From an optimization exercise on the open Yosys and OpenROAD flow, aimed at small area and a short achievable clock period; shortcuts taken in it are not production practice.
At most, simulation tests tie the RTL to the original design; equivalence was not proved.
Not every run is shown, and edits may drop behaviour that the tests do not exercise.
Only the layout flow was run in runs 4 and 5; the RTL was not checked for function there.
No activity file was given, so power comes from the tool's default toggle rates.

==> run_1/clk_routes.png <==
Scale: 3 px per µm.
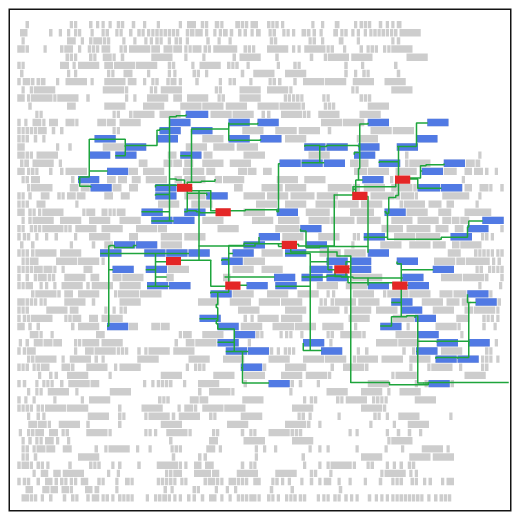
==> run_1/io_placement.png <==
Scale: 2 px per µm. Pins as bars across the die edge, other pins in gray.
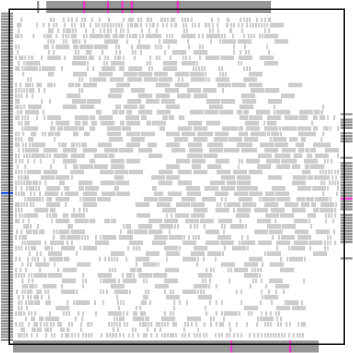
==> run_1/layer_met2.png <==
Scale: 3 px per µm.
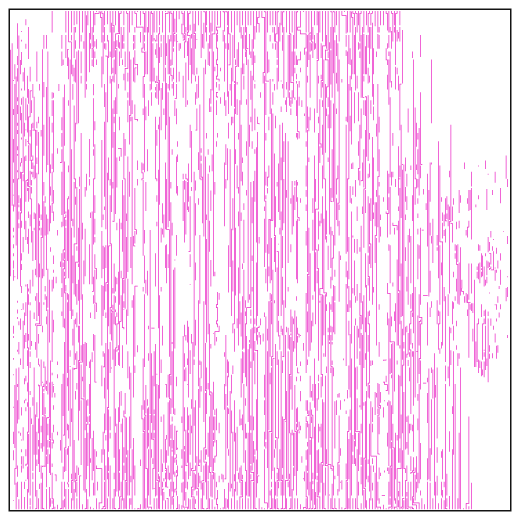
$ cat flow/design.v
module neurona_capa_1(
    weight_0, weight_1, weight_2, weight_3, weight_4, weight_5, weight_6, weight_7, weight_8, weight_9, weight_10, weight_11, weight_12, weight_13, weight_14, weight_15, weight_16, weight_17, weight_18, weight_19, weight_20, weight_21, weight_22, weight_23, weight_24, weight_25, weight_26, weight_27, weight_28, weight_29, weight_30, weight_31, weight_32, weight_33, weight_34, weight_35, weight_36, weight_37, weight_38, weight_39, weight_40, weight_41, weight_42, weight_43, weight_44, weight_45, weight_46, weight_47, weight_48,
    pixel_0, pixel_1, pixel_2, pixel_3, pixel_4, pixel_5, pixel_6, pixel_7, pixel_8, pixel_9, pixel_10, pixel_11, pixel_12, pixel_13, pixel_14, pixel_15, pixel_16, pixel_17, pixel_18, pixel_19, pixel_20, pixel_21, pixel_22, pixel_23, pixel_24, pixel_25, pixel_26, pixel_27, pixel_28, pixel_29, pixel_30, pixel_31, pixel_32, pixel_33, pixel_34, pixel_35, pixel_36, pixel_37, pixel_38, pixel_39, pixel_40, pixel_41, pixel_42, pixel_43, pixel_44, pixel_45, pixel_46, pixel_47, pixel_48,
    clk, out
);
    input wire clk;
    input wire pixel_0;
    input wire pixel_1;
    input wire pixel_2;
    input wire pixel_3;
    input wire pixel_4;
    input wire pixel_5;
    input wire pixel_6;
    input wire pixel_7;
    input wire pixel_8;
    input wire pixel_9;
    input wire pixel_10;
    input wire pixel_11;
    input wire pixel_12;
    input wire pixel_13;
    input wire pixel_14;
    input wire pixel_15;
    input wire pixel_16;
    input wire pixel_17;
    input wire pixel_18;
    input wire pixel_19;
    input wire pixel_20;
    input wire pixel_21;
    input wire pixel_22;
    input wire pixel_23;
    input wire pixel_24;
    input wire pixel_25;
    input wire pixel_26;
    input wire pixel_27;
    input wire pixel_28;
    input wire pixel_29;
    input wire pixel_30;
    input wire pixel_31;
    input wire pixel_32;
    input wire pixel_33;
    input wire pixel_34;
    input wire pixel_35;
    input wire pixel_36;
    input wire pixel_37;
    input wire pixel_38;
    input wire pixel_39;
    input wire pixel_40;
    input wire pixel_41;
    input wire pixel_42;
    input wire pixel_43;
    input wire pixel_44;
    input wire pixel_45;
    input wire pixel_46;
    input wire pixel_47;
    input wire pixel_48;
    input wire [7:0] weight_0;
    input wire [7:0] weight_1;
    input wire [7:0] weight_2;
    input wire [7:0] weight_3;
    input wire [7:0] weight_4;
    input wire [7:0] weight_5;
    input wire [7:0] weight_6;
    input wire [7:0] weight_7;
    input wire [7:0] weight_8;
    input wire [7:0] weight_9;
    input wire [7:0] weight_10;
    input wire [7:0] weight_11;
    input wire [7:0] weight_12;
    input wire [7:0] weight_13;
    input wire [7:0] weight_14;
    input wire [7:0] weight_15;
    input wire [7:0] weight_16;
    input wire [7:0] weight_17;
    input wire [7:0] weight_18;
    input wire [7:0] weight_19;
    input wire [7:0] weight_20;
    input wire [7:0] weight_21;
    input wire [7:0] weight_22;
    input wire [7:0] weight_23;
    input wire [7:0] weight_24;
    input wire [7:0] weight_25;
    input wire [7:0] weight_26;
    input wire [7:0] weight_27;
    input wire [7:0] weight_28;
    input wire [7:0] weight_29;
    input wire [7:0] weight_30;
    input wire [7:0] weight_31;
    input wire [7:0] weight_32;
    input wire [7:0] weight_33;
    input wire [7:0] weight_34;
    input wire [7:0] weight_35;
    input wire [7:0] weight_36;
    input wire [7:0] weight_37;
    input wire [7:0] weight_38;
    input wire [7:0] weight_39;
    input wire [7:0] weight_40;
    input wire [7:0] weight_41;
    input wire [7:0] weight_42;
    input wire [7:0] weight_43;
    input wire [7:0] weight_44;
    input wire [7:0] weight_45;
    input wire [7:0] weight_46;
    input wire [7:0] weight_47;
    input wire [7:0] weight_48;
    output wire [7:0] out;
    wire [7:0] nb_0 = ~({8{pixel_0}} & weight_0);
    wire [7:0] nb_1 = ~({8{pixel_1}} & weight_1);
    wire [7:0] nb_2 = ~({8{pixel_2}} & weight_2);
    wire [7:0] nb_3 = ~({8{pixel_3}} & weight_3);
    wire [7:0] nb_4 = ~({8{pixel_4}} & weight_4);
    wire [7:0] nb_5 = ~({8{pixel_5}} & weight_5);
    wire [7:0] nb_6 = ~({8{pixel_6}} & weight_6);
    wire [7:0] nb_7 = ~({8{pixel_7}} & weight_7);
    wire [7:0] nb_8 = ~({8{pixel_8}} & weight_8);
    wire [7:0] nb_9 = ~({8{pixel_9}} & weight_9);
    wire [7:0] nb_10 = ~({8{pixel_10}} & weight_10);
    wire [7:0] nb_11 = ~({8{pixel_11}} & weight_11);
    wire [7:0] nb_12 = ~({8{pixel_12}} & weight_12);
    wire [7:0] nb_13 = ~({8{pixel_13}} & weight_13);
    wire [7:0] nb_14 = ~({8{pixel_14}} & weight_14);
    wire [7:0] nb_15 = ~({8{pixel_15}} & weight_15);
    wire [7:0] nb_16 = ~({8{pixel_16}} & weight_16);
    wire [7:0] nb_17 = ~({8{pixel_17}} & weight_17);
    wire [7:0] nb_18 = ~({8{pixel_18}} & weight_18);
    wire [7:0] nb_19 = ~({8{pixel_19}} & weight_19);
    wire [7:0] nb_20 = ~({8{pixel_20}} & weight_20);
    wire [7:0] nb_21 = ~({8{pixel_21}} & weight_21);
    wire [7:0] nb_22 = ~({8{pixel_22}} & weight_22);
    wire [7:0] nb_23 = ~({8{pixel_23}} & weight_23);
    wire [7:0] nb_24 = ~({8{pixel_24}} & weight_24);
    wire [7:0] nb_25 = ~({8{pixel_25}} & weight_25);
    wire [7:0] nb_26 = ~({8{pixel_26}} & weight_26);
    wire [7:0] nb_27 = ~({8{pixel_27}} & weight_27);
    wire [7:0] nb_28 = ~({8{pixel_28}} & weight_28);
    wire [7:0] nb_29 = ~({8{pixel_29}} & weight_29);
    wire [7:0] nb_30 = ~({8{pixel_30}} & weight_30);
    wire [7:0] nb_31 = ~({8{pixel_31}} & weight_31);
    wire [7:0] nb_32 = ~({8{pixel_32}} & weight_32);
    wire [7:0] nb_33 = ~({8{pixel_33}} & weight_33);
    wire [7:0] nb_34 = ~({8{pixel_34}} & weight_34);
    wire [7:0] nb_35 = ~({8{pixel_35}} & weight_35);
    wire [7:0] nb_36 = ~({8{pixel_36}} & weight_36);
    wire [7:0] nb_37 = ~({8{pixel_37}} & weight_37);
    wire [7:0] nb_38 = ~({8{pixel_38}} & weight_38);
    wire [7:0] nb_39 = ~({8{pixel_39}} & weight_39);
    wire [7:0] nb_40 = ~({8{pixel_40}} & weight_40);
    wire [7:0] nb_41 = ~({8{pixel_41}} & weight_41);
    wire [7:0] nb_42 = ~({8{pixel_42}} & weight_42);
    wire [7:0] nb_43 = ~({8{pixel_43}} & weight_43);
    wire [7:0] nb_44 = ~({8{pixel_44}} & weight_44);
    wire [7:0] nb_45 = ~({8{pixel_45}} & weight_45);
    wire [7:0] nb_46 = ~({8{pixel_46}} & weight_46);
    wire [7:0] nb_47 = ~({8{pixel_47}} & weight_47);
    wire [7:0] nb_48 = ~({8{pixel_48}} & weight_48);
    wire x1;
    wire p2;
    wire x3;
    wire p4;
    wire s5;
    wire c6;
    wire s7;
    wire c8;
    wire s9;
    wire c10;
    wire s11;
    wire c12;
    wire s13;
    wire c14;
    wire s15;
    wire c16;
    wire s17;
    wire c18;
    wire s19;
    wire c20;
    wire s21;
    wire c22;
    wire s23;
    wire c24;
    wire s25;
    wire c26;
    wire s27;
    wire c28;
    wire s29;
    wire c30;
    wire s31;
    wire c32;
    wire s33;
    wire c34;
    wire s35;
    wire c36;
    wire s37;
    wire c38;
    wire s39;
    wire c40;
    wire s41;
    wire c42;
    wire s43;
    wire c44;
    wire s45;
    wire c46;
    wire s47;
    wire c48;
    wire s49;
    wire c50;
    wire s51;
    wire c52;
    wire s53;
    wire c54;
    wire s55;
    wire c56;
    wire s57;
    wire c58;
    wire s59;
    wire c60;
    wire s61;
    wire c62;
    wire s63;
    wire c64;
    wire s65;
    wire c66;
    wire s67;
    wire c68;
    wire s69;
    wire c70;
    wire s71;
    wire c72;
    wire s73;
    wire c74;
    wire s75;
    wire c76;
    wire s77;
    wire c78;
    wire s79;
    wire c80;
    wire s81;
    wire c82;
    wire s83;
    wire c84;
    wire s85;
    wire c86;
    wire s87;
    wire c88;
    wire s89;
    wire c90;
    wire s91;
    wire c92;
    wire s93;
    wire c94;
    wire s95;
    wire c96;
    wire s97;
    wire c98;
    wire s99;
    wire c100;
    wire s101;
    wire c102;
    wire s103;
    wire c104;
    wire s105;
    wire c106;
    wire s107;
    wire c108;
    wire s109;
    wire c110;
    wire s111;
    wire c112;
    wire s113;
    wire c114;
    wire s115;
    wire c116;
    wire s117;
    wire c118;
    wire s119;
    wire c120;
    wire s121;
    wire c122;
    wire s123;
    wire c124;
    wire s125;
    wire c126;
    wire s127;
    wire c128;
    wire s129;
    wire c130;
    wire s131;
    wire c132;
    wire s133;
    wire c134;
    wire s135;
    wire c136;
    wire s137;
    wire c138;
    wire s139;
    wire c140;
    wire s141;
    wire c142;
    wire s143;
    wire c144;
    wire s145;
    wire c146;
    wire s147;
    wire c148;
    wire s149;
    wire c150;
    wire s151;
    wire c152;
    wire s153;
    wire c154;
    wire s155;
    wire c156;
    wire s157;
    wire c158;
    wire s159;
    wire c160;
    wire s161;
    wire c162;
    wire s163;
    wire c164;
    wire s165;
    wire c166;
    wire s167;
    wire c168;
    wire s169;
    wire c170;
    wire s171;
    wire c172;
    wire s173;
    wire c174;
    wire s175;
    wire c176;
    wire s177;
    wire c178;
    wire s179;
    wire c180;
    wire s181;
    wire c182;
    wire s183;
    wire c184;
    wire s185;
    wire c186;
    wire s187;
    wire c188;
    wire s189;
    wire c190;
    wire s191;
    wire c192;
    wire s193;
    wire c194;
    wire s195;
    wire c196;
    wire s197;
    wire c198;
    wire s199;
    wire c200;
    wire s201;
    wire c202;
    wire s203;
    wire c204;
    wire s205;
    wire c206;
    wire s207;
    wire c208;
    wire s209;
    wire c210;
    wire s211;
    wire c212;
    wire s213;
    wire c214;
    wire s215;
    wire c216;
    wire s217;
    wire c218;
    wire s219;
    wire c220;
    wire s221;
    wire c222;
    wire s223;
    wire c224;
    wire s225;
    wire c226;
    wire s227;
    wire c228;
    wire s229;
    wire c230;
    wire s231;
    wire c232;
    wire s233;
    wire c234;
    wire s235;
    wire c236;
    wire s237;
    wire c238;
    wire s239;
    wire c240;
    wire s241;
    wire c242;
    wire s243;
    wire c244;
    wire s245;
    wire c246;
    wire s247;
    wire c248;
    wire s249;
    wire c250;
    wire s251;
    wire c252;
    wire s253;
    wire c254;
    wire s255;
    wire c256;
    wire s257;
    wire c258;
    wire s259;
    wire c260;
    wire s261;
    wire c262;
    wire s263;
    wire c264;
    wire s265;
    wire c266;
    wire s267;
    wire c268;
    wire s269;
    wire c270;
    wire s271;
    wire c272;
    wire s273;
    wire c274;
    wire s275;
    wire c276;
    wire s277;
    wire c278;
    wire s279;
    wire c280;
    wire s281;
    wire c282;
    wire s283;
    wire c284;
    wire s285;
    wire c286;
    wire s287;
    wire c288;
    wire s289;
    wire c290;
    wire s291;
    wire c292;
    wire s293;
    wire c294;
    wire s295;
    wire c296;
    wire s297;
    wire c298;
    wire s299;
    wire c300;
    wire s301;
    wire c302;
    wire s303;
    wire c304;
    wire s305;
    wire c306;
    wire s307;
    wire c308;
    wire s309;
    wire c310;
    wire s311;
    wire c312;
    wire s313;
    wire c314;
    wire s315;
    wire c316;
    wire s317;
    wire c318;
    wire s319;
    wire c320;
    wire s321;
    wire c322;
    wire s323;
    wire c324;
    wire s325;
    wire c326;
    wire s327;
    wire c328;
    wire s329;
    wire c330;
    wire s331;
    wire c332;
    wire s333;
    wire c334;
    wire s335;
    wire c336;
    wire s337;
    wire c338;
    wire s339;
    wire c340;
    wire s341;
    wire c342;
    wire s343;
    wire c344;
    wire s345;
    wire c346;
    wire s347;
    wire c348;
    wire s349;
    wire c350;
    wire s351;
    wire c352;
    wire s353;
    wire c354;
    wire s355;
    wire c356;
    wire s357;
    wire c358;
    wire s359;
    wire c360;
    wire s361;
    wire c362;
    wire s363;
    wire c364;
    wire s365;
    wire c366;
    wire s367;
    wire c368;
    wire s369;
    wire c370;
    wire s371;
    wire c372;
    wire s373;
    wire c374;
    wire s375;
    wire c376;
    wire s377;
    wire c378;
    wire s379;
    wire c380;
    wire s381;
    wire c382;
    wire s383;
    wire c384;
    wire s385;
    wire c386;
    wire s387;
    wire c388;
    wire s389;
    wire c390;
    wire s391;
    wire c392;
    wire s393;
    wire c394;
    wire s395;
    wire c396;
    wire s397;
    wire c398;
    wire s399;
    wire c400;
    wire s401;
    wire c402;
    wire s403;
    wire c404;
    wire s405;
    wire c406;
    wire s407;
    wire c408;
    wire s409;
    wire c410;
    wire s411;
    wire c412;
    wire s413;
    wire c414;
    wire s415;
    wire c416;
    wire s417;
    wire c418;
    wire s419;
    wire c420;
    wire s421;
    wire c422;
    wire s423;
    wire c424;
    wire s425;
    wire c426;
    wire s427;
    wire c428;
    wire s429;
    wire c430;
    wire s431;
    wire c432;
    wire s433;
    wire c434;
    wire s435;
    wire c436;
    wire s437;
    wire c438;
    wire s439;
    wire c440;
    wire s441;
    wire c442;
    wire s443;
    wire c444;
    wire s445;
    wire c446;
    wire s447;
    wire c448;
    wire s449;
    wire c450;
    wire x451;
    wire x452;
    wire x453;
    wire x454;
    wire x455;
    wire x456;
    wire x457;
    wire x458;
    wire x459;
    wire x460;
    wire x461;
    wire x462;
    wire x463;
    wire x464;
    wire x465;
    wire x466;
    wire x467;
    wire x468;
    wire x469;
    wire x470;
    wire x471;
    wire x472;
    wire x473;
    wire x474;
    wire x475;
    wire x476;
    wire x477;
    wire x478;
    wire x479;
    wire x480;
    wire x481;
    wire x482;
    wire x483;
    wire x484;
    wire x485;
    wire x486;
    wire x487;
    wire x488;
    wire x489;
    wire x490;
    wire x491;
    wire x492;
    wire x493;
    wire x494;
    wire x495;
    wire x496;
    wire x497;
    wire x498;
    wire x499;
    wire x500;
    wire x501;
    wire x502;
    wire x503;
    wire x504;
    wire x505;
    wire x506;
    wire x507;
    wire x508;
    wire x509;
    wire x510;
    wire x511;
    wire x512;
    wire x513;
    wire x514;
    wire x515;
    wire x516;
    wire x517;
    wire x518;
    wire x519;
    wire x520;
    wire x521;
    wire x522;
    wire x523;
    wire x524;
    wire x525;
    wire x526;
    wire h527;
    wire g528;
    wire s529;
    wire c530;
    wire s531;
    wire c532;
    wire s533;
    wire c534;
    wire h535;
    wire g536;
    wire s537;
    wire c538;
    wire s539;
    wire c540;
    wire s541;
    wire c542;
    wire s543;
    wire c544;
    wire s545;
    wire c546;
    wire s547;
    wire c548;
    wire s549;
    wire c550;
    wire h551;
    wire g552;
    wire s553;
    wire c554;
    wire s555;
    wire c556;
    wire s557;
    wire c558;
    wire s559;
    wire c560;
    wire s561;
    wire c562;
    wire s563;
    wire c564;
    wire s565;
    wire c566;
    wire s567;
    wire c568;
    wire s569;
    wire c570;
    wire s571;
    wire c572;
    wire h573;
    wire g574;
    wire s575;
    wire c576;
    wire s577;
    wire c578;
    wire s579;
    wire c580;
    wire s581;
    wire c582;
    wire s583;
    wire c584;
    wire s585;
    wire c586;
    wire s587;
    wire c588;
    wire s589;
    wire c590;
    wire s591;
    wire c592;
    wire s593;
    wire c594;
    wire s595;
    wire c596;
    wire s597;
    wire c598;
    wire h599;
    wire g600;
    wire s601;
    wire c602;
    wire s603;
    wire c604;
    wire s605;
    wire c606;
    wire s607;
    wire c608;
    wire s609;
    wire c610;
    wire s611;
    wire c612;
    wire s613;
    wire c614;
    wire s615;
    wire c616;
    wire s617;
    wire c618;
    wire s619;
    wire c620;
    wire s621;
    wire c622;
    wire s623;
    wire c624;
    wire s625;
    wire c626;
    wire h627;
    wire g628;
    wire s629;
    wire c630;
    wire s631;
    wire c632;
    wire s633;
    wire c634;
    wire s635;
    wire c636;
    wire s637;
    wire c638;
    wire s639;
    wire c640;
    wire s641;
    wire c642;
    wire s643;
    wire c644;
    wire s645;
    wire c646;
    wire s647;
    wire c648;
    wire s649;
    wire c650;
    wire s651;
    wire c652;
    wire s653;
    wire c654;
    wire h655;
    wire g656;
    wire x657;
    wire x658;
    wire x659;
    wire x660;
    wire x661;
    wire x662;
    wire x663;
    wire x664;
    wire x665;
    wire x666;
    wire x667;
    wire x668;
    wire x669;
    wire x670;
    wire x671;
    wire x672;
    wire x673;
    wire x674;
    wire x675;
    wire x676;
    wire h677;
    wire g678;
    wire h679;
    wire g680;
    wire h681;
    wire g682;
    wire h683;
    wire g684;
    wire h685;
    wire g686;
    wire p687;
    wire p688;
    wire p689;
    wire p690;
    wire p691;
    wire p692;
    wire p693;
    wire p694;
    wire p695;
    wire p696;
    wire p697;
    wire p698;
    wire p699;
    wire p700;
    wire p701;
    wire x702;
    wire x703;
    wire x704;
    wire x705;
    wire h706;
    wire g707;
    wire h708;
    wire g709;
    wire p710;
    wire p711;
    wire p712;
    wire p713;
    wire p714;
    wire p715;
    wire p716;
    wire x717;
    wire x718;
    wire x719;
    nxn2 u_x1 (.a(nb_0[4]), .b(nb_10[4]), .y(x1));
    assign p2 = nb_0[4] | nb_10[4];
    nxn2 u_x3 (.a(nb_0[5]), .b(nb_10[5]), .y(x3));
    assign p4 = nb_0[5] | nb_10[5];
    nfa u_s5 (.a(nb_0[0]), .b(nb_10[0]), .ci(nb_11[0]), .s(s5), .co(c6));
    nfa u_s7 (.a(nb_12[0]), .b(nb_13[0]), .ci(nb_14[0]), .s(s7), .co(c8));
    nfa u_s9 (.a(nb_15[0]), .b(nb_16[0]), .ci(nb_17[0]), .s(s9), .co(c10));
    nfa u_s11 (.a(nb_18[0]), .b(nb_19[0]), .ci(nb_1[0]), .s(s11), .co(c12));
    nfa u_s13 (.a(nb_20[0]), .b(nb_21[0]), .ci(nb_22[0]), .s(s13), .co(c14));
    nfa u_s15 (.a(nb_23[0]), .b(nb_24[0]), .ci(nb_25[0]), .s(s15), .co(c16));
    nfa u_s17 (.a(nb_26[0]), .b(nb_27[0]), .ci(nb_28[0]), .s(s17), .co(c18));
    nfa u_s19 (.a(nb_29[0]), .b(nb_2[0]), .ci(nb_30[0]), .s(s19), .co(c20));
    nfa u_s21 (.a(nb_31[0]), .b(nb_32[0]), .ci(nb_33[0]), .s(s21), .co(c22));
    nfa u_s23 (.a(nb_34[0]), .b(nb_35[0]), .ci(nb_36[0]), .s(s23), .co(c24));
    nfa u_s25 (.a(nb_37[0]), .b(nb_38[0]), .ci(nb_39[0]), .s(s25), .co(c26));
    nfa u_s27 (.a(nb_3[0]), .b(nb_40[0]), .ci(nb_41[0]), .s(s27), .co(c28));
    nfa u_s29 (.a(nb_42[0]), .b(nb_43[0]), .ci(nb_44[0]), .s(s29), .co(c30));
    nfa u_s31 (.a(nb_45[0]), .b(nb_46[0]), .ci(nb_47[0]), .s(s31), .co(c32));
    nfa u_s33 (.a(nb_48[0]), .b(nb_4[0]), .ci(nb_5[0]), .s(s33), .co(c34));
    nfa u_s35 (.a(nb_6[0]), .b(nb_7[0]), .ci(nb_8[0]), .s(s35), .co(c36));
    nfa u_s37 (.a(nb_9[0]), .b(s11), .ci(s13), .s(s37), .co(c38));
    nfa u_s39 (.a(s15), .b(s17), .ci(s19), .s(s39), .co(c40));
    nfa u_s41 (.a(s21), .b(s23), .ci(s25), .s(s41), .co(c42));
    nfa u_s43 (.a(s27), .b(s29), .ci(s31), .s(s43), .co(c44));
    nfa u_s45 (.a(s33), .b(s35), .ci(s5), .s(s45), .co(c46));
    nfa u_s47 (.a(s7), .b(s9), .ci(s37), .s(s47), .co(c48));
    nfa u_s49 (.a(s39), .b(s41), .ci(s43), .s(s49), .co(c50));
    nfa u_s51 (.a(nb_0[1]), .b(nb_10[1]), .ci(nb_11[1]), .s(s51), .co(c52));
    nfa u_s53 (.a(nb_12[1]), .b(nb_13[1]), .ci(nb_14[1]), .s(s53), .co(c54));
    nfa u_s55 (.a(nb_15[1]), .b(nb_16[1]), .ci(nb_17[1]), .s(s55), .co(c56));
    nfa u_s57 (.a(nb_18[1]), .b(nb_19[1]), .ci(nb_1[1]), .s(s57), .co(c58));
    nfa u_s59 (.a(nb_20[1]), .b(nb_21[1]), .ci(nb_22[1]), .s(s59), .co(c60));
    nfa u_s61 (.a(nb_23[1]), .b(nb_24[1]), .ci(nb_25[1]), .s(s61), .co(c62));
    nfa u_s63 (.a(nb_26[1]), .b(nb_27[1]), .ci(nb_28[1]), .s(s63), .co(c64));
    nfa u_s65 (.a(nb_29[1]), .b(nb_2[1]), .ci(nb_30[1]), .s(s65), .co(c66));
    nfa u_s67 (.a(nb_31[1]), .b(nb_32[1]), .ci(nb_33[1]), .s(s67), .co(c68));
    nfa u_s69 (.a(nb_34[1]), .b(nb_35[1]), .ci(nb_36[1]), .s(s69), .co(c70));
    nfa u_s71 (.a(nb_37[1]), .b(nb_38[1]), .ci(nb_39[1]), .s(s71), .co(c72));
    nfa u_s73 (.a(nb_3[1]), .b(nb_40[1]), .ci(nb_41[1]), .s(s73), .co(c74));
    nfa u_s75 (.a(nb_42[1]), .b(nb_43[1]), .ci(nb_44[1]), .s(s75), .co(c76));
    nfa u_s77 (.a(nb_45[1]), .b(nb_46[1]), .ci(nb_47[1]), .s(s77), .co(c78));
    nfa u_s79 (.a(nb_48[1]), .b(nb_4[1]), .ci(nb_5[1]), .s(s79), .co(c80));
    nfa u_s81 (.a(nb_6[1]), .b(nb_7[1]), .ci(nb_8[1]), .s(s81), .co(c82));
    nfa u_s83 (.a(nb_9[1]), .b(c10), .ci(c12), .s(s83), .co(c84));
    nfa u_s85 (.a(c14), .b(c16), .ci(c18), .s(s85), .co(c86));
    nfa u_s87 (.a(c20), .b(c22), .ci(c24), .s(s87), .co(c88));
    nfa u_s89 (.a(c26), .b(c28), .ci(c30), .s(s89), .co(c90));
    nfa u_s91 (.a(c32), .b(c34), .ci(c36), .s(s91), .co(c92));
    nfa u_s93 (.a(c6), .b(c8), .ci(s51), .s(s93), .co(c94));
    nfa u_s95 (.a(s53), .b(s55), .ci(s57), .s(s95), .co(c96));
    nfa u_s97 (.a(s59), .b(s61), .ci(s63), .s(s97), .co(c98));
    nfa u_s99 (.a(s65), .b(s67), .ci(s69), .s(s99), .co(c100));
    nfa u_s101 (.a(s71), .b(s73), .ci(s75), .s(s101), .co(c102));
    nfa u_s103 (.a(s77), .b(s79), .ci(s81), .s(s103), .co(c104));
    nfa u_s105 (.a(c38), .b(c40), .ci(c42), .s(s105), .co(c106));
    nfa u_s107 (.a(c44), .b(c46), .ci(s83), .s(s107), .co(c108));
    nfa u_s109 (.a(s85), .b(s87), .ci(s89), .s(s109), .co(c110));
    nfa u_s111 (.a(s91), .b(s101), .ci(s103), .s(s111), .co(c112));
    nfa u_s113 (.a(s93), .b(s95), .ci(s97), .s(s113), .co(c114));
    nfa u_s115 (.a(nb_0[2]), .b(nb_10[2]), .ci(nb_11[2]), .s(s115), .co(c116));
    nfa u_s117 (.a(nb_12[2]), .b(nb_13[2]), .ci(nb_14[2]), .s(s117), .co(c118));
    nfa u_s119 (.a(nb_15[2]), .b(nb_16[2]), .ci(nb_17[2]), .s(s119), .co(c120));
    nfa u_s121 (.a(nb_18[2]), .b(nb_19[2]), .ci(nb_1[2]), .s(s121), .co(c122));
    nfa u_s123 (.a(nb_20[2]), .b(nb_21[2]), .ci(nb_22[2]), .s(s123), .co(c124));
    nfa u_s125 (.a(nb_23[2]), .b(nb_24[2]), .ci(nb_25[2]), .s(s125), .co(c126));
    nfa u_s127 (.a(nb_26[2]), .b(nb_27[2]), .ci(nb_28[2]), .s(s127), .co(c128));
    nfa u_s129 (.a(nb_29[2]), .b(nb_2[2]), .ci(nb_30[2]), .s(s129), .co(c130));
    nfa u_s131 (.a(nb_31[2]), .b(nb_32[2]), .ci(nb_33[2]), .s(s131), .co(c132));
    nfa u_s133 (.a(nb_34[2]), .b(nb_35[2]), .ci(nb_36[2]), .s(s133), .co(c134));
    nfa u_s135 (.a(nb_37[2]), .b(nb_38[2]), .ci(nb_39[2]), .s(s135), .co(c136));
    nfa u_s137 (.a(nb_3[2]), .b(nb_40[2]), .ci(nb_41[2]), .s(s137), .co(c138));
    nfa u_s139 (.a(nb_42[2]), .b(nb_43[2]), .ci(nb_44[2]), .s(s139), .co(c140));
    nfa u_s141 (.a(nb_45[2]), .b(nb_46[2]), .ci(nb_47[2]), .s(s141), .co(c142));
    nfa u_s143 (.a(nb_48[2]), .b(nb_4[2]), .ci(nb_5[2]), .s(s143), .co(c144));
    nfa u_s145 (.a(nb_6[2]), .b(nb_7[2]), .ci(nb_8[2]), .s(s145), .co(c146));
    nfa u_s147 (.a(nb_9[2]), .b(c52), .ci(c54), .s(s147), .co(c148));
    nfa u_s149 (.a(c56), .b(c58), .ci(c60), .s(s149), .co(c150));
    nfa u_s151 (.a(c62), .b(c64), .ci(c66), .s(s151), .co(c152));
    nfa u_s153 (.a(c68), .b(c70), .ci(c72), .s(s153), .co(c154));
    nfa u_s155 (.a(c74), .b(c76), .ci(c78), .s(s155), .co(c156));
    nfa u_s157 (.a(c80), .b(c82), .ci(s115), .s(s157), .co(c158));
    nfa u_s159 (.a(s117), .b(s119), .ci(s121), .s(s159), .co(c160));
    nfa u_s161 (.a(s123), .b(s125), .ci(s127), .s(s161), .co(c162));
    nfa u_s163 (.a(s129), .b(s131), .ci(s133), .s(s163), .co(c164));
    nfa u_s165 (.a(s135), .b(s137), .ci(s139), .s(s165), .co(c166));
    nfa u_s167 (.a(s141), .b(s143), .ci(s145), .s(s167), .co(c168));
    nfa u_s169 (.a(c84), .b(c86), .ci(c88), .s(s169), .co(c170));
    nfa u_s171 (.a(c90), .b(c92), .ci(c100), .s(s171), .co(c172));
    nfa u_s173 (.a(c102), .b(c104), .ci(c94), .s(s173), .co(c174));
    nfa u_s175 (.a(c96), .b(c98), .ci(s147), .s(s175), .co(c176));
    nfa u_s177 (.a(s149), .b(s151), .ci(s153), .s(s177), .co(c178));
    nfa u_s179 (.a(s155), .b(s157), .ci(s159), .s(s179), .co(c180));
    nfa u_s181 (.a(s161), .b(s163), .ci(s165), .s(s181), .co(c182));
    nfa u_s183 (.a(nb_0[3]), .b(nb_10[3]), .ci(nb_11[3]), .s(s183), .co(c184));
    nfa u_s185 (.a(nb_12[3]), .b(nb_13[3]), .ci(nb_14[3]), .s(s185), .co(c186));
    nfa u_s187 (.a(nb_15[3]), .b(nb_16[3]), .ci(nb_17[3]), .s(s187), .co(c188));
    nfa u_s189 (.a(nb_18[3]), .b(nb_19[3]), .ci(nb_1[3]), .s(s189), .co(c190));
    nfa u_s191 (.a(nb_20[3]), .b(nb_21[3]), .ci(nb_22[3]), .s(s191), .co(c192));
    nfa u_s193 (.a(nb_23[3]), .b(nb_24[3]), .ci(nb_25[3]), .s(s193), .co(c194));
    nfa u_s195 (.a(nb_26[3]), .b(nb_27[3]), .ci(nb_28[3]), .s(s195), .co(c196));
    nfa u_s197 (.a(nb_29[3]), .b(nb_2[3]), .ci(nb_30[3]), .s(s197), .co(c198));
    nfa u_s199 (.a(nb_31[3]), .b(nb_32[3]), .ci(nb_33[3]), .s(s199), .co(c200));
    nfa u_s201 (.a(nb_34[3]), .b(nb_35[3]), .ci(nb_36[3]), .s(s201), .co(c202));
    nfa u_s203 (.a(nb_37[3]), .b(nb_38[3]), .ci(nb_39[3]), .s(s203), .co(c204));
    nfa u_s205 (.a(nb_3[3]), .b(nb_40[3]), .ci(nb_41[3]), .s(s205), .co(c206));
    nfa u_s207 (.a(nb_42[3]), .b(nb_43[3]), .ci(nb_44[3]), .s(s207), .co(c208));
    nfa u_s209 (.a(nb_45[3]), .b(nb_46[3]), .ci(nb_47[3]), .s(s209), .co(c210));
    nfa u_s211 (.a(nb_48[3]), .b(nb_4[3]), .ci(nb_5[3]), .s(s211), .co(c212));
    nfa u_s213 (.a(nb_6[3]), .b(nb_7[3]), .ci(nb_8[3]), .s(s213), .co(c214));
    nfa u_s215 (.a(nb_9[3]), .b(c116), .ci(c118), .s(s215), .co(c216));
    nfa u_s217 (.a(c120), .b(c122), .ci(c124), .s(s217), .co(c218));
    nfa u_s219 (.a(c126), .b(c128), .ci(c130), .s(s219), .co(c220));
    nfa u_s221 (.a(c132), .b(c134), .ci(c136), .s(s221), .co(c222));
    nfa u_s223 (.a(c138), .b(c140), .ci(c142), .s(s223), .co(c224));
    nfa u_s225 (.a(c144), .b(c146), .ci(s183), .s(s225), .co(c226));
    nfa u_s227 (.a(s185), .b(s187), .ci(s189), .s(s227), .co(c228));
    nfa u_s229 (.a(s191), .b(s193), .ci(s195), .s(s229), .co(c230));
    nfa u_s231 (.a(s197), .b(s199), .ci(s201), .s(s231), .co(c232));
    nfa u_s233 (.a(s203), .b(s205), .ci(s207), .s(s233), .co(c234));
    nfa u_s235 (.a(s209), .b(s211), .ci(s213), .s(s235), .co(c236));
    nfa u_s237 (.a(c148), .b(c150), .ci(c152), .s(s237), .co(c238));
    nfa u_s239 (.a(c154), .b(c156), .ci(c158), .s(s239), .co(c240));
    nfa u_s241 (.a(c160), .b(c162), .ci(c164), .s(s241), .co(c242));
    nfa u_s243 (.a(c166), .b(c168), .ci(s215), .s(s243), .co(c244));
    nfa u_s245 (.a(s217), .b(s219), .ci(s221), .s(s245), .co(c246));
    nfa u_s247 (.a(s223), .b(s225), .ci(s227), .s(s247), .co(c248));
    nfa u_s249 (.a(s229), .b(s231), .ci(s233), .s(s249), .co(c250));
    nfa u_s251 (.a(nb_11[4]), .b(nb_12[4]), .ci(nb_13[4]), .s(s251), .co(c252));
    nfa u_s253 (.a(nb_14[4]), .b(nb_15[4]), .ci(nb_16[4]), .s(s253), .co(c254));
    nfa u_s255 (.a(nb_17[4]), .b(nb_18[4]), .ci(nb_19[4]), .s(s255), .co(c256));
    nfa u_s257 (.a(nb_1[4]), .b(nb_20[4]), .ci(nb_21[4]), .s(s257), .co(c258));
    nfa u_s259 (.a(nb_22[4]), .b(nb_23[4]), .ci(nb_24[4]), .s(s259), .co(c260));
    nfa u_s261 (.a(nb_25[4]), .b(nb_26[4]), .ci(nb_27[4]), .s(s261), .co(c262));
    nfa u_s263 (.a(nb_28[4]), .b(nb_29[4]), .ci(nb_2[4]), .s(s263), .co(c264));
    nfa u_s265 (.a(nb_30[4]), .b(nb_31[4]), .ci(nb_32[4]), .s(s265), .co(c266));
    nfa u_s267 (.a(nb_33[4]), .b(nb_34[4]), .ci(nb_35[4]), .s(s267), .co(c268));
    nfa u_s269 (.a(nb_36[4]), .b(nb_37[4]), .ci(nb_38[4]), .s(s269), .co(c270));
    nfa u_s271 (.a(nb_39[4]), .b(nb_3[4]), .ci(nb_40[4]), .s(s271), .co(c272));
    nfa u_s273 (.a(nb_41[4]), .b(nb_42[4]), .ci(nb_43[4]), .s(s273), .co(c274));
    nfa u_s275 (.a(nb_44[4]), .b(nb_45[4]), .ci(nb_46[4]), .s(s275), .co(c276));
    nfa u_s277 (.a(nb_47[4]), .b(nb_48[4]), .ci(nb_4[4]), .s(s277), .co(c278));
    nfa u_s279 (.a(nb_5[4]), .b(nb_6[4]), .ci(nb_7[4]), .s(s279), .co(c280));
    nfa u_s281 (.a(nb_8[4]), .b(nb_9[4]), .ci(x1), .s(s281), .co(c282));
    nfa u_s283 (.a(c184), .b(c186), .ci(c188), .s(s283), .co(c284));
    nfa u_s285 (.a(c190), .b(c192), .ci(c194), .s(s285), .co(c286));
    nfa u_s287 (.a(c196), .b(c198), .ci(c200), .s(s287), .co(c288));
    nfa u_s289 (.a(c202), .b(c204), .ci(c206), .s(s289), .co(c290));
    nfa u_s291 (.a(c208), .b(c210), .ci(c212), .s(s291), .co(c292));
    nfa u_s293 (.a(c214), .b(s251), .ci(s253), .s(s293), .co(c294));
    nfa u_s295 (.a(s255), .b(s257), .ci(s259), .s(s295), .co(c296));
    nfa u_s297 (.a(s261), .b(s263), .ci(s265), .s(s297), .co(c298));
    nfa u_s299 (.a(s267), .b(s269), .ci(s271), .s(s299), .co(c300));
    nfa u_s301 (.a(s273), .b(s275), .ci(s277), .s(s301), .co(c302));
    nfa u_s303 (.a(s279), .b(s281), .ci(c216), .s(s303), .co(c304));
    nfa u_s305 (.a(c218), .b(c220), .ci(c222), .s(s305), .co(c306));
    nfa u_s307 (.a(c224), .b(c226), .ci(c228), .s(s307), .co(c308));
    nfa u_s309 (.a(c230), .b(c232), .ci(c234), .s(s309), .co(c310));
    nfa u_s311 (.a(c236), .b(s283), .ci(s285), .s(s311), .co(c312));
    nfa u_s313 (.a(s287), .b(s289), .ci(s291), .s(s313), .co(c314));
    nfa u_s315 (.a(s293), .b(s295), .ci(s297), .s(s315), .co(c316));
    nfa u_s317 (.a(nb_11[5]), .b(nb_12[5]), .ci(nb_13[5]), .s(s317), .co(c318));
    nfa u_s319 (.a(nb_14[5]), .b(nb_15[5]), .ci(nb_16[5]), .s(s319), .co(c320));
    nfa u_s321 (.a(nb_17[5]), .b(nb_18[5]), .ci(nb_19[5]), .s(s321), .co(c322));
    nfa u_s323 (.a(nb_1[5]), .b(nb_20[5]), .ci(nb_21[5]), .s(s323), .co(c324));
    nfa u_s325 (.a(nb_22[5]), .b(nb_23[5]), .ci(nb_24[5]), .s(s325), .co(c326));
    nfa u_s327 (.a(nb_25[5]), .b(nb_26[5]), .ci(nb_27[5]), .s(s327), .co(c328));
    nfa u_s329 (.a(nb_28[5]), .b(nb_29[5]), .ci(nb_2[5]), .s(s329), .co(c330));
    nfa u_s331 (.a(nb_30[5]), .b(nb_31[5]), .ci(nb_32[5]), .s(s331), .co(c332));
    nfa u_s333 (.a(nb_33[5]), .b(nb_34[5]), .ci(nb_35[5]), .s(s333), .co(c334));
    nfa u_s335 (.a(nb_36[5]), .b(nb_37[5]), .ci(nb_38[5]), .s(s335), .co(c336));
    nfa u_s337 (.a(nb_39[5]), .b(nb_3[5]), .ci(nb_40[5]), .s(s337), .co(c338));
    nfa u_s339 (.a(nb_41[5]), .b(nb_42[5]), .ci(nb_43[5]), .s(s339), .co(c340));
    nfa u_s341 (.a(nb_44[5]), .b(nb_45[5]), .ci(nb_46[5]), .s(s341), .co(c342));
    nfa u_s343 (.a(nb_47[5]), .b(nb_48[5]), .ci(nb_4[5]), .s(s343), .co(c344));
    nfa u_s345 (.a(nb_5[5]), .b(nb_6[5]), .ci(nb_7[5]), .s(s345), .co(c346));
    nfa u_s347 (.a(nb_8[5]), .b(nb_9[5]), .ci(p2), .s(s347), .co(c348));
    nfa u_s349 (.a(x3), .b(c252), .ci(c254), .s(s349), .co(c350));
    nfa u_s351 (.a(c256), .b(c258), .ci(c260), .s(s351), .co(c352));
    nfa u_s353 (.a(c262), .b(c264), .ci(c266), .s(s353), .co(c354));
    nfa u_s355 (.a(c268), .b(c270), .ci(c272), .s(s355), .co(c356));
    nfa u_s357 (.a(c274), .b(c276), .ci(c278), .s(s357), .co(c358));
    nfa u_s359 (.a(c280), .b(s317), .ci(s319), .s(s359), .co(c360));
    nfa u_s361 (.a(s321), .b(s323), .ci(s325), .s(s361), .co(c362));
    nfa u_s363 (.a(s327), .b(s329), .ci(s331), .s(s363), .co(c364));
    nfa u_s365 (.a(s333), .b(s335), .ci(s337), .s(s365), .co(c366));
    nfa u_s367 (.a(s339), .b(s341), .ci(s343), .s(s367), .co(c368));
    nfa u_s369 (.a(s345), .b(c282), .ci(s347), .s(s369), .co(c370));
    nfa u_s371 (.a(c284), .b(c286), .ci(c288), .s(s371), .co(c372));
    nfa u_s373 (.a(c290), .b(c292), .ci(c294), .s(s373), .co(c374));
    nfa u_s375 (.a(c296), .b(c298), .ci(c300), .s(s375), .co(c376));
    nfa u_s377 (.a(c302), .b(s349), .ci(s351), .s(s377), .co(c378));
    nfa u_s379 (.a(s353), .b(s355), .ci(s357), .s(s379), .co(c380));
    nfa u_s381 (.a(s359), .b(s361), .ci(s363), .s(s381), .co(c382));
    nfa u_s383 (.a(nb_0[6]), .b(nb_10[6]), .ci(nb_11[6]), .s(s383), .co(c384));
    nfa u_s385 (.a(nb_12[6]), .b(nb_13[6]), .ci(nb_14[6]), .s(s385), .co(c386));
    nfa u_s387 (.a(nb_15[6]), .b(nb_16[6]), .ci(nb_17[6]), .s(s387), .co(c388));
    nfa u_s389 (.a(nb_18[6]), .b(nb_19[6]), .ci(nb_1[6]), .s(s389), .co(c390));
    nfa u_s391 (.a(nb_20[6]), .b(nb_21[6]), .ci(nb_22[6]), .s(s391), .co(c392));
    nfa u_s393 (.a(nb_23[6]), .b(nb_24[6]), .ci(nb_25[6]), .s(s393), .co(c394));
    nfa u_s395 (.a(nb_26[6]), .b(nb_27[6]), .ci(nb_28[6]), .s(s395), .co(c396));
    nfa u_s397 (.a(nb_29[6]), .b(nb_2[6]), .ci(nb_30[6]), .s(s397), .co(c398));
    nfa u_s399 (.a(nb_31[6]), .b(nb_32[6]), .ci(nb_33[6]), .s(s399), .co(c400));
    nfa u_s401 (.a(nb_34[6]), .b(nb_35[6]), .ci(nb_36[6]), .s(s401), .co(c402));
    nfa u_s403 (.a(nb_37[6]), .b(nb_38[6]), .ci(nb_39[6]), .s(s403), .co(c404));
    nfa u_s405 (.a(nb_3[6]), .b(nb_40[6]), .ci(nb_41[6]), .s(s405), .co(c406));
    nfa u_s407 (.a(nb_42[6]), .b(nb_43[6]), .ci(nb_44[6]), .s(s407), .co(c408));
    nfa u_s409 (.a(nb_45[6]), .b(nb_46[6]), .ci(nb_47[6]), .s(s409), .co(c410));
    nfa u_s411 (.a(nb_48[6]), .b(nb_4[6]), .ci(nb_5[6]), .s(s411), .co(c412));
    nfa u_s413 (.a(nb_6[6]), .b(nb_7[6]), .ci(nb_8[6]), .s(s413), .co(c414));
    nfa u_s415 (.a(nb_9[6]), .b(p4), .ci(c318), .s(s415), .co(c416));
    nfa u_s417 (.a(c320), .b(c322), .ci(c324), .s(s417), .co(c418));
    nfa u_s419 (.a(c326), .b(c328), .ci(c330), .s(s419), .co(c420));
    nfa u_s421 (.a(c332), .b(c334), .ci(c336), .s(s421), .co(c422));
    nfa u_s423 (.a(c338), .b(c340), .ci(c342), .s(s423), .co(c424));
    nfa u_s425 (.a(c344), .b(c346), .ci(s383), .s(s425), .co(c426));
    nfa u_s427 (.a(s385), .b(s387), .ci(s389), .s(s427), .co(c428));
    nfa u_s429 (.a(s391), .b(s393), .ci(s395), .s(s429), .co(c430));
    nfa u_s431 (.a(s397), .b(s399), .ci(s401), .s(s431), .co(c432));
    nfa u_s433 (.a(s403), .b(s405), .ci(s407), .s(s433), .co(c434));
    nfa u_s435 (.a(s409), .b(s411), .ci(s413), .s(s435), .co(c436));
    nfa u_s437 (.a(c348), .b(c350), .ci(c352), .s(s437), .co(c438));
    nfa u_s439 (.a(c354), .b(c356), .ci(c358), .s(s439), .co(c440));
    nfa u_s441 (.a(c360), .b(c362), .ci(c364), .s(s441), .co(c442));
    nfa u_s443 (.a(c366), .b(c368), .ci(s415), .s(s443), .co(c444));
    nfa u_s445 (.a(s417), .b(s419), .ci(s421), .s(s445), .co(c446));
    nfa u_s447 (.a(s423), .b(s425), .ci(s427), .s(s447), .co(c448));
    nfa u_s449 (.a(s429), .b(s431), .ci(s433), .s(s449), .co(c450));
    nx2 u_x451 (.a(nb_0[7]), .b(nb_10[7]), .y(x451));
    nx2 u_x452 (.a(nb_11[7]), .b(nb_12[7]), .y(x452));
    nx2 u_x453 (.a(nb_13[7]), .b(nb_14[7]), .y(x453));
    nx2 u_x454 (.a(nb_15[7]), .b(nb_16[7]), .y(x454));
    nx2 u_x455 (.a(nb_17[7]), .b(nb_18[7]), .y(x455));
    nx2 u_x456 (.a(nb_19[7]), .b(nb_1[7]), .y(x456));
    nx2 u_x457 (.a(nb_20[7]), .b(nb_21[7]), .y(x457));
    nx2 u_x458 (.a(nb_22[7]), .b(nb_23[7]), .y(x458));
    nx2 u_x459 (.a(nb_24[7]), .b(nb_25[7]), .y(x459));
    nx2 u_x460 (.a(nb_26[7]), .b(nb_27[7]), .y(x460));
    nx2 u_x461 (.a(nb_28[7]), .b(nb_29[7]), .y(x461));
    nx2 u_x462 (.a(nb_2[7]), .b(nb_30[7]), .y(x462));
    nx2 u_x463 (.a(nb_31[7]), .b(nb_32[7]), .y(x463));
    nx2 u_x464 (.a(nb_33[7]), .b(nb_34[7]), .y(x464));
    nx2 u_x465 (.a(nb_35[7]), .b(nb_36[7]), .y(x465));
    nx2 u_x466 (.a(nb_37[7]), .b(nb_38[7]), .y(x466));
    nx2 u_x467 (.a(nb_39[7]), .b(nb_3[7]), .y(x467));
    nx2 u_x468 (.a(nb_40[7]), .b(nb_41[7]), .y(x468));
    nx2 u_x469 (.a(nb_42[7]), .b(nb_43[7]), .y(x469));
    nx2 u_x470 (.a(nb_44[7]), .b(nb_45[7]), .y(x470));
    nx2 u_x471 (.a(nb_46[7]), .b(nb_47[7]), .y(x471));
    nx2 u_x472 (.a(nb_48[7]), .b(nb_4[7]), .y(x472));
    nx2 u_x473 (.a(nb_5[7]), .b(nb_6[7]), .y(x473));
    nx2 u_x474 (.a(nb_7[7]), .b(nb_8[7]), .y(x474));
    nx2 u_x475 (.a(nb_9[7]), .b(x451), .y(x475));
    nx2 u_x476 (.a(x452), .b(x453), .y(x476));
    nx2 u_x477 (.a(x454), .b(x455), .y(x477));
    nx2 u_x478 (.a(x456), .b(x457), .y(x478));
    nx2 u_x479 (.a(x458), .b(x459), .y(x479));
    nx2 u_x480 (.a(x460), .b(x461), .y(x480));
    nx2 u_x481 (.a(x462), .b(x463), .y(x481));
    nx2 u_x482 (.a(x464), .b(x465), .y(x482));
    nx2 u_x483 (.a(x466), .b(x467), .y(x483));
    nx2 u_x484 (.a(x468), .b(x469), .y(x484));
    nx2 u_x485 (.a(x470), .b(x471), .y(x485));
    nx2 u_x486 (.a(x472), .b(x473), .y(x486));
    nx2 u_x487 (.a(x474), .b(x475), .y(x487));
    nx2 u_x488 (.a(x476), .b(x477), .y(x488));
    nx2 u_x489 (.a(x478), .b(x479), .y(x489));
    nx2 u_x490 (.a(x480), .b(x481), .y(x490));
    nx2 u_x491 (.a(x482), .b(x483), .y(x491));
    nx2 u_x492 (.a(x484), .b(x485), .y(x492));
    nx2 u_x493 (.a(x486), .b(c384), .y(x493));
    nx2 u_x494 (.a(c386), .b(c388), .y(x494));
    nx2 u_x495 (.a(c390), .b(c392), .y(x495));
    nx2 u_x496 (.a(c394), .b(c396), .y(x496));
    nx2 u_x497 (.a(c398), .b(c400), .y(x497));
    nx2 u_x498 (.a(c402), .b(c404), .y(x498));
    nx2 u_x499 (.a(c406), .b(c408), .y(x499));
    nx2 u_x500 (.a(c410), .b(c412), .y(x500));
    nx2 u_x501 (.a(c414), .b(x487), .y(x501));
    nx2 u_x502 (.a(x488), .b(x489), .y(x502));
    nx2 u_x503 (.a(x490), .b(x491), .y(x503));
    nx2 u_x504 (.a(x492), .b(x493), .y(x504));
    nx2 u_x505 (.a(x494), .b(x495), .y(x505));
    nx2 u_x506 (.a(x496), .b(x497), .y(x506));
    nx2 u_x507 (.a(x498), .b(x499), .y(x507));
    nx2 u_x508 (.a(x500), .b(x501), .y(x508));
    nx2 u_x509 (.a(x502), .b(x503), .y(x509));
    nx2 u_x510 (.a(x504), .b(x505), .y(x510));
    nx2 u_x511 (.a(x506), .b(x507), .y(x511));
    nx2 u_x512 (.a(c416), .b(c418), .y(x512));
    nx2 u_x513 (.a(c420), .b(c422), .y(x513));
    nx2 u_x514 (.a(c424), .b(c426), .y(x514));
    nx2 u_x515 (.a(c428), .b(c430), .y(x515));
    nx2 u_x516 (.a(c432), .b(c434), .y(x516));
    nx2 u_x517 (.a(c436), .b(x508), .y(x517));
    nx2 u_x518 (.a(x509), .b(x510), .y(x518));
    nx2 u_x519 (.a(x511), .b(x512), .y(x519));
    nx2 u_x520 (.a(x513), .b(x514), .y(x520));
    nx2 u_x521 (.a(x515), .b(x516), .y(x521));
    nx2 u_x522 (.a(x517), .b(x518), .y(x522));
    nx2 u_x523 (.a(x519), .b(x520), .y(x523));
    nx2 u_x524 (.a(x521), .b(c438), .y(x524));
    nx2 u_x525 (.a(c440), .b(c442), .y(x525));
    nx2 u_x526 (.a(c444), .b(c446), .y(x526));
    reg [92:0] r1;
    always @(posedge clk)
        r1 <= {x526, x525, x524, x523, x522, c450, c448, s449, s447, s445, s443, s441, c382, s439, s437, c380, c378, c376, c374, c372, c370, s435, s381, s379, s377, s375, s373, c316, s371, c314, c312, c310, c308, c306, c304, s369, s367, s365, s315, s313, s311, s309, s307, c250, c248, s305, s303, c246, c244, c242, c240, c238, s301, s299, s249, s247, s245, s243, s241, s239, c182, c180, s237, c178, c176, c174, c172, c170, s235, s181, s179, s177, s175, s173, s171, c114, c112, s169, c110, c108, c106, s167, s113, s111, s109, s107, s105, c50, c48, s99, s49, s47, s45};
    nha u_h527 (.a(r1[0]), .b(r1[1]), .s(h527), .co(g528));
    nfa u_s529 (.a(r1[10]), .b(r1[3]), .ci(r1[4]), .s(s529), .co(c530));
    nfa u_s531 (.a(r1[5]), .b(r1[6]), .ci(r1[7]), .s(s531), .co(c532));
    nfa u_s533 (.a(r1[8]), .b(r1[9]), .ci(g528), .s(s533), .co(c534));
    nha u_h535 (.a(s529), .b(s531), .s(h535), .co(g536));
    nfa u_s537 (.a(r1[11]), .b(r1[12]), .ci(r1[13]), .s(s537), .co(c538));
    nfa u_s539 (.a(r1[14]), .b(r1[15]), .ci(r1[16]), .s(s539), .co(c540));
    nfa u_s541 (.a(r1[17]), .b(r1[18]), .ci(r1[19]), .s(s541), .co(c542));
    nfa u_s543 (.a(r1[20]), .b(r1[21]), .ci(r1[22]), .s(s543), .co(c544));
    nfa u_s545 (.a(r1[23]), .b(c530), .ci(c532), .s(s545), .co(c546));
    nfa u_s547 (.a(s537), .b(s539), .ci(s541), .s(s547), .co(c548));
    nfa u_s549 (.a(s543), .b(c534), .ci(g536), .s(s549), .co(c550));
    nha u_h551 (.a(s545), .b(s547), .s(h551), .co(g552));
    nfa u_s553 (.a(r1[24]), .b(r1[25]), .ci(r1[26]), .s(s553), .co(c554));
    nfa u_s555 (.a(r1[27]), .b(r1[28]), .ci(r1[29]), .s(s555), .co(c556));
    nfa u_s557 (.a(r1[30]), .b(r1[31]), .ci(r1[32]), .s(s557), .co(c558));
    nfa u_s559 (.a(r1[33]), .b(r1[34]), .ci(r1[35]), .s(s559), .co(c560));
    nfa u_s561 (.a(r1[36]), .b(r1[37]), .ci(r1[38]), .s(s561), .co(c562));
    nfa u_s563 (.a(c538), .b(c540), .ci(c542), .s(s563), .co(c564));
    nfa u_s565 (.a(c544), .b(s553), .ci(s555), .s(s565), .co(c566));
    nfa u_s567 (.a(s557), .b(s559), .ci(s561), .s(s567), .co(c568));
    nfa u_s569 (.a(c546), .b(c548), .ci(s563), .s(s569), .co(c570));
    nfa u_s571 (.a(s565), .b(s567), .ci(c550), .s(s571), .co(c572));
    nha u_h573 (.a(g552), .b(s569), .s(h573), .co(g574));
    nfa u_s575 (.a(r1[39]), .b(r1[40]), .ci(r1[41]), .s(s575), .co(c576));
    nfa u_s577 (.a(r1[42]), .b(r1[43]), .ci(r1[44]), .s(s577), .co(c578));
    nfa u_s579 (.a(r1[45]), .b(r1[46]), .ci(r1[47]), .s(s579), .co(c580));
    nfa u_s581 (.a(r1[48]), .b(r1[49]), .ci(r1[50]), .s(s581), .co(c582));
    nfa u_s583 (.a(r1[51]), .b(r1[52]), .ci(r1[53]), .s(s583), .co(c584));
    nfa u_s585 (.a(r1[54]), .b(c554), .ci(c556), .s(s585), .co(c586));
    nfa u_s587 (.a(c558), .b(c560), .ci(c562), .s(s587), .co(c588));
    nfa u_s589 (.a(s575), .b(s577), .ci(s579), .s(s589), .co(c590));
    nfa u_s591 (.a(s581), .b(s583), .ci(c564), .s(s591), .co(c592));
    nfa u_s593 (.a(c566), .b(c568), .ci(s585), .s(s593), .co(c594));
    nfa u_s595 (.a(s587), .b(s589), .ci(c570), .s(s595), .co(c596));
    nfa u_s597 (.a(s591), .b(s593), .ci(c572), .s(s597), .co(c598));
    nha u_h599 (.a(g574), .b(s595), .s(h599), .co(g600));
    nfa u_s601 (.a(r1[55]), .b(r1[56]), .ci(r1[57]), .s(s601), .co(c602));
    nfa u_s603 (.a(r1[58]), .b(r1[59]), .ci(r1[60]), .s(s603), .co(c604));
    nfa u_s605 (.a(r1[61]), .b(r1[62]), .ci(r1[63]), .s(s605), .co(c606));
    nfa u_s607 (.a(r1[64]), .b(r1[65]), .ci(r1[66]), .s(s607), .co(c608));
    nfa u_s609 (.a(r1[67]), .b(r1[68]), .ci(r1[69]), .s(s609), .co(c610));
    nfa u_s611 (.a(r1[70]), .b(c576), .ci(c578), .s(s611), .co(c612));
    nfa u_s613 (.a(c580), .b(c582), .ci(c584), .s(s613), .co(c614));
    nfa u_s615 (.a(s601), .b(s603), .ci(s605), .s(s615), .co(c616));
    nfa u_s617 (.a(s607), .b(s609), .ci(c586), .s(s617), .co(c618));
    nfa u_s619 (.a(c588), .b(c590), .ci(s611), .s(s619), .co(c620));
    nfa u_s621 (.a(s613), .b(s615), .ci(c592), .s(s621), .co(c622));
    nfa u_s623 (.a(c594), .b(s617), .ci(s619), .s(s623), .co(c624));
    nfa u_s625 (.a(c596), .b(s621), .ci(s623), .s(s625), .co(c626));
    nha u_h627 (.a(c598), .b(g600), .s(h627), .co(g628));
    nfa u_s629 (.a(r1[71]), .b(r1[72]), .ci(r1[73]), .s(s629), .co(c630));
    nfa u_s631 (.a(r1[74]), .b(r1[75]), .ci(r1[76]), .s(s631), .co(c632));
    nfa u_s633 (.a(r1[77]), .b(r1[78]), .ci(r1[79]), .s(s633), .co(c634));
    nfa u_s635 (.a(r1[80]), .b(r1[81]), .ci(r1[82]), .s(s635), .co(c636));
    nfa u_s637 (.a(r1[83]), .b(r1[84]), .ci(r1[85]), .s(s637), .co(c638));
    nfa u_s639 (.a(c602), .b(c604), .ci(c606), .s(s639), .co(c640));
    nfa u_s641 (.a(c608), .b(c610), .ci(s629), .s(s641), .co(c642));
    nfa u_s643 (.a(s631), .b(s633), .ci(s635), .s(s643), .co(c644));
    nfa u_s645 (.a(s637), .b(c612), .ci(c614), .s(s645), .co(c646));
    nfa u_s647 (.a(c616), .b(s639), .ci(s641), .s(s647), .co(c648));
    nfa u_s649 (.a(s643), .b(c618), .ci(c620), .s(s649), .co(c650));
    nfa u_s651 (.a(s645), .b(s647), .ci(c622), .s(s651), .co(c652));
    nfa u_s653 (.a(c624), .b(s649), .ci(s651), .s(s653), .co(c654));
    nha u_h655 (.a(g628), .b(c626), .s(h655), .co(g656));
    nx2 u_x657 (.a(r1[86]), .b(r1[87]), .y(x657));
    nx2 u_x658 (.a(r1[88]), .b(r1[89]), .y(x658));
    nx2 u_x659 (.a(r1[90]), .b(r1[91]), .y(x659));
    nx2 u_x660 (.a(r1[92]), .b(x657), .y(x660));
    nx2 u_x661 (.a(x658), .b(x659), .y(x661));
    nx2 u_x662 (.a(x660), .b(x661), .y(x662));
    nx2 u_x663 (.a(c630), .b(c632), .y(x663));
    nx2 u_x664 (.a(c634), .b(c636), .y(x664));
    nx2 u_x665 (.a(c638), .b(x662), .y(x665));
    nx2 u_x666 (.a(x663), .b(x664), .y(x666));
    nx2 u_x667 (.a(x665), .b(x666), .y(x667));
    nx2 u_x668 (.a(c640), .b(c642), .y(x668));
    nx2 u_x669 (.a(c644), .b(x667), .y(x669));
    nx2 u_x670 (.a(x668), .b(x669), .y(x670));
    nx2 u_x671 (.a(c646), .b(c648), .y(x671));
    nx2 u_x672 (.a(x670), .b(x671), .y(x672));
    nx2 u_x673 (.a(c650), .b(x672), .y(x673));
    nx2 u_x674 (.a(x673), .b(c652), .y(x674));
    nx2 u_x675 (.a(x674), .b(g656), .y(x675));
    nx2 u_x676 (.a(c654), .b(x675), .y(x676));
    nha u_h677 (.a(r1[2]), .b(h527), .s(h677), .co(g678));
    nha u_h679 (.a(s533), .b(h535), .s(h679), .co(g680));
    nha u_h681 (.a(s549), .b(h551), .s(h681), .co(g682));
    nha u_h683 (.a(s571), .b(h573), .s(h683), .co(g684));
    nha u_h685 (.a(s597), .b(h599), .s(h685), .co(g686));
    assign p687 = g680 | (h679 & g678);
    assign p688 = h679 & h677;
    assign p689 = g682 | (h681 & g680);
    assign p690 = h681 & h679;
    assign p691 = g684 | (h683 & g682);
    assign p692 = h683 & h681;
    assign p693 = g686 | (h685 & g684);
    assign p694 = h685 & h683;
    assign p695 = p689 | (p690 & g678);
    assign p696 = p691 | (p692 & p687);
    assign p697 = p692 & p688;
    assign p698 = p693 | (p694 & p689);
    assign p699 = p694 & p690;
    assign p700 = p698 | (p699 & g678);
    assign p701 = ~h677;
    nxn2 u_x702 (.a(h679), .b(g678), .y(x702));
    nxn2 u_x703 (.a(h681), .b(p687), .y(x703));
    nxn2 u_x704 (.a(h683), .b(p695), .y(x704));
    nxn2 u_x705 (.a(h685), .b(p696), .y(x705));
    reg r2_h627;
    reg r2_s625;
    reg r2_h655;
    reg r2_s653;
    reg r2_p700;
    reg r2_x676;
    reg r2_p701;
    reg r2_x702;
    reg r2_x703;
    reg r2_x704;
    reg r2_x705;
    always @(posedge clk) begin
        r2_h627 <= h627;
        r2_s625 <= s625;
        r2_h655 <= h655;
        r2_s653 <= s653;
        r2_p700 <= p700;
        r2_x676 <= x676;
        r2_p701 <= p701;
        r2_x702 <= x702;
        r2_x703 <= x703;
        r2_x704 <= x704;
        r2_x705 <= x705;
    end
    nha u_h706 (.a(r2_h627), .b(r2_s625), .s(h706), .co(g707));
    nha u_h708 (.a(r2_h655), .b(r2_s653), .s(h708), .co(g709));
    assign p710 = g707 | (h706 & r2_p700);
    assign p711 = g709 | (h708 & g707);
    assign p712 = h708 & h706;
    assign p713 = r2_x676 & g709;
    assign p714 = r2_x676 & h708;
    assign p715 = p711 | (p712 & r2_p700);
    assign p716 = p713 | (p714 & p710);
    nxn2 u_x717 (.a(h706), .b(r2_p700), .y(x717));
    nxn2 u_x718 (.a(h708), .b(p710), .y(x718));
    nxn2 u_x719 (.a(r2_x676), .b(p715), .y(x719));
    assign out = {x719, x718, x717, r2_x705, r2_x704, r2_x703, r2_x702, r2_p701};
endmodule
module nfa(input wire a, input wire b, input wire ci, output wire s, output wire co);
    assign s = a ^ b ^ ci;
    assign co = (a & b) | (a & ci) | (b & ci);
endmodule
module nha(input wire a, input wire b, output wire s, output wire co);
    assign s = a ^ b;
    assign co = a & b;
endmodule
module nx2(input wire a, input wire b, output wire y);
    assign y = a ^ b;
endmodule
module nmx(input wire s, input wire a, input wire b, output wire y);
    assign y = s ? b : a;
endmodule
module nmj(input wire a, input wire b, input wire c, output wire y);
    assign y = (a & b) | (a & c) | (b & c);
endmodule
module nxn2(input wire a, input wire b, output wire y);
    assign y = ~(a ^ b);
endmodule
$ cat flow/flow/run.sh
#!/bin/bash
# Own layout flow: the standard flow (standard.sh, unchanged synthesis),
# with two changes: the port buffers buffer_ports inserts are buf_1 cells
# (timing repair resizes them where needed), and the setup repair margin is
# 0 ns for the pre-placement repair in floorplan and 4.7 ns for the
# repairs after clock-tree synthesis and global routing, so that gates are
# upsized from placed timing rather than from the wire-less estimate.
set -euo pipefail
export BUFFER_PORTS_ARGS="-buffer_cell sky130_fd_sc_hd__buf_1"
SETUP_SLACK_MARGIN=0 bash standard.sh synth floorplan > standard_floorplan.log 2>&1
SETUP_SLACK_MARGIN=4.7 bash standard.sh > standard.log 2>&1
$ cat flow/standard.sh
#!/bin/bash
# synth_recipe.tcl (not shown) runs the flow's synth.tcl, then flattens the netlist and writes it again
# the make line also repeats each setting of config.mk as NAME=value (left out here)
make -C /OpenROAD-flow-scripts/flow DESIGN_CONFIG=/design/flow/config.mk WORK_HOME=/design/flow/orfs CLKGATE_MAP_FILE= SYNTH_SCRIPT=/design/flow/synth_recipe.tcl "${@:-finish}"
$ cat flow/config.mk
export PLATFORM = sky130hd
export DESIGN_NAME = neurona_capa_1
export DESIGN_NICKNAME = neurona_capa_1
export VERILOG_FILES = /design/flow/design.v
export SDC_FILE = /design/flow/constraint.sdc
export NUM_CORES = 4
export LEC_CHECK = 0
export CAP_MARGIN = 20
export CORE_MARGIN = 2
export CORE_UTILIZATION = 40
export CTS_BUF_LIST = sky130_fd_sc_hd__clkbuf_4 sky130_fd_sc_hd__clkbuf_8
export SLEW_MARGIN = 20
export SYNTH_HIERARCHICAL = 1
export SYNTH_MINIMUM_KEEP_SIZE = 0
$ cat flow/constraint.sdc
create_clock -name core_clock -period 8.0 [get_ports {clk}]
set_input_delay 1.6000 -clock core_clock [delete_from_list [all_inputs] [get_ports {clk}]]
set_output_delay 1.6000 -clock core_clock [all_outputs]
set_load 0.01 [all_outputs]
==> metrics.yaml, run 1 <==
rsz0062_at_grt: "yes"
cap_violations: 0
clock_sinks: 104
ys_seq_area_frac: 0.1966
drive_gt1_frac: 0.06200
worst-path-max-fanout: 9
grt_pass1_wl_um: 56860
initial_utilization: 0.4063
drt_iter0_markers: 408
num-nets-final: 2103
multi_input_area_um2: 8328
cts_resized: 66
n_all_inverters: 1
maxUsedRoutingLayer: "met4"
wl_per_cell_um: 23.21
p_int_w: 0.003163
min-delay-start: "r1[2]"
area_growth_pct: 21.61
hold_path_class: "register to register"
wl_met3_um: 2068
ys_top_cells_by_area: "fa_1 53%, dfxtp_1 20%, nand2_1 14%"
report.final.hold_viol_count: 0
antenna_left: 0
postLayoutCellArea_um2: 12880
synth_top_family_by_area: "adder cells"
synth.top_cells.by_count: "392 x nand2_1, 281 x fa_1, 104 x dfxtp_1, 96 x xor2_1, 49 x clkbuf_1"
status: "finished clean"
relSlewSlack: 0.7699
final_max_slew_viol_count: 0
synth-simple-area-share: 0.1402
gp_congestion: 1.035
grt.busiest_layer: "met2"
holdBufCountCts: 0
powerDensity_nw_per_um2: 440.6
max_slew.worst_pin.slew_ns: 0.3440
die-area_um2: 27790
grt_usage: 0.2902
yosys_warnings: 7
place_area_um2: 12450
ys_seq_elements: 104
finalCritPeriodShare: 0.4094
comb.multi_input.count: 801
syn_inst: 963
p_switching_w: 0.002510
ios: 450
power-top-group: "combinational cells"
nClkBuffers: 11
seqCellArea_um2: 2086
yosys.cell_count.top_type: "nand2_1"
fin_cells: 1710
core_um2: 26060
reg2reg_depth: 7
met2_length_um: 21890
met1_length_um: 14730
Notes on clk_routes.png above:
clock wires -> green  # length 1350 µm
flip-flops -> blue  # count 104
clock drivers -> red  # count 9
routed clock nets = 10
Final Skew: 0.009748 ns
Worst-Skew Late Latency: 0.37 ns
clock share of power: 0.059
Clk power: 0.000337 W

Notes on io_placement.png above:
`weight_9` -> magenta  # pins 8, direction input, edge 5 top, 2 bottom, 1 right
`pixel_38` -> blue  # pins 1, direction input, edge left
number of port buffers: 449
Die Ht: 166.7 µm
Die W: 166.7 µm

Notes on layer_met2.png above:
wire length on this layer = 21.9 mm
share of all routed wire = 55%
nets with wire on the layer = 1849
routing usage on met2: 0.5489
drt total wl: 39690 µm
DR vias: 8272

--- run 2: outline of the changes from run 1 ---
flow/design.v: 1346 -> 1376 lines; modules unchanged: 6
  neurona_capa_1: edited, 1326 -> 1356 lines
==> flow/flow/run.sh (replaced) <==
#!/bin/bash
# Own layout flow: the standard flow (standard.sh, unchanged synthesis),
# except that the port buffers buffer_ports inserts are buf_1 cells rather
# than the default it picks; timing repair resizes them where needed.
set -euo pipefail
export BUFFER_PORTS_ARGS="-buffer_cell sky130_fd_sc_hd__buf_1"
bash standard.sh > standard.log 2>&1
--- a/flow/config.mk
+++ b/flow/config.mk
@@ -8,6 +8,7 @@
 export CAP_MARGIN = 20
 export CORE_MARGIN = 2
-export CORE_UTILIZATION = 40
+export CORE_UTILIZATION = 41
 export CTS_BUF_LIST = sky130_fd_sc_hd__clkbuf_4 sky130_fd_sc_hd__clkbuf_8
+export SETUP_SLACK_MARGIN = 4.7
 export SLEW_MARGIN = 20
 export SYNTH_HIERARCHICAL = 1
==> run_2/io_fan.png <==
Scale: 2 px per µm.
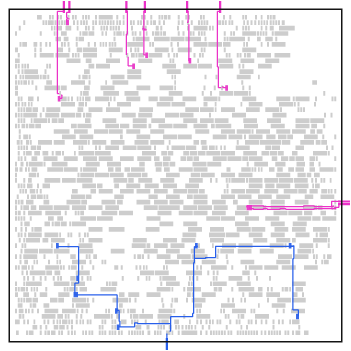
`pixel_38` -> blue  # bits 1, direction input, end cells 8, buffers 1, wire 258 µm
`weight_9` -> magenta  # bits 8, direction input, end cells 8, buffers 8, wire 286 µm
IO Count: 450

==> run_2/placement.png <==
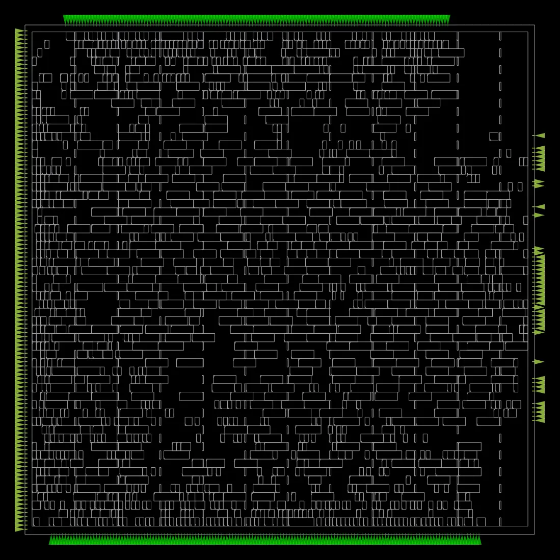
register share of the cell area: 0.1580
non-filler cells, final: 1729

==> run 2 against run 1 <==
Against the previous run: still clean on timing, DRC and antenna; non-clock buffer count stayed put; sequential share of layout area shrank 0.40 points; clock-buffer cell count shrank 2; critical path type unchanged.
==> metrics.yaml, run 2 <==
holdBufCountCts: 0
wl_um: 39210
report.final.hold_viol_count: 0
die-area_um2: 27370
drt_iter0_markers: 450
met1_length_um: 13880
clock_sinks: 104
n_antenna_cell: 3
cts_resized: 69
ys_top_cells_by_area: "fa_1 51%, dfxtp_1 19%, nand2_1 14%"
synth_top_family_by_area: "adder cells"
powerDensity_nw_per_um2: 475.9
finalCritPeriodShare: 0.4135
relSlewSlack: 0.5889
core_um2: 25840
vias: 8544
n_all_inverters: 1
wl_per_cell_um: 22.67
gp_congestion: 0.9380
grt_pass1_wl_um: 55080
power_clock_w: 0.000360
clkPwrFrac: 0.057
ys_seq_elements: 104
maxUsedRoutingLayer: "met4"
initial_utilization: 0.4136
ys_seq_area_frac: 0.1948
antenna_left: 0
status: "finished clean"
multi_input_area_um2: 8647
met2_usage: 0.5532
grt_usage: 0.2924
min-delay-start: "r1[2]"
area_growth_pct: 23.33
rsz0062_at_grt: "yes"
postLayoutCellArea_um2: 13180
port_buffers: 449
max_slew.worst_pin.slew_ns: 0.6166
yosys_warnings: 7
bufAreaShareNonClock: 0.1368
grt.busiest_layer: "met2"
comb.multi_input.count: 821
worst-path-max-fanout: 8
cap_violations: 0
final_max_slew_viol_count: 0
wl_met3_um: 2567
met2_length_um: 21590
skew_ns: 0.007065
==> run_2/io_placement.png <==
Scale: 2 px per µm. Pins as bars across the die edge, other pins in gray.
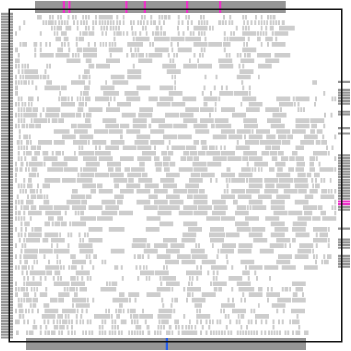
Die W: 165.4 µm
Die Ht: 165.4 µm

==> run 3, diff against run 2 <==
==> flow/flow/run.sh (replaced) <==
#!/bin/bash
# Own layout flow: the standard flow (standard.sh, unchanged synthesis),
# with two changes: the port buffers buffer_ports inserts are buf_1 cells
# (timing repair resizes them where needed), and the setup repair margin is
# 0 ns for the pre-placement repair in floorplan and 4.7 ns for the
# repairs after clock-tree synthesis and global routing, so that gates are
# upsized from placed timing rather than from the wire-less estimate.
set -euo pipefail
export BUFFER_PORTS_ARGS="-buffer_cell sky130_fd_sc_hd__buf_1"
SETUP_SLACK_MARGIN=0 bash standard.sh synth floorplan > standard_floorplan.log 2>&1
SETUP_SLACK_MARGIN=4.7 bash standard.sh > standard.log 2>&1
--- a/flow/config.mk
+++ b/flow/config.mk
@@ -9,7 +9,6 @@
 export CORE_MARGIN = 2
 export CORE_UTILIZATION = 41
 export CTS_BUF_LIST = sky130_fd_sc_hd__clkbuf_4 sky130_fd_sc_hd__clkbuf_8
-export SETUP_SLACK_MARGIN = 4.7
 export SLEW_MARGIN = 20
 export SYNTH_HIERARCHICAL = 1
 export SYNTH_MINIMUM_KEEP_SIZE = 0
==> run_3/layer_met2.png <==
Scale: 3 px per µm.
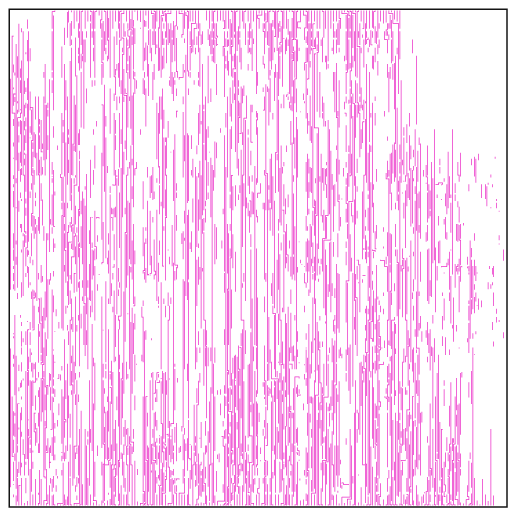
main direction = vertical
longest straight run = 84.0 µm
wire length on this layer = 21.7 mm
nets with wire on the layer = 1831
share of all routed wire = 54%
DR vias: 8449
drt total wl: 40340 µm
routing usage on met2: 0.5575

==> run_3/io_placement.png <==
Scale: 2 px per µm. Pins as bars across the die edge, other pins in gray.
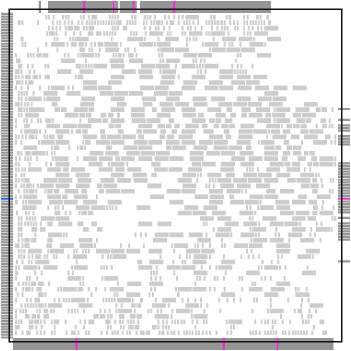
`pixel_38` -> blue  # pins 1, direction input, edge left
`weight_9` -> magenta  # pins 8, direction input, edge 4 top, 3 bottom, 1 right

==> run 3 against run 2 <==
Against the previous run: maximum frequency rose by 1.4%; non-clock buffer count did not move; die area did not move; area after synthesis did not move; sequential share of layout area rose by 0.38 points; final area fell by 2.4%; register-to-register slack got worse by 0.02 ns.
==> metrics.yaml, run 3 <==
drt_iter0_markers: 507
yosys_warnings: 7
die_y_um: 165.4
finalCritPeriodShare: 0.4078
worst-path-max-fanout: 8
grt_pass1_wl_um: 56930
wl_met3_um: 2566
status: "finished clean"
nClkBuffers: 9
yosys.cell_count.top_type: "nand2_1"
clock_latency_ns: 0.38
ys_seq_elements: 104
num-nets-final: 2113
die-area_um2: 27370
antenna_left: 0
power_clock_w: 0.000309
powerDensity_nw_per_um2: 476.6
clkPwrFrac: 0.050
holdBufCountCts: 0
synth-simple-area-share: 0.1389
clock_sinks: 104
postLayoutCellArea_um2: 12870
maxUsedRoutingLayer: "met5"
ios: 450
synth_top_family_by_area: "adder cells"
min-delay-start: "r1[2]"
grt_usage: 0.3045
bufAreaShareNonClock: 0.1415
==> run_3/io_fan.png <==
Scale: 2 px per µm.
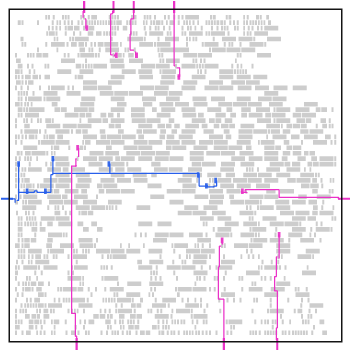
`pixel_38` -> blue  # bits 1, direction input, end cells 8, buffers 1, wire 157 µm
`weight_9` -> magenta  # bits 8, direction input, end cells 8, buffers 8, wire 364 µm

--- run 4: outline of the changes from run 3 ---
flow/design.v: 1376 -> 1376 lines; modules unchanged: 6
  neurona_capa_1: edited, 1356 -> 1356 lines
==> flow/flow/run.sh (replaced) <==
#!/bin/bash
# Own layout flow: the standard flow (standard.sh, unchanged synthesis),
# except that the port buffers buffer_ports inserts are buf_1 cells rather
# than the default it picks; timing repair resizes them where needed.
set -euo pipefail
export BUFFER_PORTS_ARGS="-buffer_cell sky130_fd_sc_hd__buf_1"
bash standard.sh > standard.log 2>&1
--- a/flow/config.mk
+++ b/flow/config.mk
@@ -8,6 +8,7 @@
 export CAP_MARGIN = 20
 export CORE_MARGIN = 2
-export CORE_UTILIZATION = 41
+export CORE_UTILIZATION = 40
 export CTS_BUF_LIST = sky130_fd_sc_hd__clkbuf_4 sky130_fd_sc_hd__clkbuf_8
+export SETUP_SLACK_MARGIN = 4.7
 export SLEW_MARGIN = 20
 export SYNTH_HIERARCHICAL = 1
==> run_4/placement.png <==
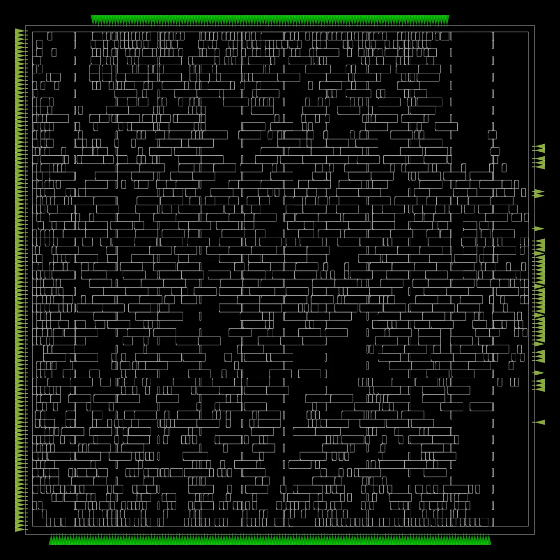
non-filler cells, final: 1739
fin util: 0.4914

==> run_4/clk_routes.png <==
Scale: 3 px per µm.
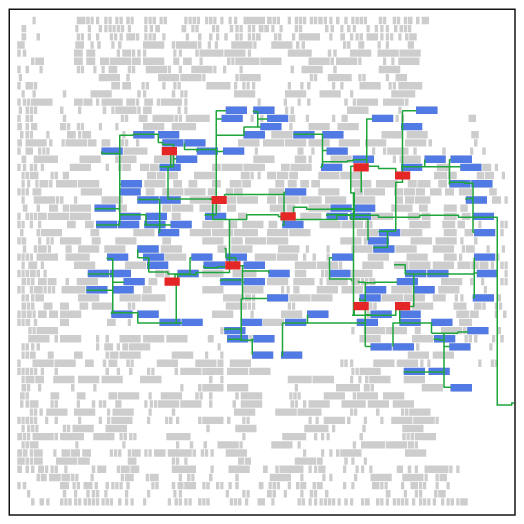
Worst-Skew Late Latency: 0.38 ns
Clk power: 0.000319 W
clock share of power: 0.051
Final Skew: 0.008185 ns

==> run 4 against run 3 <==
Against the previous run: critical path depth did not move; register-to-register slack barely moved; critical endpoint is now r1[10]; global-route usage fell by 2.2 points.
==> metrics.yaml, run 4 <==
antenna_left: 0
synth-simple-area-share: 0.1378
syn_inst: 987
synth_top_family_by_area: "adder cells"
n_antenna_cell: 2
seq_share: 0.1646
yosys_warnings: 7
synth.top_cells.by_count: "392 x nand2_1, 271 x fa_1, 116 x xor2_1, 108 x dfxtp_1, 49 x clkbuf_1"
grt_usage: 0.2825
multi_input_area_um2: 8559
met1_length_um: 15030
worst-path-max-fanout: 8
met2_length_um: 21280
grt_pass1_wl_um: 55790
area_growth_pct: 21.98
grt.busiest_layer: "met2"
cap_violations: 0
clock_sinks: 108
num-nets-final: 2118
yosys.cell_count.top_type: "nand2_1"
status: "finished clean"
drt_iter0_markers: 314
cts_resized: 66
postLayoutCellArea_um2: 13130
vias: 8427
rsz0062_at_grt: "yes"
seqCellArea_um2: 2162
maxUsedRoutingLayer: "met4"
min-delay-start: "r1[2]"
holdBufCountCts: 0
ios: 450
port_buffers: 449
final_max_slew_viol_count: 0
==> run_4/io_placement.png <==
Scale: 2 px per µm. Pins as bars across the die edge, other pins in gray.
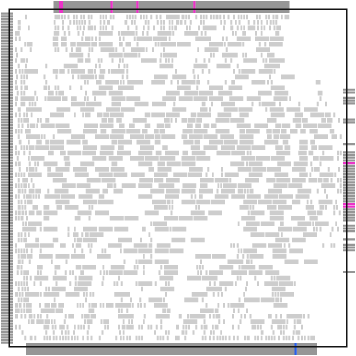
`weight_9` -> magenta  # pins 8, direction input, edge 5 top, 3 right
`pixel_38` -> blue  # pins 1, direction input, edge bottom
Die Ht: 168.1 µm
Die W: 168.1 µm

==> run 5, diff against run 4 <==
==> flow/flow/run.sh (replaced) <==
#!/bin/bash
# Own layout flow: the standard flow (standard.sh, unchanged synthesis),
# with two changes: the port buffers buffer_ports inserts are buf_1 cells
# (timing repair resizes them where needed), and the setup repair margin is
# 0 ns for the pre-placement repair in floorplan and 4.7 ns for the
# repairs after clock-tree synthesis and global routing, so that gates are
# upsized from placed timing rather than from the wire-less estimate.
set -euo pipefail
export BUFFER_PORTS_ARGS="-buffer_cell sky130_fd_sc_hd__buf_1"
SETUP_SLACK_MARGIN=0 bash standard.sh synth floorplan > standard_floorplan.log 2>&1
SETUP_SLACK_MARGIN=4.7 bash standard.sh > standard.log 2>&1
--- a/flow/config.mk
+++ b/flow/config.mk
@@ -9,7 +9,6 @@
 export CORE_MARGIN = 2
 export CORE_UTILIZATION = 40
 export CTS_BUF_LIST = sky130_fd_sc_hd__clkbuf_4 sky130_fd_sc_hd__clkbuf_8
-export SETUP_SLACK_MARGIN = 4.7
 export SLEW_MARGIN = 20
 export SYNTH_HIERARCHICAL = 1
 export SYNTH_MINIMUM_KEEP_SIZE = 0
==> run_5/io_placement.png <==
Scale: 2 px per µm. Pins as bars across the die edge, other pins in gray.
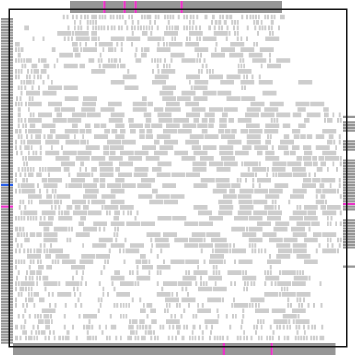
`weight_9` -> magenta  # pins 8, direction input, edge 4 top, 2 bottom, 1 right, 1 left
`pixel_38` -> blue  # pins 1, direction input, edge left

==> run_5/layer_met2.png <==
Scale: 3 px per µm.
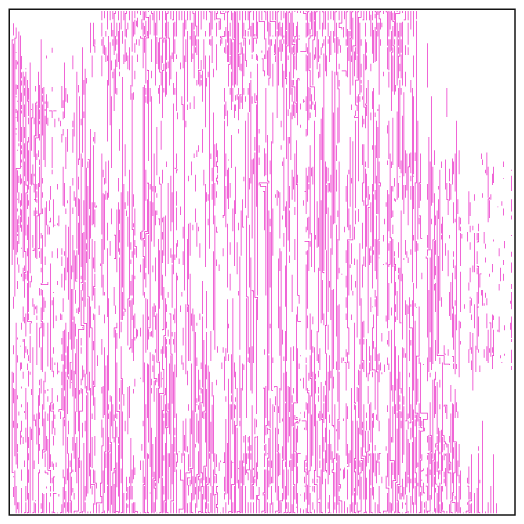
nets with wire on the layer = 1852
main direction = vertical
DR vias: 8548
routing usage on met2: 0.5480
drt total wl: 40180 µm

==> run 5 against run 4 <==
Against the previous run: clock power rose by 2%; area after synthesis is the same; utilization is 0.61 points lower; non-clock buffer count unchanged; clock-buffer cell count stayed put; wire length grew 2.1%; flip-flop and latch count did not move; combinational power fell by 0.8%; via count is 1.4% higher; sequential share of layout area is 0.21 points higher; maximum frequency is 0.62% lower; setup slack lost 0.020 ns.
==> metrics.yaml, run 5 <==
p_int_w: 0.003373
rsz0062_at_grt: "no"
relSlewSlack: 0.7448
synth-simple-area-share: 0.1378
n_all_inverters: 1
ys_seq_elements: 108
met1_length_um: 15510
core_um2: 26730
area_growth_pct: 20.46
maxUsedRoutingLayer: "met5"
num-nets-final: 2118
port_buffers: 449
holdBufCountCts: 0
ios: 450
comb.multi_input.count: 821
status: "finished clean"
die_y_um: 168.1
clock_latency_ns: 0.38
cts_resized: 55
reg2reg_depth: 9
synth_top_family_by_area: "adder cells"
min-delay-start: "r1[2]"
ys_top_cells_by_area: "fa_1 50%, dfxtp_1 20%, nand2_1 14%"
antenna_left: 0
bufAreaShareNonClock: 0.1389
max_slew.worst_pin.slew_ns: 0.3815
wl_per_cell_um: 23.12
final_max_slew_viol_count: 0
finalCritPeriodShare: 0.4119
p_switching_w: 0.002891
nClkBuffers: 10
met2_length_um: 21770
power-top-group: "combinational cells"
grt_pass1_wl_um: 58040
wl_met3_um: 1950
syn_inst: 987
clock_sinks: 108
==> run_5/placement.png <==
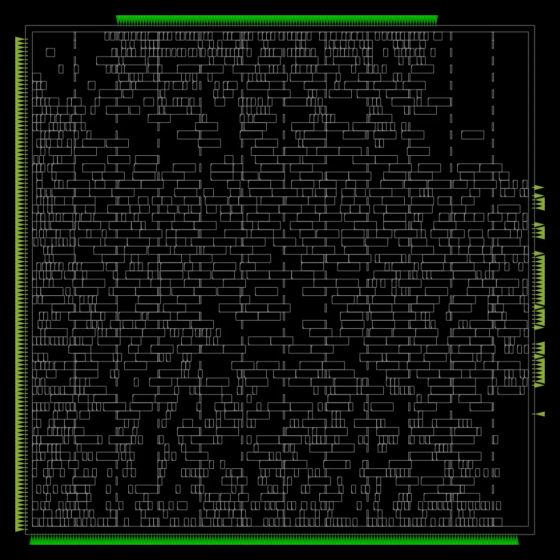
non-filler cells, final: 1738
row cnt: 60

-- static timing again, ports no longer ideal --
The flow's constraints put no driver on any port. The routed layouts listed below were extracted and timed again, unchanged, in two steps.
Step 1 (the two cells are an assumption about what drives the block):
set clk [get_ports {clk}]
set_driving_cell -lib_cell sky130_fd_sc_hd__clkbuf_16 $clk
set_driving_cell -lib_cell sky130_fd_sc_hd__buf_2 [delete_from_list [all_inputs] $clk]
Step 2 also shifts input and output timing later by t, the mid clock arrival at the registers, as if the neighbouring blocks saw the same clock.
Three values: no drivers, after step 1, after step 2; two values: the first two.
run | t, ns | slack for setup (ns) | clock arrival spread, ns
run 1 | 0.407 | 4.725 / 4.736 / 4.329 | 0.012 / 0.013
run 2 | 0.408 | 4.692 / 4.704 / 4.296 | 0.008 / 0.008
run 3 | 0.410 | 4.737 / 4.752 / 4.342 | 0.015 / 0.014
run 4 | 0.422 | 4.725 / 4.745 / 4.322 | 0.011 / 0.011
run 5 | 0.416 | 4.705 / 4.725 / 4.308 | 0.017 / 0.017
After both steps every run listed still meets setup and hold. For run 4, which loses most, drivers alone change the setup slack by +0.020 ns; drivers and shift together by -0.403 ns.
